Background: an optimization exercise with open tools, aiming at small area. Do not read the settings as production practice.
Function was checked by simulation only, so behaviour that the tests miss may differ from the original.
Not every run is shown, and edits may drop behaviour that the tests do not exercise.

**design/flow/config.mk**
```make
export PLATFORM = sky130hd
export DESIGN_NAME = top
export DESIGN_NICKNAME = top
export VERILOG_FILES = /design/flow/design.v
export SDC_FILE = /design/flow/constraint.sdc
export NUM_CORES = 4
export LEC_CHECK = 0
export CAP_MARGIN = 20
export CORE_MARGIN = 2
export CORE_UTILIZATION = 40
export SLEW_MARGIN = 20
```
**design/flow/constraint.sdc**
```tcl
create_clock -name core_clock -period 50.0 [get_ports {clk}]
set_input_delay 10.0000 -clock core_clock [delete_from_list [all_inputs] [get_ports {clk}]]
set_output_delay 10.0000 -clock core_clock [all_outputs]
set_load 0.01 [all_outputs]
```
**design/flow/design.v**
```verilog
module clock_divider(
    input clk,          
    input reset,        
    output reg CLK1Hz,  
    output tick         
);
    parameter DIV = 4;                   
    localparam CW = (DIV > 1) ? $clog2(DIV) : 1;
    reg [CW-1:0] counter;                
    assign tick = (counter == DIV - 1) && !CLK1Hz;
    always @(posedge clk or posedge reset) begin
        if (reset) begin
            counter <= 0;               
            CLK1Hz <= 0;                
        end else begin
            if (counter == DIV - 1) begin
                counter <= 0;           
                CLK1Hz <= ~CLK1Hz;      
            end else begin
                counter <= counter + 1;  
            end
        end
    end
endmodule
module edge_detector(
    input clk,
    input rst,
    input signal_in,
    output reg pulse_out
);
    reg signal_d1, signal_d2;
    always @(posedge clk or posedge rst) begin
        if (rst) begin
            signal_d1 <= 0;
            signal_d2 <= 0;
            pulse_out <= 0;
        end else begin
            signal_d1 <= signal_in;
            signal_d2 <= signal_d1;
            pulse_out <= signal_d1 & ~signal_d2;  
        end
    end
endmodule
module entry_exit_fsm(
    input clk,
    input rst,
    input entry_pulse,
    input exit_pulse,
    input [1:0] count,
    output reg allow_entry,
    output reg allow_exit,
    output reg alarm
);
    always @(posedge clk or posedge rst) begin
        if (rst) begin
            allow_entry <= 0;
            allow_exit <= 0;
            alarm <= 0;
        end else begin
            allow_entry <= 0;
            allow_exit <= 0;
            alarm <= 0;
            if (entry_pulse) begin
                if (count < 3) allow_entry <= 1;
                else alarm <= 1;
            end
            if (exit_pulse) begin
                if (count > 0) allow_exit <= 1;
                else alarm <= 1;
            end
        end
    end
endmodule
module counter (
    input clk,
    input rst_n,
    input up,
    input down,
    output full,
    output empty,
    output reg [1:0] count   
);
always @(posedge clk or negedge rst_n) begin
  if (!rst_n)
    count <= 2'b00;
  else if (up && !down && count < 2'b11)   
    count <= count + 1'b1;
  else if (down && !up && count > 2'b00)   
    count <= count - 1'b1;
end
assign full = (count == 2'b11);   
assign empty = (count == 2'b00);  
endmodule
module timestamp_buffer #(
    parameter TIME_WIDTH = 16
)(
    input wire clk,
    input wire rst,
    input wire entry,
    input wire exit,
    input wire [TIME_WIDTH-1:0] global_time,
    output reg [TIME_WIDTH-1:0] oldest_time,
    output reg [1:0] count
);
    reg [TIME_WIDTH-1:0] buffer [2:0];
    reg [1:0] head, tail;
    always @(posedge clk or posedge rst) begin
        if (rst) begin
            head <= 0;
            tail <= 0;
            count <= 0;
            oldest_time <= 0;
        end else begin
            if (entry && count < 3) begin
                buffer[tail] <= global_time;
                tail <= (tail + 1) % 3;
                count <= count + 1;
            end
            if (exit && count > 0) begin
                oldest_time <= buffer[head];
                head <= (head + 1) % 3;
                count <= count - 1;
            end
        end
    end
endmodule
module cost_calculator #(
    parameter TIME_WIDTH = 16,
    parameter COST_WIDTH = 16
)(
    input wire [TIME_WIDTH-1:0] global_time,
    input wire [TIME_WIDTH-1:0] oldest_time,
    input wire [7:0] rate,
    input wire enable,
    output reg [COST_WIDTH-1:0] cost,
    output reg [TIME_WIDTH-1:0] duration
);
    always @(*) begin
        if (enable) begin
            if (global_time >= oldest_time) begin
                duration = global_time - oldest_time;
                cost = duration * rate;
            end else begin
                duration = 0;
                cost = 0;
            end
        end else begin
            duration = 0;
            cost = 0;
        end
    end
endmodule
module sevenSegments (bcd,dec);
input [3:0]bcd;
output reg [6:0] dec;
always@(bcd)
		begin 
			case(bcd)
				4'b0000 : dec = ~7'b1111110;  
				4'b0001 : dec = ~7'b0110000;  
				4'b0010 : dec = ~7'b1101101;  
				4'b0011 : dec = ~7'b1111001;  
				4'b0100 : dec = ~7'b0110011;  
				4'b0101 : dec = ~7'b1011011;  
				4'b0110 : dec = ~7'b1011111;  
				4'b0111 : dec = ~7'b1110000;  
			default : dec = ~7'b1111110;  
			endcase 
		end
endmodule
module top (
    input clk,
    input rst,
    input up,
    input down,
    input raw_entry,
    input raw_exit,
    input [7:0] rate,
    output [6:0] seg_car,
    output [6:0] seg_cost1,
    output [6:0] seg_cost0,
    output full,
    output empty,
    output alarm
);
    wire tick_1Hz;
    clock_divider clk_div_inst(
        .clk(clk),
        .reset(rst),
        .CLK1Hz(),
        .tick(tick_1Hz)
    );
    reg [15:0] global_time;
    always @(posedge clk or posedge rst) begin
        if (rst) global_time <= 0;
        else if (tick_1Hz) global_time <= global_time + 1;
    end
    wire entry_pulse, exit_pulse;
    edge_detector entry_ed(
        .clk(clk),
        .rst(rst),
        .signal_in(raw_entry),
        .pulse_out(entry_pulse)
    );
    edge_detector exit_ed(
        .clk(clk),
        .rst(rst),
        .signal_in(raw_exit),
        .pulse_out(exit_pulse)
    );
    wire allow_entry_wire, allow_exit_wire;
    wire [1:0] car_count;
    entry_exit_fsm fsm_inst(
        .clk(clk),
        .rst(rst),
        .entry_pulse(entry_pulse),
        .exit_pulse(exit_pulse),
        .count(car_count),
        .allow_entry(allow_entry_wire),
        .allow_exit(allow_exit_wire),
        .alarm(alarm)
    );
    counter car_counter(
        .clk(clk),
        .rst_n(~rst),
        .up(allow_entry_wire),
        .down(allow_exit_wire),
        .count(car_count),
        .full(full),
        .empty(empty)
    );
    wire [15:0] oldest_time;
    timestamp_buffer ts_buffer(
        .clk(clk),
        .rst(rst),
        .entry(allow_entry_wire),
        .exit(allow_exit_wire),
        .global_time(global_time),
        .oldest_time(oldest_time),
        .count()
    );
    wire [15:0] cost;
    cost_calculator calc_inst(
        .global_time(global_time),
        .oldest_time(oldest_time),
        .rate(rate),
        .enable(allow_exit_wire),
        .cost(cost),
        .duration()
    );
    wire [3:0] car_count_bcd = {2'b00, car_count};
    wire [3:0] cost_tens_bcd = (cost / 10) % 10;
    wire [3:0] cost_units_bcd = cost % 10;
    sevenSegments car_display(
        .bcd(car_count_bcd),
        .dec(seg_car)
    );
    sevenSegments cost_tens(
        .bcd(cost_tens_bcd),
        .dec(seg_cost1)
    );
    sevenSegments cost_units(
        .bcd(cost_units_bcd),
        .dec(seg_cost0)
    );
endmodule
```
**design/flow/run.sh**
```bash
#!/bin/bash
# synth_recipe.tcl (not shown) runs the flow's synth.tcl, then flattens the netlist and writes it again
# the make line also repeats each setting of config.mk as NAME=value (left out here)
make -C /OpenROAD-flow-scripts/flow DESIGN_CONFIG=/design/flow/config.mk WORK_HOME=/design/flow/orfs CLKGATE_MAP_FILE= SYNTH_SCRIPT=/design/flow/synth_recipe.tcl finish
```
Fig. 1: run 1, power grid
Pins as bars on the die edge. Tap cells in grey.
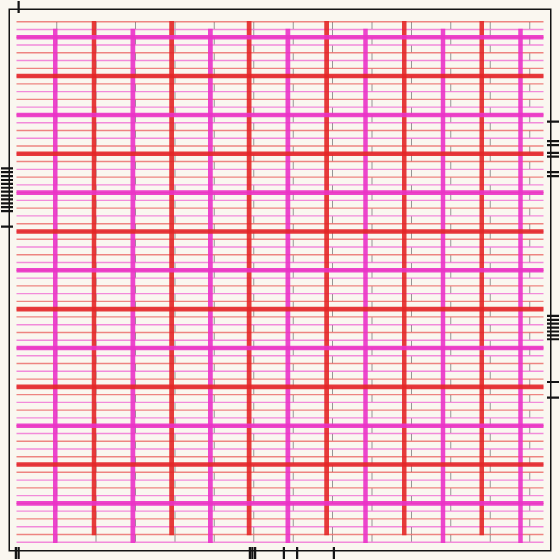
legend:
  magenta:
    net: VSS
  red:
    net: VDD
signal pins: 38
met4 straps: 13
tap cells: 448
rows: 67

Fig. 2: run 1, placed cells, one colour a class
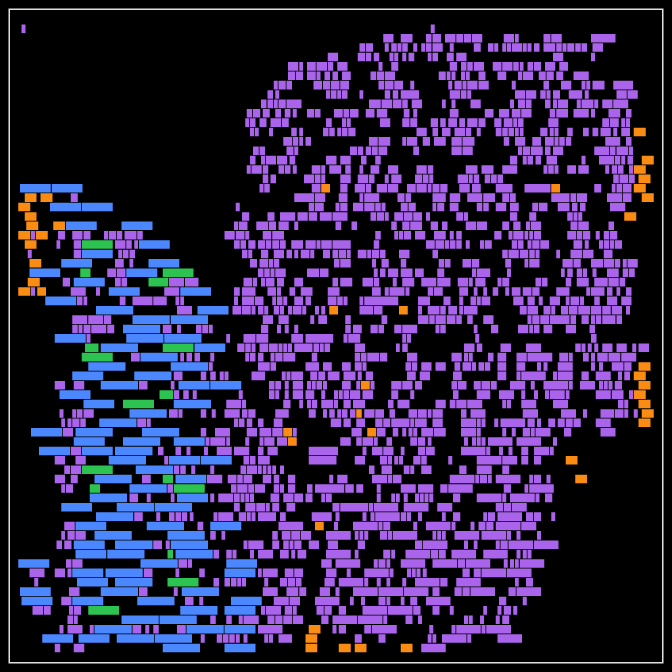
legend:
  orange:
    class: other buffers and delay cells
    cells: 45
  purple:
    class: all other logic
    cells: 1,553
  blue:
    class: flip-flops
    cells: 100
  green:
    class: clock drivers and dummy loads
    cells: 16
Row Count: 67
core area: 33,620 sq um

==> metrics.cfg, run 1 <==
[critical_path]
cp_slowest_cell = clkdlybuf4s50_1
arrival_ps = 30360
end_kind = output pin
required_ps = 40000
crit_path_start_kind = primary input
cp_max_fo = 28
rr_endpoint = ts_buffer.buffer[0][12]$_DFFE_PP_
critPathMostFrequentCell = inv_1
cp-startpoint = rate[2]
r2r-start = fsm_inst.allow_entry$_DFF_PP0_
worstSetupPathType = primary input to output pin
cp.depth = 63
max_stage_delay_ps = 820

[timing]
rsz0062_at_grt = false
fin_tns_setup_ps = 0
hold_viol = 0
slew_viol_final = 0
fin_skew_ps = 8.231
worst_slack_ps = 9641
max_freq_mhz = 24.78
min_period_ps = 40360
whs_ps = 372.1
period_share_pct = 80.72

[route]
met1Wirelength_mm = 16.73
dr_total_vias = 12490
ant_nets = 0
via_per_inst = 5.775
drc = 0
dr.pass1.iters = 5
wl_met3_mm = 1.238
top_layer_used = met4
wl_met2_mm = 16.19
routed_wl_mm = 34.70
wire_per_inst_microns = 16.05

[logic_synthesis]
syn-num-nets = 1859
yosys.area.top_type_share_pct = 10.52
ys_seq_area_share_pct = 20.02
yosysWarnings = 9
synthCells = 1719
synth-main-ff-cell = dfrtp_1
syn_area_sq_um = 13700
avgSynthCellArea_sq_um = 7.969
synth_cell_types = 118
synth-edff-count = 48
synthArstFlopShare_pct = 52.00

[clocking]
cts_root_buf = clkbuf_16
clk_latency_ps = 350
postCtsSetupBuffers = 0
cts_resized = 0
clock_path_buffers = 2
clock_sinks = 100
clkSlewWorstSetupHoldPaths_ps = 70

[final_layout]
seq_cells = 100
num_antenna_cells = 0
nets = 1849
final_cell_mix = 178 x nand2_1, 146 x nor2_1, 135 x inv_1
seq_share_pct = 18.65
multi_input_area_share_pct = 69.13
nNonClkInverters = 139
largest_class = multi-input gates
multi_input_area_sq_um = 10170
area_growth_pct = 7.362
n_clock_buffer = 9
design_area_sq_um = 14710
signal_buffers = 45
fin_util_pct = 43.75

[global_route]
grt_usage_pct = 19.38

[worst_hold_path]
min_path_cells = 0
holdCritStartpoint = entry_ed.signal_d1$_DFF_PP0_
hp-class = flop to flop

[placed_design]
io_buffers = 34
dp.final_hpwl_mm = 26.91
placed_area_sq_um = 14390
gp_congestion = 0.8850

[floorplanning]
taps = 448
fp.dieH_microns = 189.1
die_w_microns = 189.1
die_area_sq_um = 35740
io_pins = 38

[outcome]
status = timing/DRC/antenna clean

[job]
maxCapViolCount = 0

Fig. 3: run 1, clock network drawn from the DEF
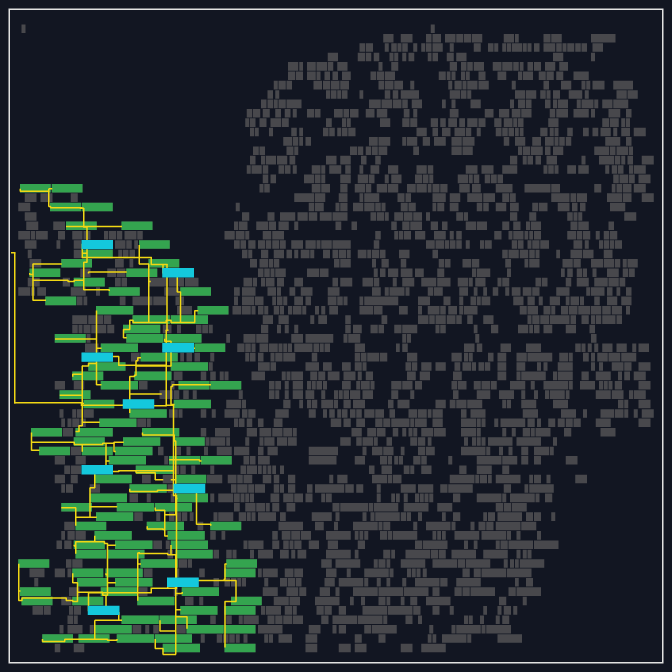
legend:
  green:
    item: flip-flops
    count: 100
  cyan:
    item: cells driving clock nets
    count: 9
  yellow:
    item: clock wires
    length: 1,120 microns
routed clock nets: 10

Fig. 4: run 1, signal wires by layer
Scale bar: 50 microns.
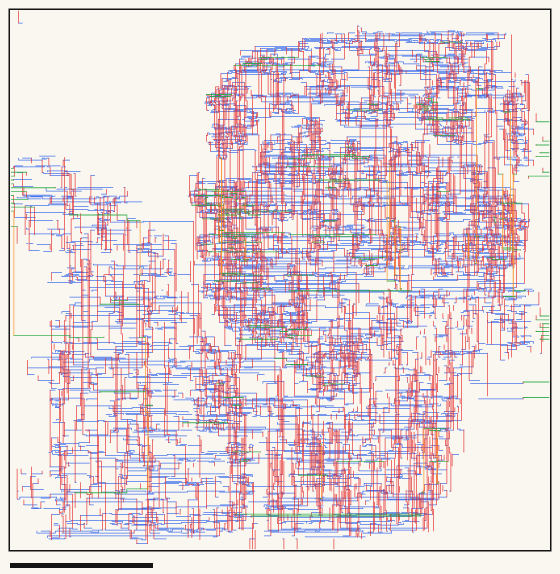
legend:
  orange:
    layer: met4
    wire_length: 548 microns
  green:
    layer: met3
    wire_length: 1,240 microns
  red:
    layer: met2
    wire_length: 16,200 microns
  blue:
    layer: met1
    wire_length: 16,700 microns

-- run 1: logic make-up after synthesis --
| group | after synthesis | share of synthesized area, % |
|---|---|---|
| fa+ha+maj | 132 | 15.29 |
| buf+inv | 205 | 5.882 |
| other cells | 1 | 0.02738 |
| simple gates | 673 | 24.82 |
| compound gates | 470 | 23.94 |
| flops | 100 | 20.02 |
| mux | 39 | 3.106 |
| xor+xnor | 99 | 6.914 |
-- run 1: registers in the layout, summed over array words and instances, names as in the netlist, 2 cells and up --
register	count
ts_buffer.count	2
clk_div_inst.counter	2
ts_buffer.buffer	48
ts_buffer.tail	2
ts_buffer.head	2
ts_buffer.oldest_time	16
car_counter.count	2
global_time	16
-- run 1: routing by layer --
| metal | up-vias | track usage (%) |
|---|---|---|
| met5 | - | 0 |
| met4 | 0 | 4.447 |
| met3 | 44 | 1.557 |
| met2 | 293 | 33.16 |
| met1 | 5980 | 26.62 |
| li1 | 6168 | - |
Fig. 5: run 1, signal routing as the flow saved it
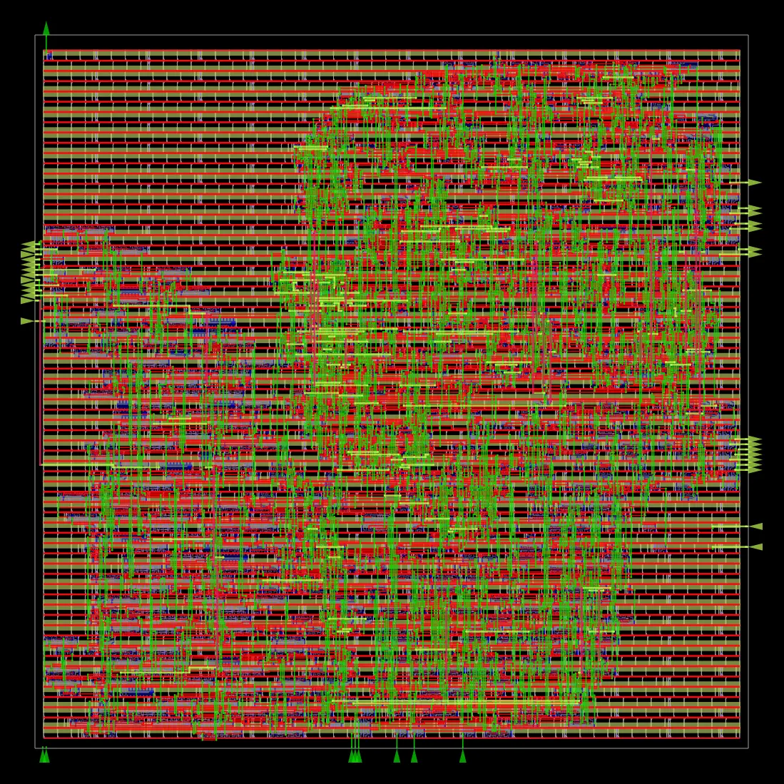

--- run 2 (changed files replaced; the others as in run 1) ---
==> design/flow/design.v <==
module top (
    input clk,
    input rst,
    input up,
    input down,
    input raw_entry,
    input raw_exit,
    input [7:0] rate,
    output [6:0] seg_car,
    output [6:0] seg_cost1,
    output [6:0] seg_cost0,
    output full,
    output empty,
    output alarm
);
    reg [15:0] tm;
    reg [2:0] ph;
    always @(posedge clk or posedge rst) begin
        if (rst) begin
            ph <= 3'd4;
            tm <= 16'd0;
        end else begin
            ph <= ph + 3'd1;
            if (&ph) tm <= tm + 16'd1;
        end
    end
    reg e1, e2, ep, x1, x2, xp;
    always @(posedge clk or posedge rst) begin
        if (rst) begin
            e1 <= 1'b0; e2 <= 1'b0; ep <= 1'b0;
            x1 <= 1'b0; x2 <= 1'b0; xp <= 1'b0;
        end else begin
            e1 <= raw_entry; e2 <= e1; ep <= e1 & ~e2;
            x1 <= raw_exit;  x2 <= x1; xp <= x1 & ~x2;
        end
    end
    reg ae, ax, alarm_r;
    reg [1:0] cnt;
    wire is_full = &cnt;
    wire is_empty = ~|cnt;
    always @(posedge clk or posedge rst) begin
        if (rst) begin
            ae <= 1'b0; ax <= 1'b0; alarm_r <= 1'b0;
            cnt <= 2'd0;
        end else begin
            ae <= ep & ~is_full;
            ax <= xp & ~is_empty;
            alarm_r <= (ep & is_full) | (xp & is_empty);
            if (ae & ~ax & ~is_full) cnt <= cnt + 2'd1;
            else if (ax & ~ae & ~is_empty) cnt <= cnt - 2'd1;
        end
    end
    assign alarm = alarm_r;
    assign full = is_full;
    assign empty = is_empty;
    assign seg_car = (cnt == 2'd0) ? 7'b0000001 :
                     (cnt == 2'd1) ? 7'b1001111 :
                     (cnt == 2'd2) ? 7'b0010010 : 7'b0000110;
    reg [1:0] qc, hd, tl;
    reg [15:0] b0, b1, b2;
    reg [15:0] last;
    wire wr = ae & ~&qc;
    wire rd = ax & |qc;
    always @(posedge clk or posedge rst) begin
        if (rst) begin
            qc <= 2'd0; hd <= 2'd0; tl <= 2'd0;
            last <= 16'd0;
        end else begin
            if (wr) begin
                tl <= (tl == 2'd2) ? 2'd0 : tl + 2'd1;
                qc <= qc + 2'd1;
            end
            if (rd) begin
                last <= (hd == 2'd0) ? b0 : (hd == 2'd1) ? b1 : b2;
                hd <= (hd == 2'd2) ? 2'd0 : hd + 2'd1;
                qc <= qc - 2'd1;
            end
        end
    end
    always @(posedge clk) begin
        if (wr && tl == 2'd0) b0 <= tm;
        if (wr && tl == 2'd1) b1 <= tm;
        if (wr && tl == 2'd2) b2 <= tm;
    end
    wire [15:0] lastn = ~last;
    wire gs1, gc2;
    fa gu3 (.a(tm[0]), .b(lastn[0]), .c(1'b1), .s(gs1), .co(gc2));
    wire gs4, gc5;
    fa gu6 (.a(tm[1]), .b(lastn[1]), .c(gc2), .s(gs4), .co(gc5));
    wire gs7, gc8;
    fa gu9 (.a(tm[2]), .b(lastn[2]), .c(gc5), .s(gs7), .co(gc8));
    wire gs10, gc11;
    fa gu12 (.a(tm[3]), .b(lastn[3]), .c(gc8), .s(gs10), .co(gc11));
    wire gs13, gc14;
    fa gu15 (.a(tm[4]), .b(lastn[4]), .c(gc11), .s(gs13), .co(gc14));
    wire gs16, gc17;
    fa gu18 (.a(tm[5]), .b(lastn[5]), .c(gc14), .s(gs16), .co(gc17));
    wire gs19, gc20;
    fa gu21 (.a(tm[6]), .b(lastn[6]), .c(gc17), .s(gs19), .co(gc20));
    wire gs22, gc23;
    fa gu24 (.a(tm[7]), .b(lastn[7]), .c(gc20), .s(gs22), .co(gc23));
    wire gs25, gc26;
    fa gu27 (.a(tm[8]), .b(lastn[8]), .c(gc23), .s(gs25), .co(gc26));
    wire gs28, gc29;
    fa gu30 (.a(tm[9]), .b(lastn[9]), .c(gc26), .s(gs28), .co(gc29));
    wire gs31, gc32;
    fa gu33 (.a(tm[10]), .b(lastn[10]), .c(gc29), .s(gs31), .co(gc32));
    wire gs34, gc35;
    fa gu36 (.a(tm[11]), .b(lastn[11]), .c(gc32), .s(gs34), .co(gc35));
    wire gs37, gc38;
    fa gu39 (.a(tm[12]), .b(lastn[12]), .c(gc35), .s(gs37), .co(gc38));
    wire gs40, gc41;
    fa gu42 (.a(tm[13]), .b(lastn[13]), .c(gc38), .s(gs40), .co(gc41));
    wire gs43, gc44;
    fa gu45 (.a(tm[14]), .b(lastn[14]), .c(gc41), .s(gs43), .co(gc44));
    wire gs46, gc47;
    fa gu48 (.a(tm[15]), .b(lastn[15]), .c(gc44), .s(gs46), .co(gc47));
    wire ge = gc47;
    wire en = ax & ge;
    wire [7:0] rg = rate & {8{en}};
    wire gp49 = gs1 & rg[0];
    wire gp50 = gs4 & rg[0];
    wire gp51 = gs7 & rg[0];
    wire gp52 = gs10 & rg[0];
    wire gp53 = gs13 & rg[0];
    wire gp54 = gs16 & rg[0];
    wire gp55 = gs19 & rg[0];
    wire gp56 = gs22 & rg[0];
    wire gp57 = gs25 & rg[0];
    wire gp58 = gs28 & rg[0];
    wire gp59 = gs31 & rg[0];
    wire gp60 = gs34 & rg[0];
    wire gp61 = gs37 & rg[0];
    wire gp62 = gs40 & rg[0];
    wire gp63 = gs43 & rg[0];
    wire gp64 = gs46 & rg[0];
    wire gp65 = gs1 & rg[1];
    wire gp66 = gs4 & rg[1];
    wire gp67 = gs7 & rg[1];
    wire gp68 = gs10 & rg[1];
    wire gp69 = gs13 & rg[1];
    wire gp70 = gs16 & rg[1];
    wire gp71 = gs19 & rg[1];
    wire gp72 = gs22 & rg[1];
    wire gp73 = gs25 & rg[1];
    wire gp74 = gs28 & rg[1];
    wire gp75 = gs31 & rg[1];
    wire gp76 = gs34 & rg[1];
    wire gp77 = gs37 & rg[1];
    wire gp78 = gs40 & rg[1];
    wire gp79 = gs43 & rg[1];
    wire gp80 = gs1 & rg[2];
    wire gp81 = gs4 & rg[2];
    wire gp82 = gs7 & rg[2];
    wire gp83 = gs10 & rg[2];
    wire gp84 = gs13 & rg[2];
    wire gp85 = gs16 & rg[2];
    wire gp86 = gs19 & rg[2];
    wire gp87 = gs22 & rg[2];
    wire gp88 = gs25 & rg[2];
    wire gp89 = gs28 & rg[2];
    wire gp90 = gs31 & rg[2];
    wire gp91 = gs34 & rg[2];
    wire gp92 = gs37 & rg[2];
    wire gp93 = gs40 & rg[2];
    wire gp94 = gs1 & rg[3];
    wire gp95 = gs4 & rg[3];
    wire gp96 = gs7 & rg[3];
    wire gp97 = gs10 & rg[3];
    wire gp98 = gs13 & rg[3];
    wire gp99 = gs16 & rg[3];
    wire gp100 = gs19 & rg[3];
    wire gp101 = gs22 & rg[3];
    wire gp102 = gs25 & rg[3];
    wire gp103 = gs28 & rg[3];
    wire gp104 = gs31 & rg[3];
    wire gp105 = gs34 & rg[3];
    wire gp106 = gs37 & rg[3];
    wire gp107 = gs1 & rg[4];
    wire gp108 = gs4 & rg[4];
    wire gp109 = gs7 & rg[4];
    wire gp110 = gs10 & rg[4];
    wire gp111 = gs13 & rg[4];
    wire gp112 = gs16 & rg[4];
    wire gp113 = gs19 & rg[4];
    wire gp114 = gs22 & rg[4];
    wire gp115 = gs25 & rg[4];
    wire gp116 = gs28 & rg[4];
    wire gp117 = gs31 & rg[4];
    wire gp118 = gs34 & rg[4];
    wire gp119 = gs1 & rg[5];
    wire gp120 = gs4 & rg[5];
    wire gp121 = gs7 & rg[5];
    wire gp122 = gs10 & rg[5];
    wire gp123 = gs13 & rg[5];
    wire gp124 = gs16 & rg[5];
    wire gp125 = gs19 & rg[5];
    wire gp126 = gs22 & rg[5];
    wire gp127 = gs25 & rg[5];
    wire gp128 = gs28 & rg[5];
    wire gp129 = gs31 & rg[5];
    wire gp130 = gs1 & rg[6];
    wire gp131 = gs4 & rg[6];
    wire gp132 = gs7 & rg[6];
    wire gp133 = gs10 & rg[6];
    wire gp134 = gs13 & rg[6];
    wire gp135 = gs16 & rg[6];
    wire gp136 = gs19 & rg[6];
    wire gp137 = gs22 & rg[6];
    wire gp138 = gs25 & rg[6];
    wire gp139 = gs28 & rg[6];
    wire gp140 = gs1 & rg[7];
    wire gp141 = gs4 & rg[7];
    wire gp142 = gs7 & rg[7];
    wire gp143 = gs10 & rg[7];
    wire gp144 = gs13 & rg[7];
    wire gp145 = gs16 & rg[7];
    wire gp146 = gs19 & rg[7];
    wire gp147 = gs22 & rg[7];
    wire gp148 = gs25 & rg[7];
    wire gs149, gc150;
    ha gu151 (.a(gp50), .b(gp65), .s(gs149), .co(gc150));
    wire gs152, gc153;
    fa gu154 (.a(gp51), .b(gp66), .c(gp80), .s(gs152), .co(gc153));
    wire gs155, gc156;
    ha gu157 (.a(gc150), .b(gs152), .s(gs155), .co(gc156));
    wire gs158, gc159;
    fa gu160 (.a(gp52), .b(gp67), .c(gp81), .s(gs158), .co(gc159));
    wire gs161, gc162;
    fa gu163 (.a(gp94), .b(gc153), .c(gs158), .s(gs161), .co(gc162));
    wire gs164, gc165;
    ha gu166 (.a(gc156), .b(gs161), .s(gs164), .co(gc165));
    wire gs167, gc168;
    fa gu169 (.a(gp53), .b(gp68), .c(gp82), .s(gs167), .co(gc168));
    wire gs170, gc171;
    fa gu172 (.a(gp95), .b(gp107), .c(gc159), .s(gs170), .co(gc171));
    wire gs173, gc174;
    fa gu175 (.a(gs167), .b(gc162), .c(gs170), .s(gs173), .co(gc174));
    wire gs176, gc177;
    ha gu178 (.a(gc165), .b(gs173), .s(gs176), .co(gc177));
    wire gs179, gc180;
    fa gu181 (.a(gp54), .b(gp69), .c(gp83), .s(gs179), .co(gc180));
    wire gs182, gc183;
    fa gu184 (.a(gp96), .b(gp108), .c(gp119), .s(gs182), .co(gc183));
    wire gs185, gc186;
    fa gu187 (.a(gc168), .b(gs179), .c(gs182), .s(gs185), .co(gc186));
    wire gs188, gc189;
    fa gu190 (.a(gc171), .b(gs185), .c(gc174), .s(gs188), .co(gc189));
    wire gs191, gc192;
    ha gu193 (.a(gc177), .b(gs188), .s(gs191), .co(gc192));
    wire gs194, gc195;
    fa gu196 (.a(gp55), .b(gp70), .c(gp84), .s(gs194), .co(gc195));
    wire gs197, gc198;
    fa gu199 (.a(gp97), .b(gp109), .c(gp120), .s(gs197), .co(gc198));
    wire gs200, gc201;
    fa gu202 (.a(gp130), .b(gc180), .c(gc183), .s(gs200), .co(gc201));
    wire gs203, gc204;
    fa gu205 (.a(gs194), .b(gs197), .c(gc186), .s(gs203), .co(gc204));
    wire gs206, gc207;
    fa gu208 (.a(gs200), .b(gs203), .c(gc189), .s(gs206), .co(gc207));
    wire gs209, gc210;
    ha gu211 (.a(gc192), .b(gs206), .s(gs209), .co(gc210));
    wire gs212, gc213;
    fa gu214 (.a(gp56), .b(gp71), .c(gp85), .s(gs212), .co(gc213));
    wire gs215, gc216;
    fa gu217 (.a(gp98), .b(gp110), .c(gp121), .s(gs215), .co(gc216));
    wire gs218, gc219;
    fa gu220 (.a(gp131), .b(gp140), .c(gc195), .s(gs218), .co(gc219));
    wire gs221, gc222;
    fa gu223 (.a(gc198), .b(gs212), .c(gs215), .s(gs221), .co(gc222));
    wire gs224, gc225;
    fa gu226 (.a(gc201), .b(gs218), .c(gs221), .s(gs224), .co(gc225));
    wire gs227, gc228;
    fa gu229 (.a(gc204), .b(gs224), .c(gc207), .s(gs227), .co(gc228));
    wire gs230, gc231;
    ha gu232 (.a(gc210), .b(gs227), .s(gs230), .co(gc231));
    wire gs233, gc234;
    fa gu235 (.a(gp57), .b(gp72), .c(gp86), .s(gs233), .co(gc234));
    wire gs236, gc237;
    fa gu238 (.a(gp99), .b(gp111), .c(gp122), .s(gs236), .co(gc237));
    wire gs239, gc240;
    fa gu241 (.a(gp132), .b(gp141), .c(gc213), .s(gs239), .co(gc240));
    wire gs242, gc243;
    fa gu244 (.a(gc216), .b(gs233), .c(gs236), .s(gs242), .co(gc243));
    wire gs245, gc246;
    fa gu247 (.a(gc219), .b(gc222), .c(gs239), .s(gs245), .co(gc246));
    wire gs248, gc249;
    fa gu250 (.a(gs242), .b(gc225), .c(gs245), .s(gs248), .co(gc249));
    wire gs251, gc252;
    fa gu253 (.a(gs248), .b(gc228), .c(gc231), .s(gs251), .co(gc252));
    wire gs254, gc255;
    fa gu256 (.a(gp58), .b(gp73), .c(gp87), .s(gs254), .co(gc255));
    wire gs257, gc258;
    fa gu259 (.a(gp100), .b(gp112), .c(gp123), .s(gs257), .co(gc258));
    wire gs260, gc261;
    fa gu262 (.a(gp133), .b(gp142), .c(gc234), .s(gs260), .co(gc261));
    wire gs263, gc264;
    fa gu265 (.a(gc237), .b(gs254), .c(gs257), .s(gs263), .co(gc264));
    wire gs266, gc267;
    fa gu268 (.a(gc240), .b(gc243), .c(gs260), .s(gs266), .co(gc267));
    wire gs269, gc270;
    fa gu271 (.a(gs263), .b(gc246), .c(gs266), .s(gs269), .co(gc270));
    wire gs272, gc273;
    fa gu274 (.a(gc249), .b(gs269), .c(gc252), .s(gs272), .co(gc273));
    wire gs275, gc276;
    fa gu277 (.a(gp59), .b(gp74), .c(gp88), .s(gs275), .co(gc276));
    wire gs278, gc279;
    fa gu280 (.a(gp101), .b(gp113), .c(gp124), .s(gs278), .co(gc279));
    wire gs281, gc282;
    fa gu283 (.a(gp134), .b(gp143), .c(gc255), .s(gs281), .co(gc282));
    wire gs284, gc285;
    fa gu286 (.a(gc258), .b(gs275), .c(gs278), .s(gs284), .co(gc285));
    wire gs287, gc288;
    fa gu289 (.a(gc261), .b(gc264), .c(gs281), .s(gs287), .co(gc288));
    wire gs290, gc291;
    fa gu292 (.a(gs284), .b(gc267), .c(gs287), .s(gs290), .co(gc291));
    wire gs293, gc294;
    fa gu295 (.a(gc270), .b(gs290), .c(gc273), .s(gs293), .co(gc294));
    wire gs296, gc297;
    fa gu298 (.a(gp60), .b(gp75), .c(gp89), .s(gs296), .co(gc297));
    wire gs299, gc300;
    fa gu301 (.a(gp102), .b(gp114), .c(gp125), .s(gs299), .co(gc300));
    wire gs302, gc303;
    fa gu304 (.a(gp135), .b(gp144), .c(gc276), .s(gs302), .co(gc303));
    wire gs305, gc306;
    fa gu307 (.a(gc279), .b(gs296), .c(gs299), .s(gs305), .co(gc306));
    wire gs308, gc309;
    fa gu310 (.a(gc282), .b(gc285), .c(gs302), .s(gs308), .co(gc309));
    wire gs311, gc312;
    fa gu313 (.a(gs305), .b(gc288), .c(gs308), .s(gs311), .co(gc312));
    wire gs314, gc315;
    fa gu316 (.a(gc291), .b(gs311), .c(gc294), .s(gs314), .co(gc315));
    wire gs317, gc318;
    fa gu319 (.a(gp61), .b(gp76), .c(gp90), .s(gs317), .co(gc318));
    wire gs320, gc321;
    fa gu322 (.a(gp103), .b(gp115), .c(gp126), .s(gs320), .co(gc321));
    wire gs323, gc324;
    fa gu325 (.a(gp136), .b(gp145), .c(gc297), .s(gs323), .co(gc324));
    wire gs326, gc327;
    fa gu328 (.a(gc300), .b(gs317), .c(gs320), .s(gs326), .co(gc327));
    wire gs329, gc330;
    fa gu331 (.a(gc303), .b(gc306), .c(gs323), .s(gs329), .co(gc330));
    wire gs332, gc333;
    fa gu334 (.a(gs326), .b(gc309), .c(gs329), .s(gs332), .co(gc333));
    wire gs335, gc336;
    fa gu337 (.a(gc312), .b(gs332), .c(gc315), .s(gs335), .co(gc336));
    wire gs338, gc339;
    fa gu340 (.a(gp62), .b(gp77), .c(gp91), .s(gs338), .co(gc339));
    wire gs341, gc342;
    fa gu343 (.a(gp104), .b(gp116), .c(gp127), .s(gs341), .co(gc342));
    wire gs344, gc345;
    fa gu346 (.a(gp137), .b(gp146), .c(gc318), .s(gs344), .co(gc345));
    wire gs347, gc348;
    fa gu349 (.a(gc321), .b(gs338), .c(gs341), .s(gs347), .co(gc348));
    wire gs350, gc351;
    fa gu352 (.a(gc324), .b(gc327), .c(gs344), .s(gs350), .co(gc351));
    wire gs353, gc354;
    fa gu355 (.a(gs347), .b(gc330), .c(gs350), .s(gs353), .co(gc354));
    wire gs356, gc357;
    fa gu358 (.a(gc333), .b(gs353), .c(gc336), .s(gs356), .co(gc357));
    wire gs359, gc360;
    fa gu361 (.a(gp63), .b(gp78), .c(gp92), .s(gs359), .co(gc360));
    wire gs362, gc363;
    fa gu364 (.a(gp105), .b(gp117), .c(gp128), .s(gs362), .co(gc363));
    wire gs365, gc366;
    fa gu367 (.a(gp138), .b(gp147), .c(gc339), .s(gs365), .co(gc366));
    wire gs368, gc369;
    fa gu370 (.a(gc342), .b(gs359), .c(gs362), .s(gs368), .co(gc369));
    wire gs371, gc372;
    fa gu373 (.a(gc345), .b(gc348), .c(gs365), .s(gs371), .co(gc372));
    wire gs374, gc375;
    fa gu376 (.a(gs368), .b(gc351), .c(gs371), .s(gs374), .co(gc375));
    wire gs377, gc378;
    fa gu379 (.a(gc354), .b(gs374), .c(gc357), .s(gs377), .co(gc378));
    wire gx380 = gp64 ^ gp79;
    wire gx381 = gp93 ^ gp106;
    wire gx382 = gp118 ^ gp129;
    wire gx383 = gp139 ^ gp148;
    wire gx384 = gx380 ^ gx381;
    wire gx385 = gx382 ^ gx383;
    wire gx386 = gc360 ^ gc363;
    wire gx387 = gx384 ^ gx385;
    wire gx388 = gx386 ^ gx387;
    wire gx389 = gc366 ^ gc369;
    wire gx390 = gx388 ^ gx389;
    wire gx391 = gc372 ^ gx390;
    wire gx392 = gx391 ^ gc375;
    wire gx393 = gx392 ^ gc378;
    wire [1:0] xl = {gs149, gp49};
    wire gi394 = ~gs176;
    wire gi395 = ~gs191;
    wire gi396 = ~gs251;
    wire gi397 = ~gs272;
    wire gi398 = ~gs335;
    wire gi399 = ~gs356;
    wire gs400, gc401;
    fa gu402 (.a(gs155), .b(gi394), .c(gs209), .s(gs400), .co(gc401));
    wire gs403, gc404;
    fa gu405 (.a(gi396), .b(gs293), .c(gi398), .s(gs403), .co(gc404));
    wire gs406, gc407;
    fa gu408 (.a(gs377), .b(gs400), .c(gs403), .s(gs406), .co(gc407));
    wire gs409, gc410;
    fa gu411 (.a(gs164), .b(gi395), .c(gs230), .s(gs409), .co(gc410));
    wire gs412, gc413;
    fa gu414 (.a(gi397), .b(gs314), .c(gi399), .s(gs412), .co(gc413));
    wire gs415, gc416;
    fa gu417 (.a(gx393), .b(gc401), .c(gc404), .s(gs415), .co(gc416));
    wire gs418, gc419;
    fa gu420 (.a(gs409), .b(gs412), .c(gc407), .s(gs418), .co(gc419));
    wire gs421, gc422;
    ha gu423 (.a(gs415), .b(gs418), .s(gs421), .co(gc422));
    wire gs424, gc425;
    fa gu426 (.a(gc410), .b(gc413), .c(gc416), .s(gs424), .co(gc425));
    wire gs427, gc428;
    fa gu429 (.a(gc419), .b(gs424), .c(gc422), .s(gs427), .co(gc428));
    wire gs430, gc431;
    ha gu432 (.a(gc425), .b(gc428), .s(gs430), .co(gc431));
    wire [4:0] rs = {gc431, gs430, gs427, gs421, gs406};
    wire [2:0] r;
    wire [2:0] cr;
    tab_r u_r (.i(rs), .o({r, cr}));
    wire gi433 = ~gs209;
    wire gi434 = ~gs377;
    wire gi435 = ~gx393;
    wire gs436, gc437;
    fa gu438 (.a(gs176), .b(gs230), .c(gs272), .s(gs436), .co(gc437));
    wire gs439, gc440;
    fa gu441 (.a(gs293), .b(gi434), .c(gs436), .s(gs439), .co(gc440));
    wire gs442, gc443;
    ha gu444 (.a(gs439), .b(cr[0]), .s(gs442), .co(gc443));
    wire gs445, gc446;
    fa gu447 (.a(gs191), .b(gi433), .c(gi396), .s(gs445), .co(gc446));
    wire gs448, gc449;
    fa gu450 (.a(gs314), .b(gi435), .c(gc437), .s(gs448), .co(gc449));
    wire gs451, gc452;
    fa gu453 (.a(gs445), .b(gc440), .c(gs448), .s(gs451), .co(gc452));
    wire gs454, gc455;
    fa gu456 (.a(cr[1]), .b(gc443), .c(gs451), .s(gs454), .co(gc455));
    wire gs457, gc458;
    fa gu459 (.a(gc446), .b(gc449), .c(cr[2]), .s(gs457), .co(gc458));
    wire gs460, gc461;
    fa gu462 (.a(gc452), .b(gs457), .c(gc455), .s(gs460), .co(gc461));
    wire gs463, gc464;
    ha gu465 (.a(gc458), .b(gc461), .s(gs463), .co(gc464));
    wire [4:0] qs = {gc464, gs463, gs460, gs454, gs442};
    wire [2:0] q;
    tab_q u_q (.i(qs), .o(q));
    wire [7:0] u;
    tab_units u_units (.i({r, xl}), .o(u));
    tab_tens u_tens (.i({q, u[7]}), .o(seg_cost1));
    assign seg_cost0 = u[6:0];
endmodule
module fa (input a, input b, input c, output s, output co);
    assign s = a ^ b ^ c;
    assign co = (a & b) | (c & (a ^ b));
endmodule
module ha (input a, input b, output s, output co);
    assign s = a ^ b;
    assign co = a & b;
endmodule
module tab_r (input [4:0] i, output [5:0] o);
    wire g_new_n12;
    wire g_new_n13;
    wire g_new_n14;
    wire g_new_n15;
    wire g_new_n16;
    wire g_new_n17;
    wire g_new_n18;
    wire g_new_n19;
    wire g_new_n20;
    wire g_new_n21;
    wire g_new_n22;
    wire g_new_n23;
    wire g_new_n25;
    wire g_new_n26;
    wire g_new_n27;
    wire g_new_n28;
    wire g_new_n29;
    wire g_new_n30;
    wire g_new_n32;
    wire g_new_n33;
    wire g_new_n34;
    wire g_new_n35;
    wire g_new_n36;
    wire g_new_n37;
    wire g_new_n39;
    wire g_new_n40;
    assign g_new_n12 = (~i[0]);
    assign g_new_n13 = (~g_new_n12) | (~i[2]);
    assign g_new_n14 = (~i[2]);
    assign g_new_n15 = (~g_new_n14) | (~i[0]);
    assign g_new_n16 = (~g_new_n13) | (~g_new_n15);
    assign g_new_n17 = (~i[4]&~g_new_n16);
    assign g_new_n18 = (~g_new_n17);
    assign g_new_n19 = (~i[1]);
    assign g_new_n20 = (~i[3]&~g_new_n18) | (~g_new_n19&~g_new_n18);
    assign g_new_n21 = (~i[4]);
    assign g_new_n22 = (~i[3]);
    assign g_new_n23 = (~g_new_n21&~g_new_n12) | (~g_new_n22) | (~g_new_n14) | (~i[1]);
    assign o[5] = (~g_new_n18&~g_new_n20) | (~g_new_n23&~g_new_n20);
    assign g_new_n25 = (~g_new_n15) | (~i[1]);
    assign g_new_n26 = (~g_new_n13) | (~g_new_n19);
    assign g_new_n27 = (~g_new_n25&~g_new_n22) | (~g_new_n26&~g_new_n22);
    assign g_new_n28 = (~g_new_n25) | (~g_new_n22);
    assign g_new_n29 = (~g_new_n28) | (~g_new_n21);
    assign g_new_n30 = (~g_new_n18) | (~g_new_n19) | (~g_new_n13);
    assign o[4] = (~g_new_n30&~g_new_n27) | (~g_new_n29&~g_new_n27);
    assign g_new_n32 = (~g_new_n19) | (~i[3]);
    assign g_new_n33 = (~i[1]&~g_new_n21) | (~i[2]) | (~g_new_n32);
    assign g_new_n34 = (~g_new_n28) | (~i[4]);
    assign g_new_n35 = (~g_new_n34) | (~g_new_n33);
    assign g_new_n36 = (~i[0]&~g_new_n32) | (~g_new_n21&~i[1]);
    assign g_new_n37 = (~g_new_n36) | (~g_new_n16);
    assign o[3] = (~g_new_n35&~g_new_n37) | (g_new_n20);
    assign g_new_n39 = (~i[3]&~i[4]) | (~i[2]&~i[4]) | (~i[1]&~i[4]);
    assign g_new_n40 = (~g_new_n33) | (~g_new_n22);
    assign o[2] = (~g_new_n40&~g_new_n39) | (~i[4]&~g_new_n39);
    assign o[1] = (i[3]&g_new_n39) | (i[2]&g_new_n39);
    assign o[0] = (~g_new_n14&~g_new_n35) | (~g_new_n36&~g_new_n35);
endmodule
module tab_q (input [4:0] i, output [2:0] o);
    wire g_new_n9;
    wire g_new_n10;
    wire g_new_n11;
    wire g_new_n12;
    wire g_new_n13;
    wire g_new_n14;
    wire g_new_n15;
    wire g_new_n16;
    wire g_new_n17;
    wire g_new_n18;
    wire g_new_n19;
    wire g_new_n20;
    wire g_new_n22;
    wire g_new_n23;
    wire g_new_n24;
    wire g_new_n25;
    wire g_new_n27;
    wire g_new_n28;
    wire g_new_n29;
    wire g_new_n30;
    wire g_new_n31;
    assign g_new_n9 = (~i[1]);
    assign g_new_n10 = (~i[3]);
    assign g_new_n11 = (~i[0]);
    assign g_new_n12 = (~i[2]&~g_new_n11);
    assign g_new_n13 = (~i[2]);
    assign g_new_n14 = (~i[0]&~g_new_n13);
    assign g_new_n15 = (~g_new_n14);
    assign g_new_n16 = (~g_new_n15&~i[4]) | (~g_new_n10&~i[4]);
    assign g_new_n17 = (~g_new_n10&~g_new_n12) | (~g_new_n16);
    assign g_new_n18 = (~g_new_n12) | (~i[4]) | (~g_new_n10);
    assign g_new_n19 = (~i[4]);
    assign g_new_n20 = (~g_new_n14&~g_new_n9) | (~g_new_n19&~g_new_n9) | (~i[3]&~g_new_n9);
    assign o[2] = (~g_new_n18&~g_new_n17) | (~g_new_n18&~g_new_n9) | (~g_new_n20&~g_new_n17) | (~g_new_n20&~g_new_n9);
    assign g_new_n22 = (~i[4]) | (~i[0]);
    assign g_new_n23 = (~g_new_n15&~g_new_n9) | (~g_new_n10&~g_new_n9) | (~g_new_n22&~g_new_n9);
    assign g_new_n24 = (~g_new_n12);
    assign g_new_n25 = (~g_new_n24) | (~g_new_n19) | (~i[3]);
    assign o[1] = (~g_new_n18&~g_new_n23) | (~g_new_n9&~g_new_n23) | (~g_new_n25&~g_new_n23);
    assign g_new_n27 = (~i[1]&~g_new_n10);
    assign g_new_n28 = (~g_new_n14&~g_new_n27) | (~g_new_n10&~g_new_n27);
    assign g_new_n29 = (~g_new_n24&~i[1]) | (~g_new_n15&~i[1]);
    assign g_new_n30 = (~g_new_n28&~g_new_n29) | (~g_new_n24&~g_new_n27);
    assign g_new_n31 = (~g_new_n30) | (~g_new_n19);
    assign o[0] = (~g_new_n19&~i[3]&~i[2]&~i[0]) | (~g_new_n31);
endmodule
module tab_units (input [4:0] i, output [7:0] o);
    wire g_new_n14;
    wire g_new_n15;
    wire g_new_n16;
    wire g_new_n17;
    wire g_new_n18;
    wire g_new_n20;
    wire g_new_n21;
    wire g_new_n22;
    wire g_new_n23;
    wire g_new_n24;
    wire g_new_n25;
    wire g_new_n26;
    wire g_new_n27;
    wire g_new_n28;
    wire g_new_n30;
    wire g_new_n31;
    wire g_new_n32;
    wire g_new_n34;
    wire g_new_n38;
    assign g_new_n14 = (~i[4]);
    assign g_new_n15 = (~i[3]);
    assign g_new_n16 = (~i[2]);
    assign g_new_n17 = (~g_new_n15) | (~g_new_n16);
    assign g_new_n18 = (~i[2]&~i[1]) | (~g_new_n14);
    assign o[7] = (~g_new_n14&~g_new_n17) | (~g_new_n14&~g_new_n18) | (~g_new_n15&~g_new_n17) | (~g_new_n15&~g_new_n18);
    assign g_new_n20 = (~g_new_n15&~i[4]) | (~i[1]&~i[4]);
    assign g_new_n21 = (~i[1]);
    assign g_new_n22 = (~i[3]&~g_new_n14&~g_new_n21);
    assign g_new_n23 = (~g_new_n20&~g_new_n22);
    assign g_new_n24 = (~i[0]);
    assign g_new_n25 = (~g_new_n21&~g_new_n16) | (~i[3]&~g_new_n16);
    assign g_new_n26 = (~g_new_n20) | (~g_new_n25);
    assign g_new_n27 = (~g_new_n17&~g_new_n22) | (~g_new_n18&~g_new_n22);
    assign g_new_n28 = (~g_new_n27);
    assign o[2] = (~g_new_n24&~g_new_n28) | (~g_new_n26);
    assign g_new_n30 = (~g_new_n20&~g_new_n22) | (~g_new_n16);
    assign g_new_n31 = (~i[4]&~g_new_n25);
    assign g_new_n32 = (~g_new_n23) | (~i[0]);
    assign o[0] = (~g_new_n31&~g_new_n32&~g_new_n28) | (~g_new_n30);
    assign g_new_n34 = (~g_new_n24&~o[0]) | (~o[2]);
    assign o[6] = (~g_new_n23&~g_new_n34);
    assign o[3] = (~g_new_n34);
    assign o[5] = (~g_new_n28&~g_new_n31&~o[3]);
    assign g_new_n38 = (~g_new_n30) | (~g_new_n31);
    assign o[4] = (~i[0]&~g_new_n38);
    assign o[1] = (~g_new_n24&~g_new_n34) | (~g_new_n38);
endmodule
module tab_tens (input [3:0] i, output [6:0] o);
    wire g_new_n12;
    wire g_new_n13;
    wire g_new_n14;
    wire g_new_n15;
    wire g_new_n16;
    wire g_new_n17;
    wire g_new_n18;
    wire g_new_n20;
    wire g_new_n22;
    wire g_new_n23;
    wire g_new_n26;
    wire g_new_n28;
    assign g_new_n12 = (~i[0]);
    assign g_new_n13 = (~i[2]&~i[1]);
    assign g_new_n14 = (~i[3]);
    assign g_new_n15 = (~g_new_n14) | (~i[0]);
    assign g_new_n16 = (~i[2]);
    assign g_new_n17 = (~i[1]&~g_new_n16);
    assign g_new_n18 = (~g_new_n17);
    assign o[2] = (~i[3]&~g_new_n18) | (~g_new_n15);
    assign g_new_n20 = (~g_new_n12&~g_new_n13) | (~o[2]);
    assign o[6] = (~g_new_n20);
    assign g_new_n22 = (~i[1]);
    assign g_new_n23 = (~g_new_n14) | (~g_new_n12) | (~i[2]);
    assign o[5] = (~g_new_n15&~g_new_n18) | (~g_new_n22&~g_new_n23);
    assign o[4] = (~i[3]&~i[2]&~i[0]&~g_new_n22);
    assign g_new_n26 = (~g_new_n14) | (~i[2]) | (~i[1]) | (~i[0]);
    assign o[3] = (~g_new_n20) | (~g_new_n26);
    assign g_new_n28 = (~g_new_n16&~i[0]) | (~i[1]&~i[0]);
    assign o[1] = (~i[3]&~g_new_n17&~g_new_n28);
    assign o[0] = (~i[2]&~i[1]) | (~g_new_n26);
endmodule
==> design/flow/config.mk <==
export PLATFORM = sky130hd
export DESIGN_NAME = top
export DESIGN_NICKNAME = top
export VERILOG_FILES = /design/flow/design.v
export SDC_FILE = /design/flow/constraint.sdc
export NUM_CORES = 4
export LEC_CHECK = 0
export ABC_AREA = 1
export CAP_MARGIN = 20
export CORE_MARGIN = 2
export CORE_UTILIZATION = 40
export SLEW_MARGIN = 20
export SYNTH_HIERARCHICAL = 1
Fig. 6: run 2, signal routing as the flow saved it
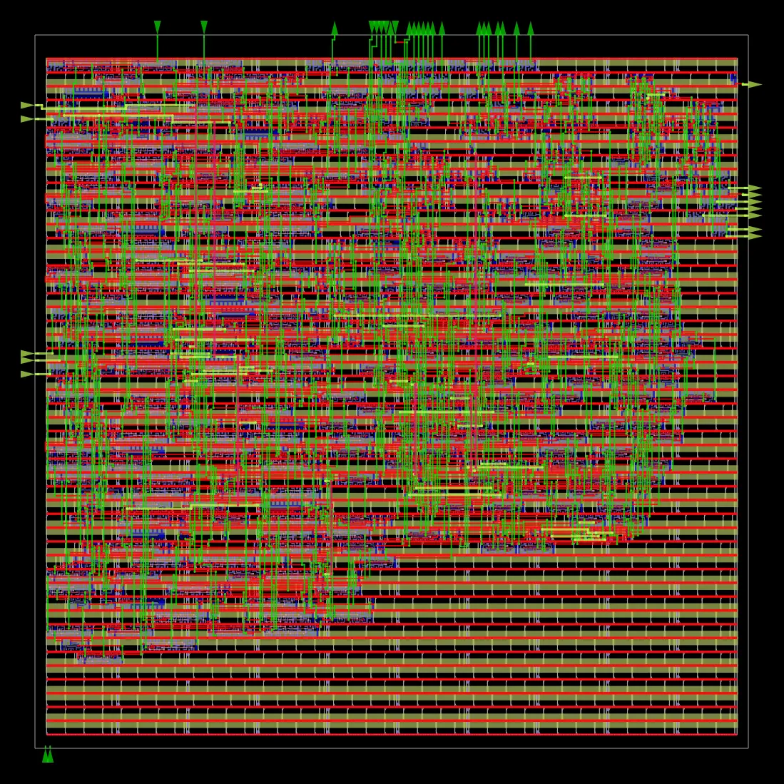
Routed WL: 15.19 mm
Vias: 5,085
post-DR wirelength/cell: 15.00 microns
Max Used Layer: met4
met2 WL: 7.458 mm

Fig. 7: run 2, power grid
Pins as bars on the die edge. Tap cells in grey.
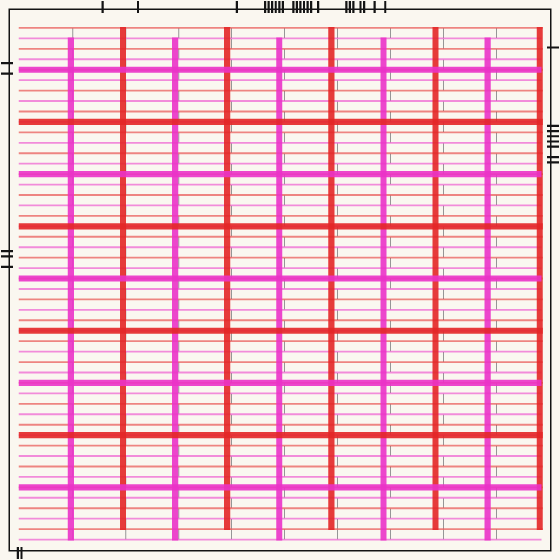
legend:
  magenta:
    net: VSS
  red:
    net: VDD
rows: 49
signal pins: 38
die width: 140.7 microns

Fig. 8: run 2, signal wires by layer
Scale bar: 50 microns.
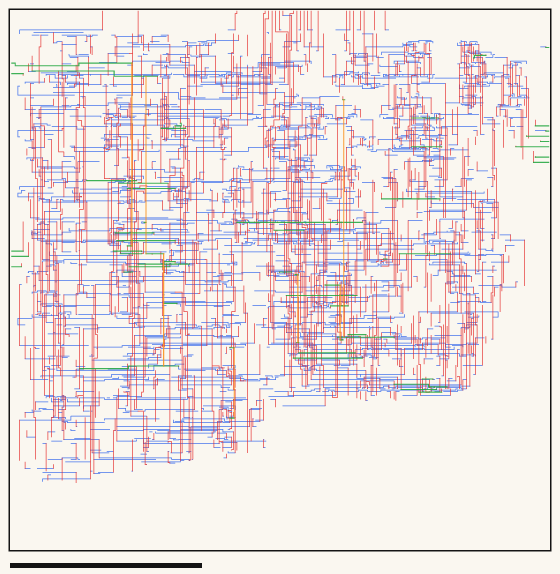
legend:
  green:
    layer: met3
    wire_length: 465 microns
  blue:
    layer: met1
    wire_length: 7,030 microns
  red:
    layer: met2
    wire_length: 7,460 microns
  orange:
    layer: met4
    wire_length: 235 microns
Total GRT Usage: 16.36%

Fig. 9: run 2, clock network drawn from the DEF
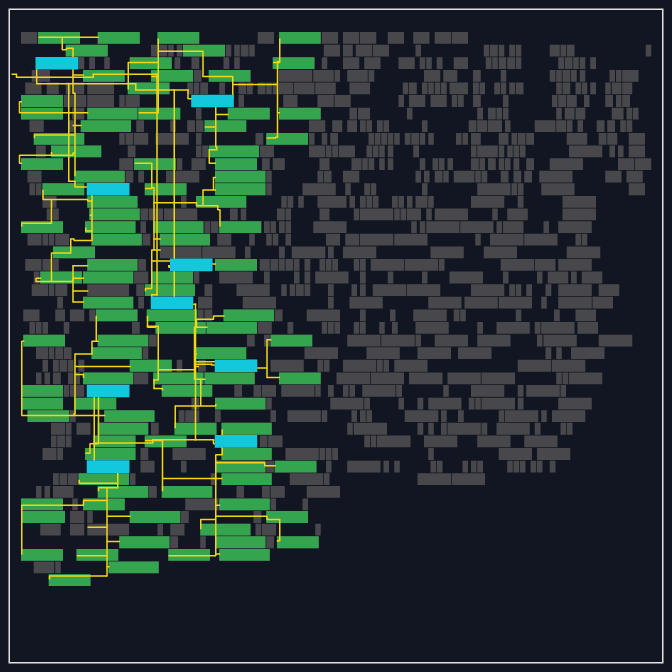
legend:
  cyan:
    item: cells driving clock nets
    count: 9
  green:
    item: flip-flops
    count: 100
  yellow:
    item: clock wires
    length: 1,070 microns
routed clock nets: 10
worst-skew pair later-pin latency: 340 ps

==> run 2 against run 1 <==
Synthesized area down 45%. Via count down 59%. Final area down 43%. Final cell count down 53%. Clock skew down 2.5 ps. Utilization up 2.4 points. Synthesized cell count down 56%. Worst setup slack better by 7800 ps.
==> metrics.cfg, run 2 <==
[clocking]
cts_resized = 0  ; unchanged
h-tree-depth = 3  ; unchanged
clock_sinks = 100  ; unchanged
clkSlewWorstSetupHoldPaths_ps = 60  ; was 70 ps
clock_path_buffers = 2  ; unchanged
cts_root_buf = clkbuf_16  ; unchanged
postCtsSetupBuffers = 0  ; unchanged
holdBufCountCts = 0  ; unchanged
cts_tree = yes  ; unchanged
numCtsBuffers = 9  ; unchanged

[logic_synthesis]
syn_area_sq_um = 7472  ; was 13,700 sq um
synth.area.mux_share_pct = 0  ; was 3.106%
yosysTopAreaCell = fa_1  ; was edfxtp_1
avgSynthCellArea_sq_um = 9.990  ; was 7.969 sq um
synth-simple-area-share_pct = 18.22  ; was 24.82%
synth_cell_types = 37  ; was 118
synth-adder-area-share_pct = 31.11  ; was 15.29%
synthCells = 748  ; was 1,719
synth_top_family_by_area = adder cells  ; was simple AND/OR/NAND/NOR gates
synth-edff-count = 48  ; unchanged
synthArstFlopShare_pct = 52.00  ; unchanged
yosysWarnings = 7  ; was 9
synth-compound-area-share_pct = 5.526  ; was 23.94%
synth-main-ff-cell = dfrtp_1  ; unchanged
synth-xor-area-share_pct = 1.993  ; was 6.915%
yosys.area.top_type_share_pct = 27.60  ; was 10.52%
ys_seq_area_share_pct = 36.72  ; was 20.02%
yosys-top-cells-count = 125 x nor2_1, 121 x nand2_1, 103 x fa_1  ; was 178 x nand2_1, 146 x nor2_1, 136 x inv_1
synth.most_common_cell = nor2_1  ; was nand2_1
syn-num-nets = 886  ; was 1,859

[floorplanning]
die_area_sq_um = 19790  ; was 35,740 sq um
fp-row-count = 49  ; was 67
io_pins = 38  ; unchanged
core_area_sq_um = 18150  ; was 33,620 sq um

[critical_path]
reg2reg_slack_ps = 47890  ; was 47,860 ps
cp_slowest_cell = fa_1  ; was clkdlybuf4s50_1
worstSetupPathType = primary input to output pin  ; unchanged
required_ps = 40000  ; about the same
max_stage_delay_ps = 590  ; was 820 ps
r2r-start = qc[0]$_DFFE_PP0P_  ; was fsm_inst.allow_entry$_DFF_PP0_
crit_path_start_kind = primary input  ; unchanged
end_kind = output pin  ; unchanged
r2r_cells = 3  ; was 2
cp-startpoint = rate[1]  ; was rate[2]
cp_max_fo = 15  ; was 28
arrival_ps = 22600  ; was 30,360 ps
rr_endpoint = b1[3]$_DFFE_PP_  ; was ts_buffer.buffer[0][12]$_DFFE_PP_
critPathMostFrequentCell = fa_1  ; was inv_1

[job]
maxCapViolCount = 0  ; unchanged

[final_layout]
layout.cells.non_filler = 1012  ; was 2,162
nets = 916  ; was 1,849
nFillCells = 1755  ; was 3,334
final_common_cell = nor2_1  ; was nand2_1
area_growth_pct = 12.16  ; was 7.362%
design_area_sq_um = 8381  ; was 14,710 sq um
multi_input_area_sq_um = 4283  ; was 10,170 sq um
final_cell_mix = 125 x nor2_1, 121 x nand2_1, 103 x fa_1  ; was 178 x nand2_1, 146 x nor2_1, 135 x inv_1
num_antenna_cells = 0  ; unchanged
drive_gt1_share_pct = 6.258  ; was 5.426%
fin_util_pct = 46.18  ; was 43.75%

[route]
met1Wirelength_mm = 7.026  ; was 16.73 mm
drc = 0  ; unchanged
wl_met3_microns = 465  ; was 1.238 mm
dr.pass1.iters = 5  ; unchanged
via_per_inst = 5.025  ; was 5.775
ant_nets = 0  ; unchanged

[placed_design]
dp.final_hpwl_mm = 11.33  ; was 26.91 mm
placed_area_sq_um = 8063  ; was 14,390 sq um
io_buffers = 34  ; unchanged
gp_congestion = 0.7974  ; was 0.8850
place_inst = 996  ; was 2,145

[global_route]
grt_use_met2_pct = 27.57  ; was 33.16%
gr-usage-met3_pct = 1.834  ; was 1.557%
grt_start_max_net_pins = 53  ; was 56
gr-max-usage-layer = met2  ; unchanged
overflow = 0  ; unchanged
grt_pass1_wl_mm = 25.82  ; was 58.77 mm
first_global_vias = 5289  ; was 11,940
met1_usage_pct = 22.70  ; was 26.62%

[worst_hold_path]
hp-class = flop to flop  ; unchanged
min_path_cells = 0  ; unchanged
holdCritStartpoint = e1$_DFF_PP0_  ; was entry_ed.signal_d1$_DFF_PP0_
holdPathEnd = e2$_DFF_PP0_  ; was entry_ed.signal_d2$_DFF_PP0_

[timing]
rsz0062_at_grt = false  ; unchanged
slew_headroom_pct = 33.21  ; was 28.48%
setup_viol = 0  ; unchanged
slew_viol_final = 0  ; unchanged
fin_skew_ps = 5.746  ; was 8.231 ps
tightest_slew_ps = 991.3  ; was 1065 ps
period_share_pct = 65.19  ; was 80.72%
min_period_ps = 32600  ; was 40,360 ps
fin_tns_setup_ps = 0  ; unchanged
hold_viol = 0  ; unchanged
max_freq_mhz = 30.68  ; was 24.78 MHz

[outcome]
status = timing/DRC/antenna clean  ; unchanged

## run 2: cell count changes after synthesis, sizes merged, moves of 43 or more
cell / previous run / this run
a21oi: 114 / 24
and2: 66 / 0
ha: 65 / 21
nand2: 179 / 128
nor3: 49 / 6
o21ai: 93 / 17
xnor2: 72 / 5
## run 2: area by class of cell
cell class,count,share of cell area [%]
clock inverters,2,0.1194
repair buffers,38,4.419
flip-flops and latches,100,32.74
multi-input cells,528,51.10
well taps,229,3.419
clock buffers,14,3.673
inverters,101,4.524
## run 2: critical path, delay by kind of cell
family / cells / cell delay, ps
AO/OA/AOI/OAI: 2 / 280
AND/OR/NAND/NOR: 22 / 2350
adder cells (fa/ha/maj): 22 / 8510
buffers and inverters: 8 / 1440
## run 2: per-stage QoR
step,hold slack (ps),setup WS (ps)
after floorplan,353.7,19270
after global placement,357.9,17470
after detailed placement,365.5,17400
after CTS,380.2,17370
after global routing,401.5,16570
final,375.6,17410
Fig. 10: run 2, placed cells, one colour a class
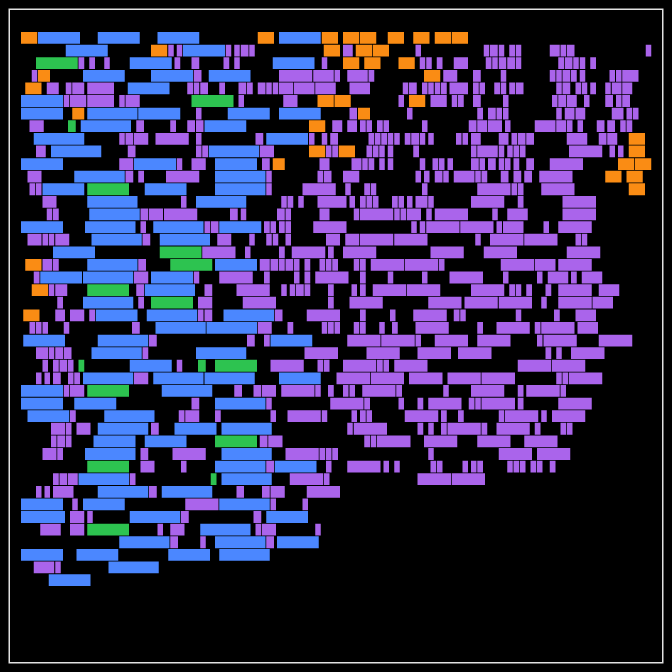

## Run 3: large edit since run 2, in outline
design/flow/design.v: 648 -> 779 lines; modules unchanged: 2
  top: edited, 452 -> 439 lines
  tab_mod25: new, 177 lines
  tab_qr: new, 62 lines
  tab_units: edited, 48 -> 62 lines
  tab_tens: edited, 33 -> 31 lines
  removed: tab_r, tab_q
==> module tab_units as of run 3 <==
module tab_units (input [4:0] i, output [7:0] o);
    wire g_new_n14;
    wire g_new_n15;
    wire g_new_n16;
    wire g_new_n17;
    wire g_new_n18;
    wire g_new_n19;
    wire g_new_n20;
    wire g_new_n22;
    wire g_new_n23;
    wire g_new_n24;
    wire g_new_n25;
    wire g_new_n26;
    wire g_new_n27;
    wire g_new_n28;
    wire g_new_n29;
    wire g_new_n31;
    wire g_new_n32;
    wire g_new_n33;
    wire g_new_n35;
    wire g_new_n36;
    wire g_new_n37;
    wire g_new_n38;
    wire g_new_n40;
    wire g_new_n41;
    wire g_new_n42;
    wire g_new_n45;
    assign g_new_n14 = (~i[3]);
    assign g_new_n15 = (~i[2]);
    assign g_new_n16 = (~g_new_n14) | (~g_new_n15) | (~i[4]);
    assign g_new_n17 = (~i[4]);
    assign g_new_n18 = (~i[2]&~i[1]);
    assign g_new_n19 = (~g_new_n18);
    assign g_new_n20 = (~g_new_n19) | (~g_new_n17);
    assign o[7] = (~g_new_n14&~g_new_n20) | (~g_new_n16);
    assign g_new_n22 = (~i[0]);
    assign g_new_n23 = (~i[1]&~g_new_n14);
    assign g_new_n24 = (~i[4]&~g_new_n15);
    assign g_new_n25 = (~g_new_n23);
    assign g_new_n26 = (~g_new_n14) | (~i[1]);
    assign g_new_n27 = (~g_new_n25) | (~g_new_n22) | (~g_new_n24) | (~g_new_n26);
    assign g_new_n28 = (~i[4]&~i[2]);
    assign g_new_n29 = (~g_new_n26) | (~g_new_n28);
    assign o[6] = (~g_new_n22&~g_new_n23&~g_new_n29) | (~g_new_n27);
    assign g_new_n31 = (~g_new_n25) | (~g_new_n24) | (~g_new_n26);
    assign g_new_n32 = (~g_new_n17&~g_new_n18) | (~i[1]&~g_new_n18);
    assign g_new_n33 = (~g_new_n14) | (~g_new_n22);
    assign o[5] = (~g_new_n28&~g_new_n33&~g_new_n32) | (~g_new_n22&~g_new_n31);
    assign g_new_n35 = (~g_new_n28) | (~i[1]);
    assign g_new_n36 = (~i[1]);
    assign g_new_n37 = (~i[0]&~g_new_n14);
    assign g_new_n38 = (~g_new_n24) | (~g_new_n37) | (~g_new_n36);
    assign o[4] = (~g_new_n33&~g_new_n35) | (~g_new_n38);
    assign g_new_n40 = (~g_new_n14) | (~i[0]);
    assign g_new_n41 = (~g_new_n40&~g_new_n32);
    assign g_new_n42 = (~i[2]&~g_new_n36) | (~g_new_n41);
    assign o[3] = (~g_new_n14&~g_new_n22&~g_new_n35) | (~g_new_n27) | (~g_new_n42);
    assign o[2] = (~g_new_n22&~g_new_n20) | (~g_new_n19&~g_new_n40) | (~g_new_n31);
    assign g_new_n45 = (~i[3]&~g_new_n41) | (~g_new_n36&~g_new_n41) | (~g_new_n24&~g_new_n41);
    assign o[1] = (~g_new_n35&~g_new_n37) | (~g_new_n45);
    assign o[0] = (~g_new_n36&~g_new_n16) | (~g_new_n29) | (~g_new_n42);
endmodule
==> module tab_qr as of run 3 <==
module tab_qr (input [4:0] i, output [5:0] o);
    wire g_new_n12;
    wire g_new_n13;
    wire g_new_n14;
    wire g_new_n15;
    wire g_new_n16;
    wire g_new_n17;
    wire g_new_n18;
    wire g_new_n20;
    wire g_new_n21;
    wire g_new_n23;
    wire g_new_n24;
    wire g_new_n25;
    wire g_new_n26;
    wire g_new_n27;
    wire g_new_n29;
    wire g_new_n30;
    wire g_new_n31;
    wire g_new_n32;
    wire g_new_n33;
    wire g_new_n34;
    wire g_new_n35;
    wire g_new_n37;
    wire g_new_n38;
    wire g_new_n39;
    wire g_new_n40;
    wire g_new_n42;
    wire g_new_n43;
    assign g_new_n12 = (~i[2]);
    assign g_new_n13 = (~i[1]);
    assign g_new_n14 = (~i[0]);
    assign g_new_n15 = (~g_new_n13) | (~g_new_n14) | (~i[3]);
    assign g_new_n16 = (~i[4]);
    assign g_new_n17 = (~i[3]&~g_new_n16);
    assign g_new_n18 = (~i[4]&~g_new_n17) | (~g_new_n12&~g_new_n17);
    assign o[5] = (~g_new_n12&~g_new_n18) | (~g_new_n15&~g_new_n18);
    assign g_new_n20 = (~i[2]&~i[1]) | (~i[3]) | (~g_new_n16);
    assign g_new_n21 = (~g_new_n17) | (~g_new_n12);
    assign o[4] = (~g_new_n21) | (~g_new_n20);
    assign g_new_n23 = (~g_new_n13) | (~i[3]);
    assign g_new_n24 = (~i[3]&~g_new_n13);
    assign g_new_n25 = (~i[0]&~g_new_n24) | (~g_new_n16) | (~g_new_n23);
    assign g_new_n26 = (~i[4]&~g_new_n23);
    assign g_new_n27 = (~g_new_n17&~g_new_n26) | (~g_new_n12);
    assign o[3] = (~g_new_n12&~g_new_n25) | (~g_new_n27);
    assign g_new_n29 = (~g_new_n24);
    assign g_new_n30 = (~g_new_n14&~g_new_n29) | (~g_new_n15);
    assign g_new_n31 = (~g_new_n30) | (~i[4]) | (~g_new_n12);
    assign g_new_n32 = (~i[2]&~g_new_n14);
    assign g_new_n33 = (~g_new_n26) | (~g_new_n32);
    assign g_new_n34 = (~i[0]&~g_new_n12);
    assign g_new_n35 = (~g_new_n29) | (~g_new_n16) | (~g_new_n23) | (~g_new_n34);
    assign o[2] = (~g_new_n31) | (~g_new_n33) | (~g_new_n35);
    assign g_new_n37 = (~g_new_n32&~i[1]) | (~i[4]&~i[1]);
    assign g_new_n38 = (~g_new_n32) | (~i[4]) | (~i[1]);
    assign g_new_n39 = (~g_new_n34&~i[3]) | (~g_new_n16&~i[3]);
    assign g_new_n40 = (~g_new_n39) | (~g_new_n38);
    assign o[1] = (~i[4]&~g_new_n23&~g_new_n32) | (~g_new_n37&~g_new_n40);
    assign g_new_n42 = (g_new_n32) | (g_new_n34);
    assign g_new_n43 = (~g_new_n17&~g_new_n26&~g_new_n42);
    assign o[0] = (~g_new_n25&~g_new_n43) | (~g_new_n42&~g_new_n43);
endmodule
==> module tab_tens as of run 3 <==
module tab_tens (input [3:0] i, output [6:0] o);
    wire g_new_n12;
    wire g_new_n13;
    wire g_new_n14;
    wire g_new_n15;
    wire g_new_n16;
    wire g_new_n17;
    wire g_new_n19;
    wire g_new_n20;
    wire g_new_n21;
    wire g_new_n24;
    wire g_new_n26;
    assign g_new_n12 = (~i[2]);
    assign g_new_n13 = (~i[0]);
    assign g_new_n14 = (~g_new_n12&~g_new_n13);
    assign g_new_n15 = (~i[3]);
    assign g_new_n16 = (~i[1]);
    assign g_new_n17 = (~i[2]&~i[0]) | (~g_new_n15) | (~g_new_n16);
    assign o[6] = (~g_new_n14&~g_new_n17);
    assign g_new_n19 = (~i[1]&~i[0]) | (~g_new_n15);
    assign g_new_n20 = (~i[1]&~g_new_n12) | (~i[0]&~g_new_n12);
    assign g_new_n21 = (~g_new_n20);
    assign o[5] = (~g_new_n19&~g_new_n21);
    assign o[4] = (~i[3]&~i[2]&~i[0]&~g_new_n16);
    assign g_new_n24 = (~g_new_n14) | (~g_new_n15) | (~i[1]);
    assign o[3] = (~g_new_n17&~g_new_n14) | (~g_new_n24);
    assign g_new_n26 = (~g_new_n16) | (~i[2]);
    assign o[2] = (~g_new_n26&~i[3]) | (~g_new_n13&~i[3]);
    assign o[1] = (~g_new_n19&~g_new_n20);
    assign o[0] = (~i[2]&~i[1]) | (~g_new_n24);
endmodule
==> module tab_mod25 as of run 3 <==
module tab_mod25 (input [6:0] i, output [4:0] o);
    wire g_new_n13;
    wire g_new_n14;
    wire g_new_n15;
    wire g_new_n16;
    wire g_new_n17;
    wire g_new_n18;
    wire g_new_n19;
    wire g_new_n20;
    wire g_new_n21;
    wire g_new_n22;
    wire g_new_n23;
    wire g_new_n24;
    wire g_new_n25;
    wire g_new_n26;
    wire g_new_n27;
    wire g_new_n28;
    wire g_new_n29;
    wire g_new_n30;
    wire g_new_n31;
    wire g_new_n32;
    wire g_new_n33;
    wire g_new_n34;
    wire g_new_n35;
    wire g_new_n36;
    wire g_new_n38;
    wire g_new_n39;
    wire g_new_n40;
    wire g_new_n41;
    wire g_new_n42;
    wire g_new_n43;
    wire g_new_n44;
    wire g_new_n45;
    wire g_new_n46;
    wire g_new_n47;
    wire g_new_n48;
    wire g_new_n49;
    wire g_new_n50;
    wire g_new_n51;
    wire g_new_n52;
    wire g_new_n53;
    wire g_new_n54;
    wire g_new_n55;
    wire g_new_n56;
    wire g_new_n57;
    wire g_new_n58;
    wire g_new_n60;
    wire g_new_n61;
    wire g_new_n62;
    wire g_new_n63;
    wire g_new_n64;
    wire g_new_n65;
    wire g_new_n66;
    wire g_new_n67;
    wire g_new_n68;
    wire g_new_n69;
    wire g_new_n70;
    wire g_new_n71;
    wire g_new_n72;
    wire g_new_n73;
    wire g_new_n74;
    wire g_new_n75;
    wire g_new_n76;
    wire g_new_n77;
    wire g_new_n79;
    wire g_new_n80;
    wire g_new_n81;
    wire g_new_n82;
    wire g_new_n83;
    wire g_new_n84;
    wire g_new_n85;
    wire g_new_n86;
    wire g_new_n87;
    wire g_new_n88;
    wire g_new_n89;
    wire g_new_n90;
    wire g_new_n92;
    wire g_new_n93;
    wire g_new_n94;
    wire g_new_n95;
    wire g_new_n96;
    wire g_new_n97;
    wire g_new_n98;
    wire g_new_n99;
    wire g_new_n100;
    wire g_new_n101;
    assign g_new_n13 = (~i[6]);
    assign g_new_n14 = (~i[2]&~g_new_n13);
    assign g_new_n15 = (~i[1]);
    assign g_new_n16 = (~i[0]);
    assign g_new_n17 = (~g_new_n15&~g_new_n16);
    assign g_new_n18 = (~i[5]);
    assign g_new_n19 = (~i[4]&~g_new_n18);
    assign g_new_n20 = (~g_new_n17) | (~g_new_n19);
    assign g_new_n21 = (~i[4]);
    assign g_new_n22 = (~i[5]&~g_new_n21);
    assign g_new_n23 = (~g_new_n22);
    assign g_new_n24 = (~g_new_n17&~g_new_n23) | (~g_new_n20);
    assign g_new_n25 = (~i[2]&~i[1]);
    assign g_new_n26 = (~g_new_n25);
    assign g_new_n27 = (~i[0]&~g_new_n26);
    assign g_new_n28 = (~g_new_n18&~g_new_n27) | (~i[4]);
    assign g_new_n29 = (~i[1]&~i[0]);
    assign g_new_n30 = (~g_new_n29);
    assign g_new_n31 = (~i[2]&~g_new_n30) | (~g_new_n19);
    assign g_new_n32 = (~g_new_n28&~g_new_n14) | (~g_new_n28&~g_new_n24) | (~g_new_n13&~g_new_n14) | (~g_new_n31&~g_new_n14) | (~g_new_n13&~g_new_n24) | (~g_new_n31&~g_new_n24);
    assign g_new_n33 = (~i[6]&~g_new_n21);
    assign g_new_n34 = (~i[4]&~g_new_n13);
    assign g_new_n35 = (~g_new_n26&~g_new_n33) | (~g_new_n34&~g_new_n33);
    assign g_new_n36 = (~g_new_n18&~g_new_n25) | (~i[3]);
    assign o[4] = (~i[3]&~g_new_n32) | (~g_new_n35&~g_new_n36);
    assign g_new_n38 = (~i[2]);
    assign g_new_n39 = (~i[0]&~g_new_n21) | (~i[1]);
    assign g_new_n40 = (~i[3]);
    assign g_new_n41 = (~g_new_n21&~g_new_n40);
    assign g_new_n42 = (~i[4]&~i[3]);
    assign g_new_n43 = (~g_new_n42&~g_new_n41) | (~i[6]);
    assign g_new_n44 = (~g_new_n38&~g_new_n43) | (~g_new_n39&~g_new_n43);
    assign g_new_n45 = (~g_new_n34) | (~i[3]) | (~g_new_n25);
    assign g_new_n46 = (~i[0]&~g_new_n15);
    assign g_new_n47 = (~i[3]&~i[2]);
    assign g_new_n48 = (~g_new_n46) | (~i[4]) | (~g_new_n47);
    assign g_new_n49 = (~g_new_n40) | (~i[4]);
    assign g_new_n50 = (~i[6]&~g_new_n49) | (~g_new_n18);
    assign g_new_n51 = (~i[2]&~g_new_n50) | (~g_new_n17&~g_new_n50) | (~g_new_n42&~g_new_n50);
    assign g_new_n52 = (~g_new_n51) | (~g_new_n45) | (~g_new_n48);
    assign g_new_n53 = (~g_new_n44&~g_new_n52);
    assign g_new_n54 = (~g_new_n17);
    assign g_new_n55 = (~g_new_n16&~g_new_n41) | (~g_new_n13);
    assign g_new_n56 = (~i[3]&~g_new_n26&~g_new_n55) | (~g_new_n16&~g_new_n26&~g_new_n55);
    assign g_new_n57 = (~i[6]&~i[4]&~g_new_n40&~g_new_n27);
    assign g_new_n58 = (~g_new_n54&~g_new_n57&~g_new_n56) | (~g_new_n34&~g_new_n57&~g_new_n56) | (~g_new_n47&~g_new_n57&~g_new_n56);
    assign o[3] = (~g_new_n58&~g_new_n53) | (~i[5]&~g_new_n53);
    assign g_new_n60 = (~g_new_n33&~g_new_n54&~i[2]) | (~g_new_n33&~g_new_n34&~i[2]) | (~g_new_n29&~g_new_n54&~i[2]) | (~g_new_n29&~g_new_n34&~i[2]);
    assign g_new_n61 = (~g_new_n30&~g_new_n38) | (~g_new_n33&~g_new_n38);
    assign g_new_n62 = (~i[3]&~g_new_n61&~g_new_n60);
    assign g_new_n63 = (~i[2]&~g_new_n27) | (~g_new_n17&~g_new_n27);
    assign g_new_n64 = (~i[6]&~g_new_n38);
    assign g_new_n65 = (~g_new_n64) | (~g_new_n21) | (~i[0]);
    assign g_new_n66 = (~i[6]&~g_new_n40&~g_new_n63) | (~g_new_n65);
    assign g_new_n67 = (~g_new_n66&~g_new_n62) | (~i[5]);
    assign g_new_n68 = (~g_new_n42);
    assign g_new_n69 = (~i[6]&~g_new_n68) | (~i[2]);
    assign g_new_n70 = (~i[6]&~g_new_n69) | (~g_new_n39&~g_new_n69);
    assign g_new_n71 = (~g_new_n41) | (~g_new_n14) | (~g_new_n16);
    assign g_new_n72 = (~g_new_n14&~g_new_n64) | (~g_new_n15);
    assign g_new_n73 = (~g_new_n16&~g_new_n68);
    assign g_new_n74 = (~g_new_n73) | (~g_new_n13) | (~g_new_n38) | (~i[1]);
    assign g_new_n75 = (~g_new_n74) | (~g_new_n71) | (~g_new_n72);
    assign g_new_n76 = (~g_new_n70&~g_new_n75) | (~g_new_n18);
    assign g_new_n77 = (~g_new_n46) | (~g_new_n64) | (~g_new_n49);
    assign o[2] = (~g_new_n67) | (~g_new_n76) | (~g_new_n77);
    assign g_new_n79 = (~g_new_n21&~g_new_n47) | (~g_new_n18);
    assign g_new_n80 = (~i[0]&~g_new_n42);
    assign g_new_n81 = (~i[2]&~g_new_n80);
    assign g_new_n82 = (~g_new_n81&~g_new_n55) | (~g_new_n79);
    assign g_new_n83 = (~i[6]&~i[5]);
    assign g_new_n84 = (~i[1]&~g_new_n83);
    assign g_new_n85 = (~g_new_n82) | (~g_new_n84);
    assign g_new_n86 = (~g_new_n19) | (~g_new_n47);
    assign g_new_n87 = (~g_new_n47&~g_new_n23) | (~g_new_n86);
    assign g_new_n88 = (~g_new_n42&~g_new_n87) | (~g_new_n42&~i[6]) | (~g_new_n83&~g_new_n87) | (~g_new_n83&~i[6]);
    assign g_new_n89 = (~g_new_n16&~g_new_n41) | (~i[5]);
    assign g_new_n90 = (~i[5]&~g_new_n68) | (~g_new_n13) | (~i[1]) | (~g_new_n89);
    assign o[1] = (~g_new_n17&~g_new_n29&~g_new_n88) | (~g_new_n90) | (~g_new_n85);
    assign g_new_n92 = (~g_new_n41&~g_new_n25) | (~g_new_n16&~g_new_n25);
    assign g_new_n93 = (~g_new_n25&~g_new_n92) | (~g_new_n80&~g_new_n92);
    assign g_new_n94 = (~g_new_n47&~g_new_n18) | (~g_new_n16&~g_new_n18);
    assign g_new_n95 = (~i[5]&~i[0]) | (~g_new_n21);
    assign g_new_n96 = (~g_new_n16&~g_new_n47);
    assign g_new_n97 = (~g_new_n47);
    assign g_new_n98 = (~g_new_n15&~g_new_n97) | (~i[0]&~g_new_n97);
    assign g_new_n99 = (~g_new_n96&~g_new_n23&~g_new_n98) | (~g_new_n94&~g_new_n95);
    assign g_new_n100 = (~g_new_n80&~g_new_n73);
    assign g_new_n101 = (~g_new_n83&~g_new_n99) | (~g_new_n83&~i[6]) | (~g_new_n100&~g_new_n99) | (~g_new_n100&~i[6]);
    assign o[0] = (~g_new_n18&~g_new_n55&~g_new_n93) | (~g_new_n101);
endmodule
Fig. 11: run 3, placed cells, one colour a class
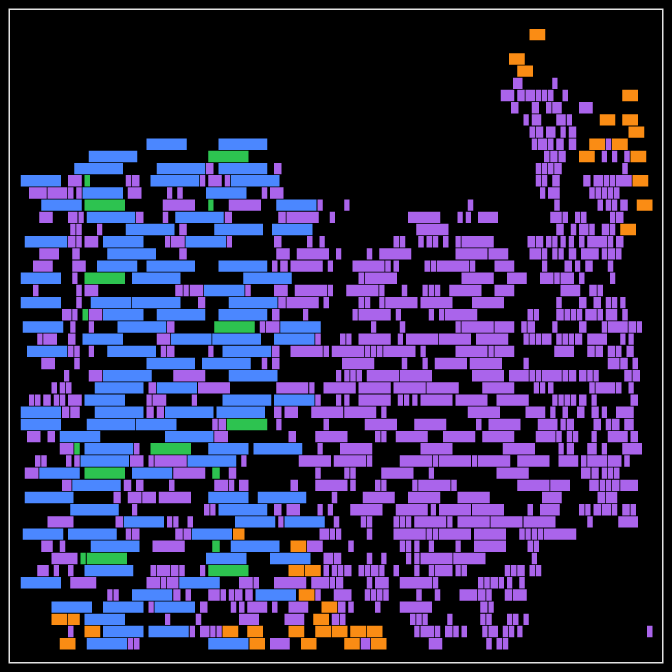
legend:
  green:
    class: clock drivers and dummy loads
    cells: 16
  purple:
    class: all other logic
    cells: 722
  blue:
    class: flip-flops
    cells: 100
  orange:
    class: other buffers and delay cells
    cells: 36
core area: 19,590 sq um
Seq area share: 30.95%
post-route cell area: 8866 sq um
Finished Core Util: 45.26%

Fig. 12: run 3, clock network drawn from the DEF
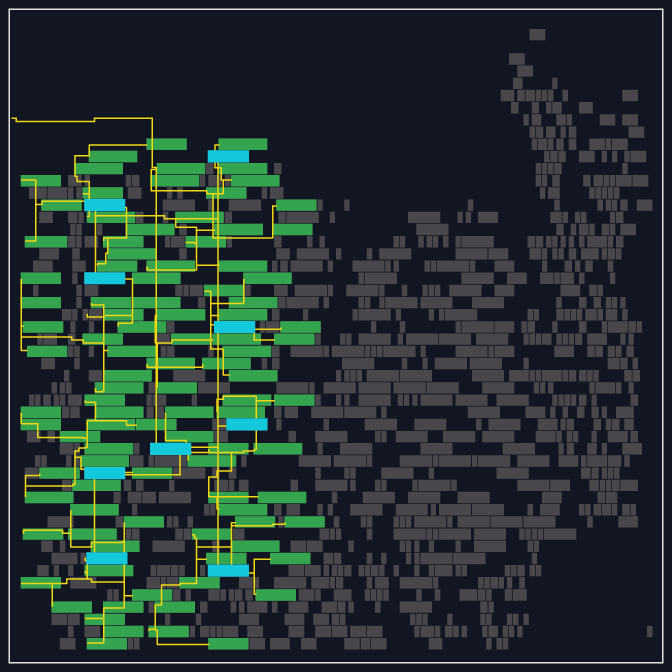
legend:
  yellow:
    item: clock wires
    length: 1,100 microns
  cyan:
    item: cells driving clock nets
    count: 9
  green:
    item: flip-flops
    count: 100
routed clock nets: 10

==> run 3 against run 2 <==
Die area rose by 7.1%. Non-clock buffer count fell by 2. Critical path depth fell by 2. Via count rose by 13%. Final area rose by 5.8%. Global-route usage rose by 0.18 points. First-iteration DRC count rose by 48%. Utilization fell by 0.92 points. Final cell count rose by 13%. Clock skew barely moved. Critical path type unchanged. Critical endpoint is now seg_cost1[6]. Largest cell class unchanged.
==> metrics.cfg, run 3 <==
[outcome]
status = timing/DRC/antenna clean  ; unchanged

[clocking]
clkSlewWorstSetupHoldPaths_ps = 60  ; about the same
cts_resized = 0  ; unchanged
h-tree-depth = 3  ; unchanged

[final_layout]
nets = 1016  ; was 916
final_common_cell = nand2_1  ; was nor2_1
num_antenna_cells = 0  ; unchanged

[logic_synthesis]
synth-edff-count = 48  ; unchanged
synthArstFlopShare_pct = 52.00  ; unchanged
ys_seq_area_share_pct = 34.22  ; was 36.72%
synth_top_family_by_area = adder cells  ; unchanged
syn-num-nets = 992  ; was 886
synth-adder-area-share_pct = 30.02  ; was 31.11%
syn_area_sq_um = 8018  ; was 7472 sq um
synth-main-ff-cell = dfrtp_1  ; unchanged
synth-compound-area-share_pct = 5.930  ; was 5.526%

[route]
drc = 0  ; unchanged
via_per_inst = 5.039  ; was 5.025
dr.pass1.iters = 5  ; unchanged
routed_wl_mm = 16.80  ; was 15.19 mm
dr_total_vias = 5739  ; was 5,085

[placed_design]
io_buffers = 34  ; unchanged
gp_congestion = 0.8319  ; was 0.7974
dp.final_hpwl_mm = 12.64  ; was 11.33 mm

[timing]
min_period_ps = 32930  ; was 32,600 ps
rsz0062_at_grt = false  ; unchanged
fin_skew_ps = 5.484  ; was 5.746 ps

[critical_path]
critPathMostFrequentCell = fa_1  ; unchanged
cp_max_fo = 15  ; unchanged
worstSetupPathType = primary input to output pin  ; unchanged
cp.depth = 52  ; was 54
reg2reg_slack_ps = 47910  ; was 47,890 ps
arrival_ps = 22930  ; was 22,600 ps
rr_endpoint = b1[3]$_DFFE_PP_  ; unchanged
required_ps = 40000  ; about the same
r2r-start = qc[1]$_DFFE_PP0P_  ; was qc[0]$_DFFE_PP0P_

[job]
maxCapViolCount = 0  ; unchanged

[worst_hold_path]
hp-class = flop to flop  ; unchanged
holdPathEnd = x2$_DFF_PP0_  ; was e2$_DFF_PP0_

[floorplanning]
fp-row-count = 51  ; was 49
die_area_sq_um = 21190  ; was 19,790 sq um

[global_route]
grt_start_max_net_pins = 53  ; unchanged
first_global_vias = 5696  ; was 5,289

Fig. 13: run 3, signal wires by layer
Scale bar: 50 microns.
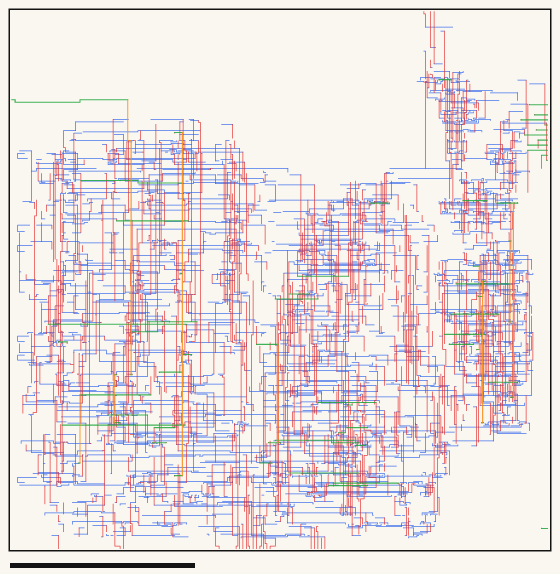
legend:
  orange:
    layer: met4
    wire_length: 360 microns
  blue:
    layer: met1
    wire_length: 7,750 microns
  red:
    layer: met2
    wire_length: 8,190 microns
  green:
    layer: met3
    wire_length: 493 microns

Fig. 14: run 3, power grid
Pins as bars on the die edge. Tap cells in grey.
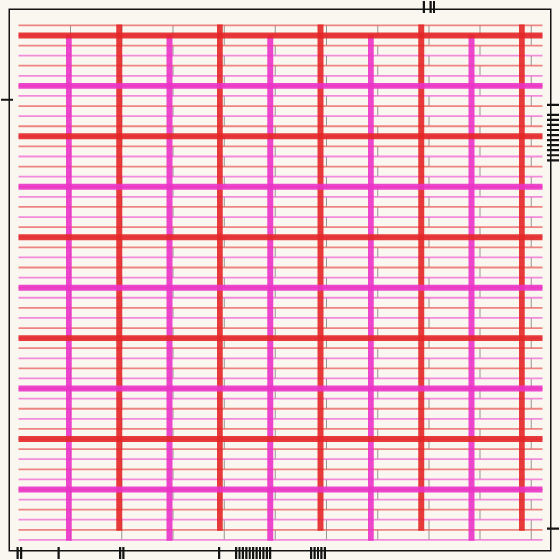
die height: 145.6 microns
die width: 145.6 microns

-- run 3: changes by cell type after synthesis, sizes merged, moves of 4 or more --
cell,previous run,this run
nand3,45,67
nor2,125,146
nand2,128,143
ha,21,34
inv,100,111
buf,8,13
fa,103,99
o21ai,17,21
-- run 3: area by class of cell --
type | instances | area, sq um
clock inverter | 3 | 13.76
inverter | 112 | 422.9
clock buffer | 13 | 240.2
timing repair buffer | 36 | 355.3
tap | 265 | 331.6
fill | 1900 | 10720
multi-input combinational | 610 | 4758
sequential | 100 | 2744
-- run 3: worst register-to-register path, cell delays in order, from the launching register on --
cell and delay (ps):
dfrtp_1 390, a21oi_1 340, inv_1 230, nor3_4 740
-- run 3: metal layers --
layer  GRT usage, %  routed length (microns)
met1          22.65                     7750
met2          27.68                     8192
met3          1.411                      492
met4          6.127                      359
met5              0                        0
Fig. 15: run 3, signal routing as the flow saved it
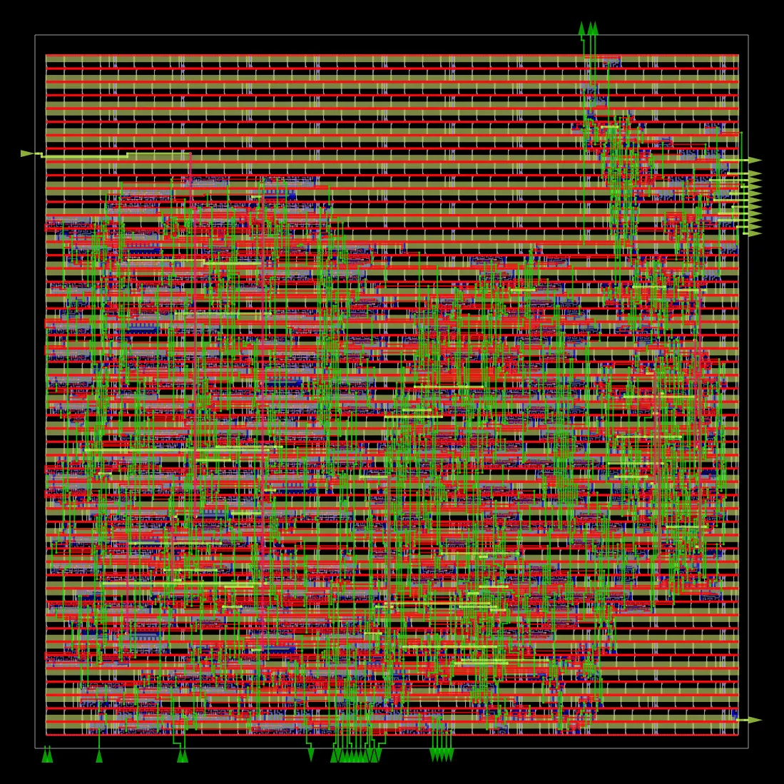

## Run 4: large edit since run 3, in outline
design/flow/design.v: 779 -> 858 lines; modules unchanged: 0
  top: edited, 439 -> 858 lines
  removed: fa, ha, tab_mod25, tab_qr, tab_units, tab_tens
--- a/design/flow/config.mk
+++ b/design/flow/config.mk
@@ -6,8 +6,6 @@
 export NUM_CORES = 4
 export LEC_CHECK = 0
-export ABC_AREA = 1
 export CAP_MARGIN = 20
 export CORE_MARGIN = 2
 export CORE_UTILIZATION = 40
 export SLEW_MARGIN = 20
-export SYNTH_HIERARCHICAL = 1
Fig. 16: run 4, signal routing as the flow saved it
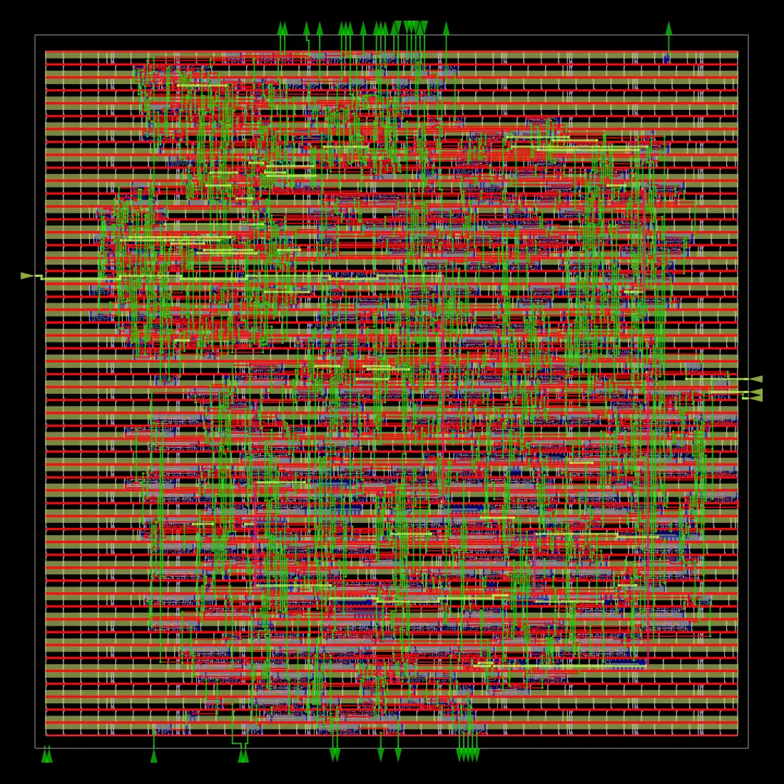
Total GRT Usage: 16.88%
met1 WL: 8.468 mm
Vias: 5,832

Fig. 17: run 4, power grid
Pins as bars on the die edge. Tap cells in grey.
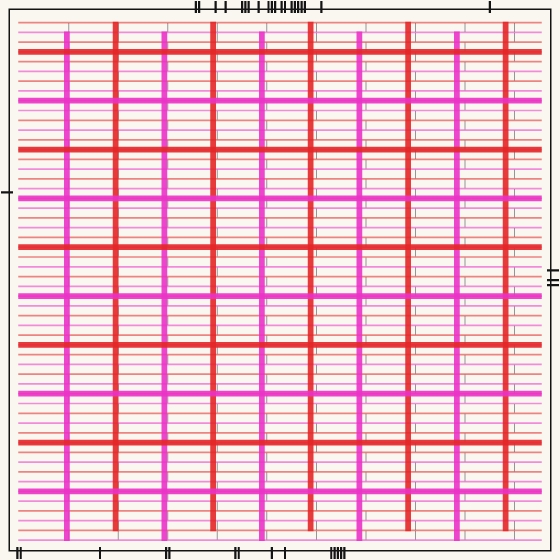
legend:
  magenta:
    net: VSS
  red:
    net: VDD
met1 rails: 54
met5 straps: 10

==> run 4 against run 3 <==
Still clean. Worst setup slack worse by 910 ps. Die area up 6.7%. Final area increased by 7.2%. Hold slack got worse by 4.1 ps. Routed wire length grew 4.3%. Global-route usage up 0.34 points.
==> metrics.cfg, run 4 <==
[outcome]
status = timing/DRC/antenna clean  ; unchanged

[job]
maxCapViolCount = 0  ; unchanged

[final_layout]
design_area_sq_um = 9508  ; was 8866 sq um
final-nonclk-buf-share_pct = 4.132  ; was 4.008%
multi_input_area_sq_um = 5308  ; was 4758 sq um
nets = 996  ; was 1,016
final_cell_mix = 101 x inv_1, 98 x fa_1, 89 x nand2_1  ; was 138 x nand2_1, 136 x nor2_1, 99 x inv_1, 99 x fa_1, 65 x nand3_1
signal_buffers = 40  ; was 36
seq_share_pct = 28.87  ; was 30.95%
multi_input_area_share_pct = 55.82  ; was 53.67%
nFillCells = 1950  ; was 1,900
nNonClkInverters = 104  ; was 112
multi_input_cells = 593  ; was 610

[floorplanning]
die_w_microns = 150.4  ; was 145.6 microns
fp-row-count = 53  ; was 51

[timing]
period_share_pct = 67.68  ; was 65.86%
fin_tns_setup_ps = 0  ; unchanged
tightest_slew_ps = 1049  ; was 1052 ps
whs_ps = 369.4  ; was 373.5 ps
rsz0062_at_grt = false  ; unchanged

[logic_synthesis]
synth-edff-count = 48  ; unchanged
yosysTopAreaCell = fa_1  ; unchanged
synth-adder-area-share_pct = 28.27  ; was 30.02%
synth.area.mux_share_pct = 3.080  ; was 0.1404%
synth-simple-area-share_pct = 15.97  ; was 20.44%
yosysWarnings = 1  ; was 7
yosys-top-cells-count = 102 x inv_1, 98 x fa_1, 89 x nand2_1  ; was 138 x nand2_1, 136 x nor2_1, 100 x inv_1
synth.most_common_cell = inv_1  ; was nand2_1
synth-main-ff-cell = dfrtp_1  ; unchanged
ys_seq_area_share_pct = 32.01  ; was 34.22%
synth_top_family_by_area = adder cells  ; unchanged

[clocking]
clock_path_buffers = 2  ; unchanged
cts_tree = yes  ; unchanged
clock_sinks = 100  ; unchanged
clk_latency_ps = 340  ; about the same
numCtsBuffers = 9  ; unchanged
holdBufCountCts = 0  ; unchanged

[placed_design]
pre_cts_ws_ps = 16120  ; was 17,080 ps

[global_route]
grt_start_max_net_pins = 53  ; unchanged
grt_use_met2_pct = 26.61  ; was 27.68%
first_global_vias = 5792  ; was 5,696

[route]
drc = 0  ; unchanged
dr.pass1.iters = 5  ; unchanged

[critical_path]
crit_family = adder cells  ; unchanged

Fig. 18: run 4, signal wires by layer
Scale bar: 50 microns.
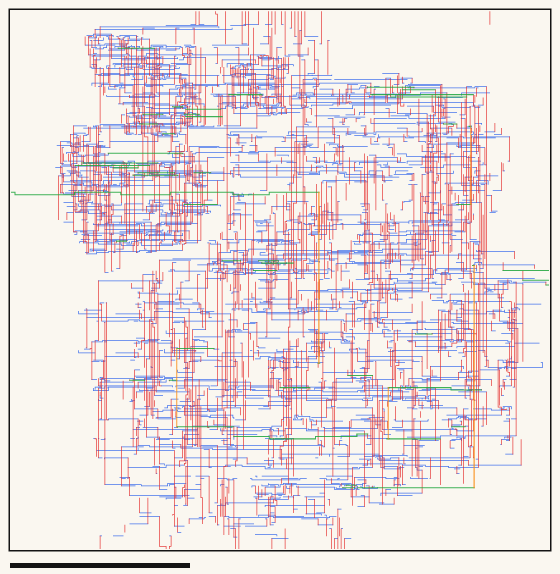
Routed WL: 17.52 mm
post-DR wirelength/cell: 15.53 microns

Fig. 19: run 4, placed cells, one colour a class
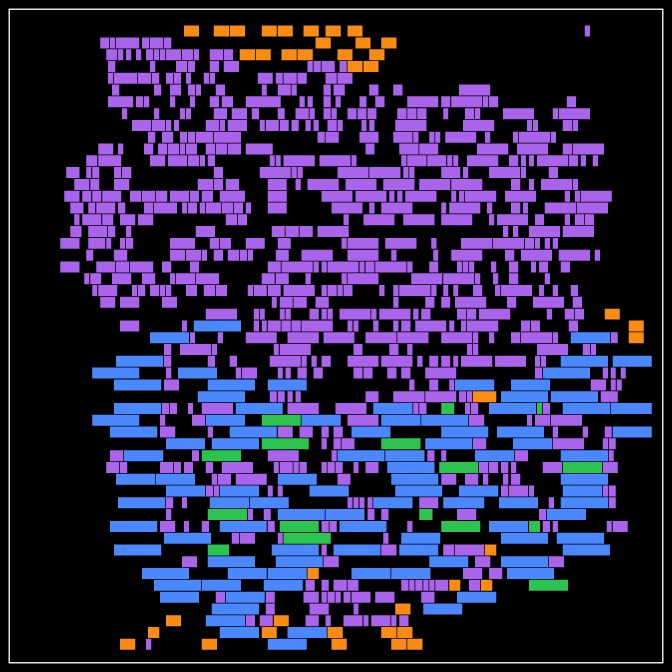
legend:
  blue:
    class: flip-flops
    cells: 100
  purple:
    class: all other logic
    cells: 697
  green:
    class: clock drivers and dummy loads
    cells: 16
  orange:
    class: other buffers and delay cells
    cells: 40

-- run 4: worst reg2reg max path: cells and delay by family, from the launching register on --
family | cells | cell delay [ps]
simple gates | 5 | 1650
fa+ha+maj | 2 | 440
xor+xnor | 1 | 150
flops | 1 | 360
-- run 4: path summary, 6_finish.rpt --
kind,from,end,slack (ps),depth (start not counted)
worst max-delay path,rate[0],seg_cost1[2],16160,47
worst min-delay path,x1$_DFF_PP0_,x2$_DFF_PP0_,370,0
worst max register to register,ph[0]$_DFF_PP0_,tm[15]$_DFFE_PP0P_,47290,8
worst min register to register,x1$_DFF_PP0_,x2$_DFF_PP0_,370,0
max in group asynchronous,rst,hd[0]$_DFFE_PP0P_,39330,3
min in group asynchronous,rst,e1$_DFF_PP0_,10170,3
-- run 4: per-layer routing --
metal | share of wire [%] | wire (microns)
met5 | 0 | 0
met4 | 0.95 | 167
met3 | 3.2 | 559
met2 | 48 | 8327
met1 | 48 | 8468

re-timing with driven ports:
How much do the figures lean on ideal ports? The routed layouts below were timed once more, with nothing changed but the port constraints. Step 1 assumes that a clkbuf_16 drives the clock port and a buf_2 every other input. Step 2 adds t to the input delays and takes it off the output delays; t is the mean of the earliest and latest rising clock arrival at the registers after step 1. Input paths then give back, and output paths get back, about the clock's delay inside the block. Slacks: no drivers / after step 1 / after step 2; pairs: no drivers / after step 1.
run	t (ns)	setup WS [ns]	hold slack, ns	worst setup path at the end	latest minus earliest clock arrival (ns)
run 1	0.376	9.641 / 9.619 / 9.619	0.372 / 0.372 / 0.372	input to output	0.009 / 0.009
run 2	0.370	17.405 / 17.370 / 17.370	0.376 / 0.376 / 0.376	input to output	0.006 / 0.007
run 3	0.378	17.070 / 17.040 / 17.040	0.374 / 0.374 / 0.374	input to output	0.007 / 0.007
run 4	0.386	16.161 / 16.133 / 16.133	0.369 / 0.369 / 0.369	input to output	0.013 / 0.012
After both steps every run listed still meets setup and hold. The setup slack of run 2, which loses most, moves by -0.035 ns with the drivers and by -0.035 ns with both steps.
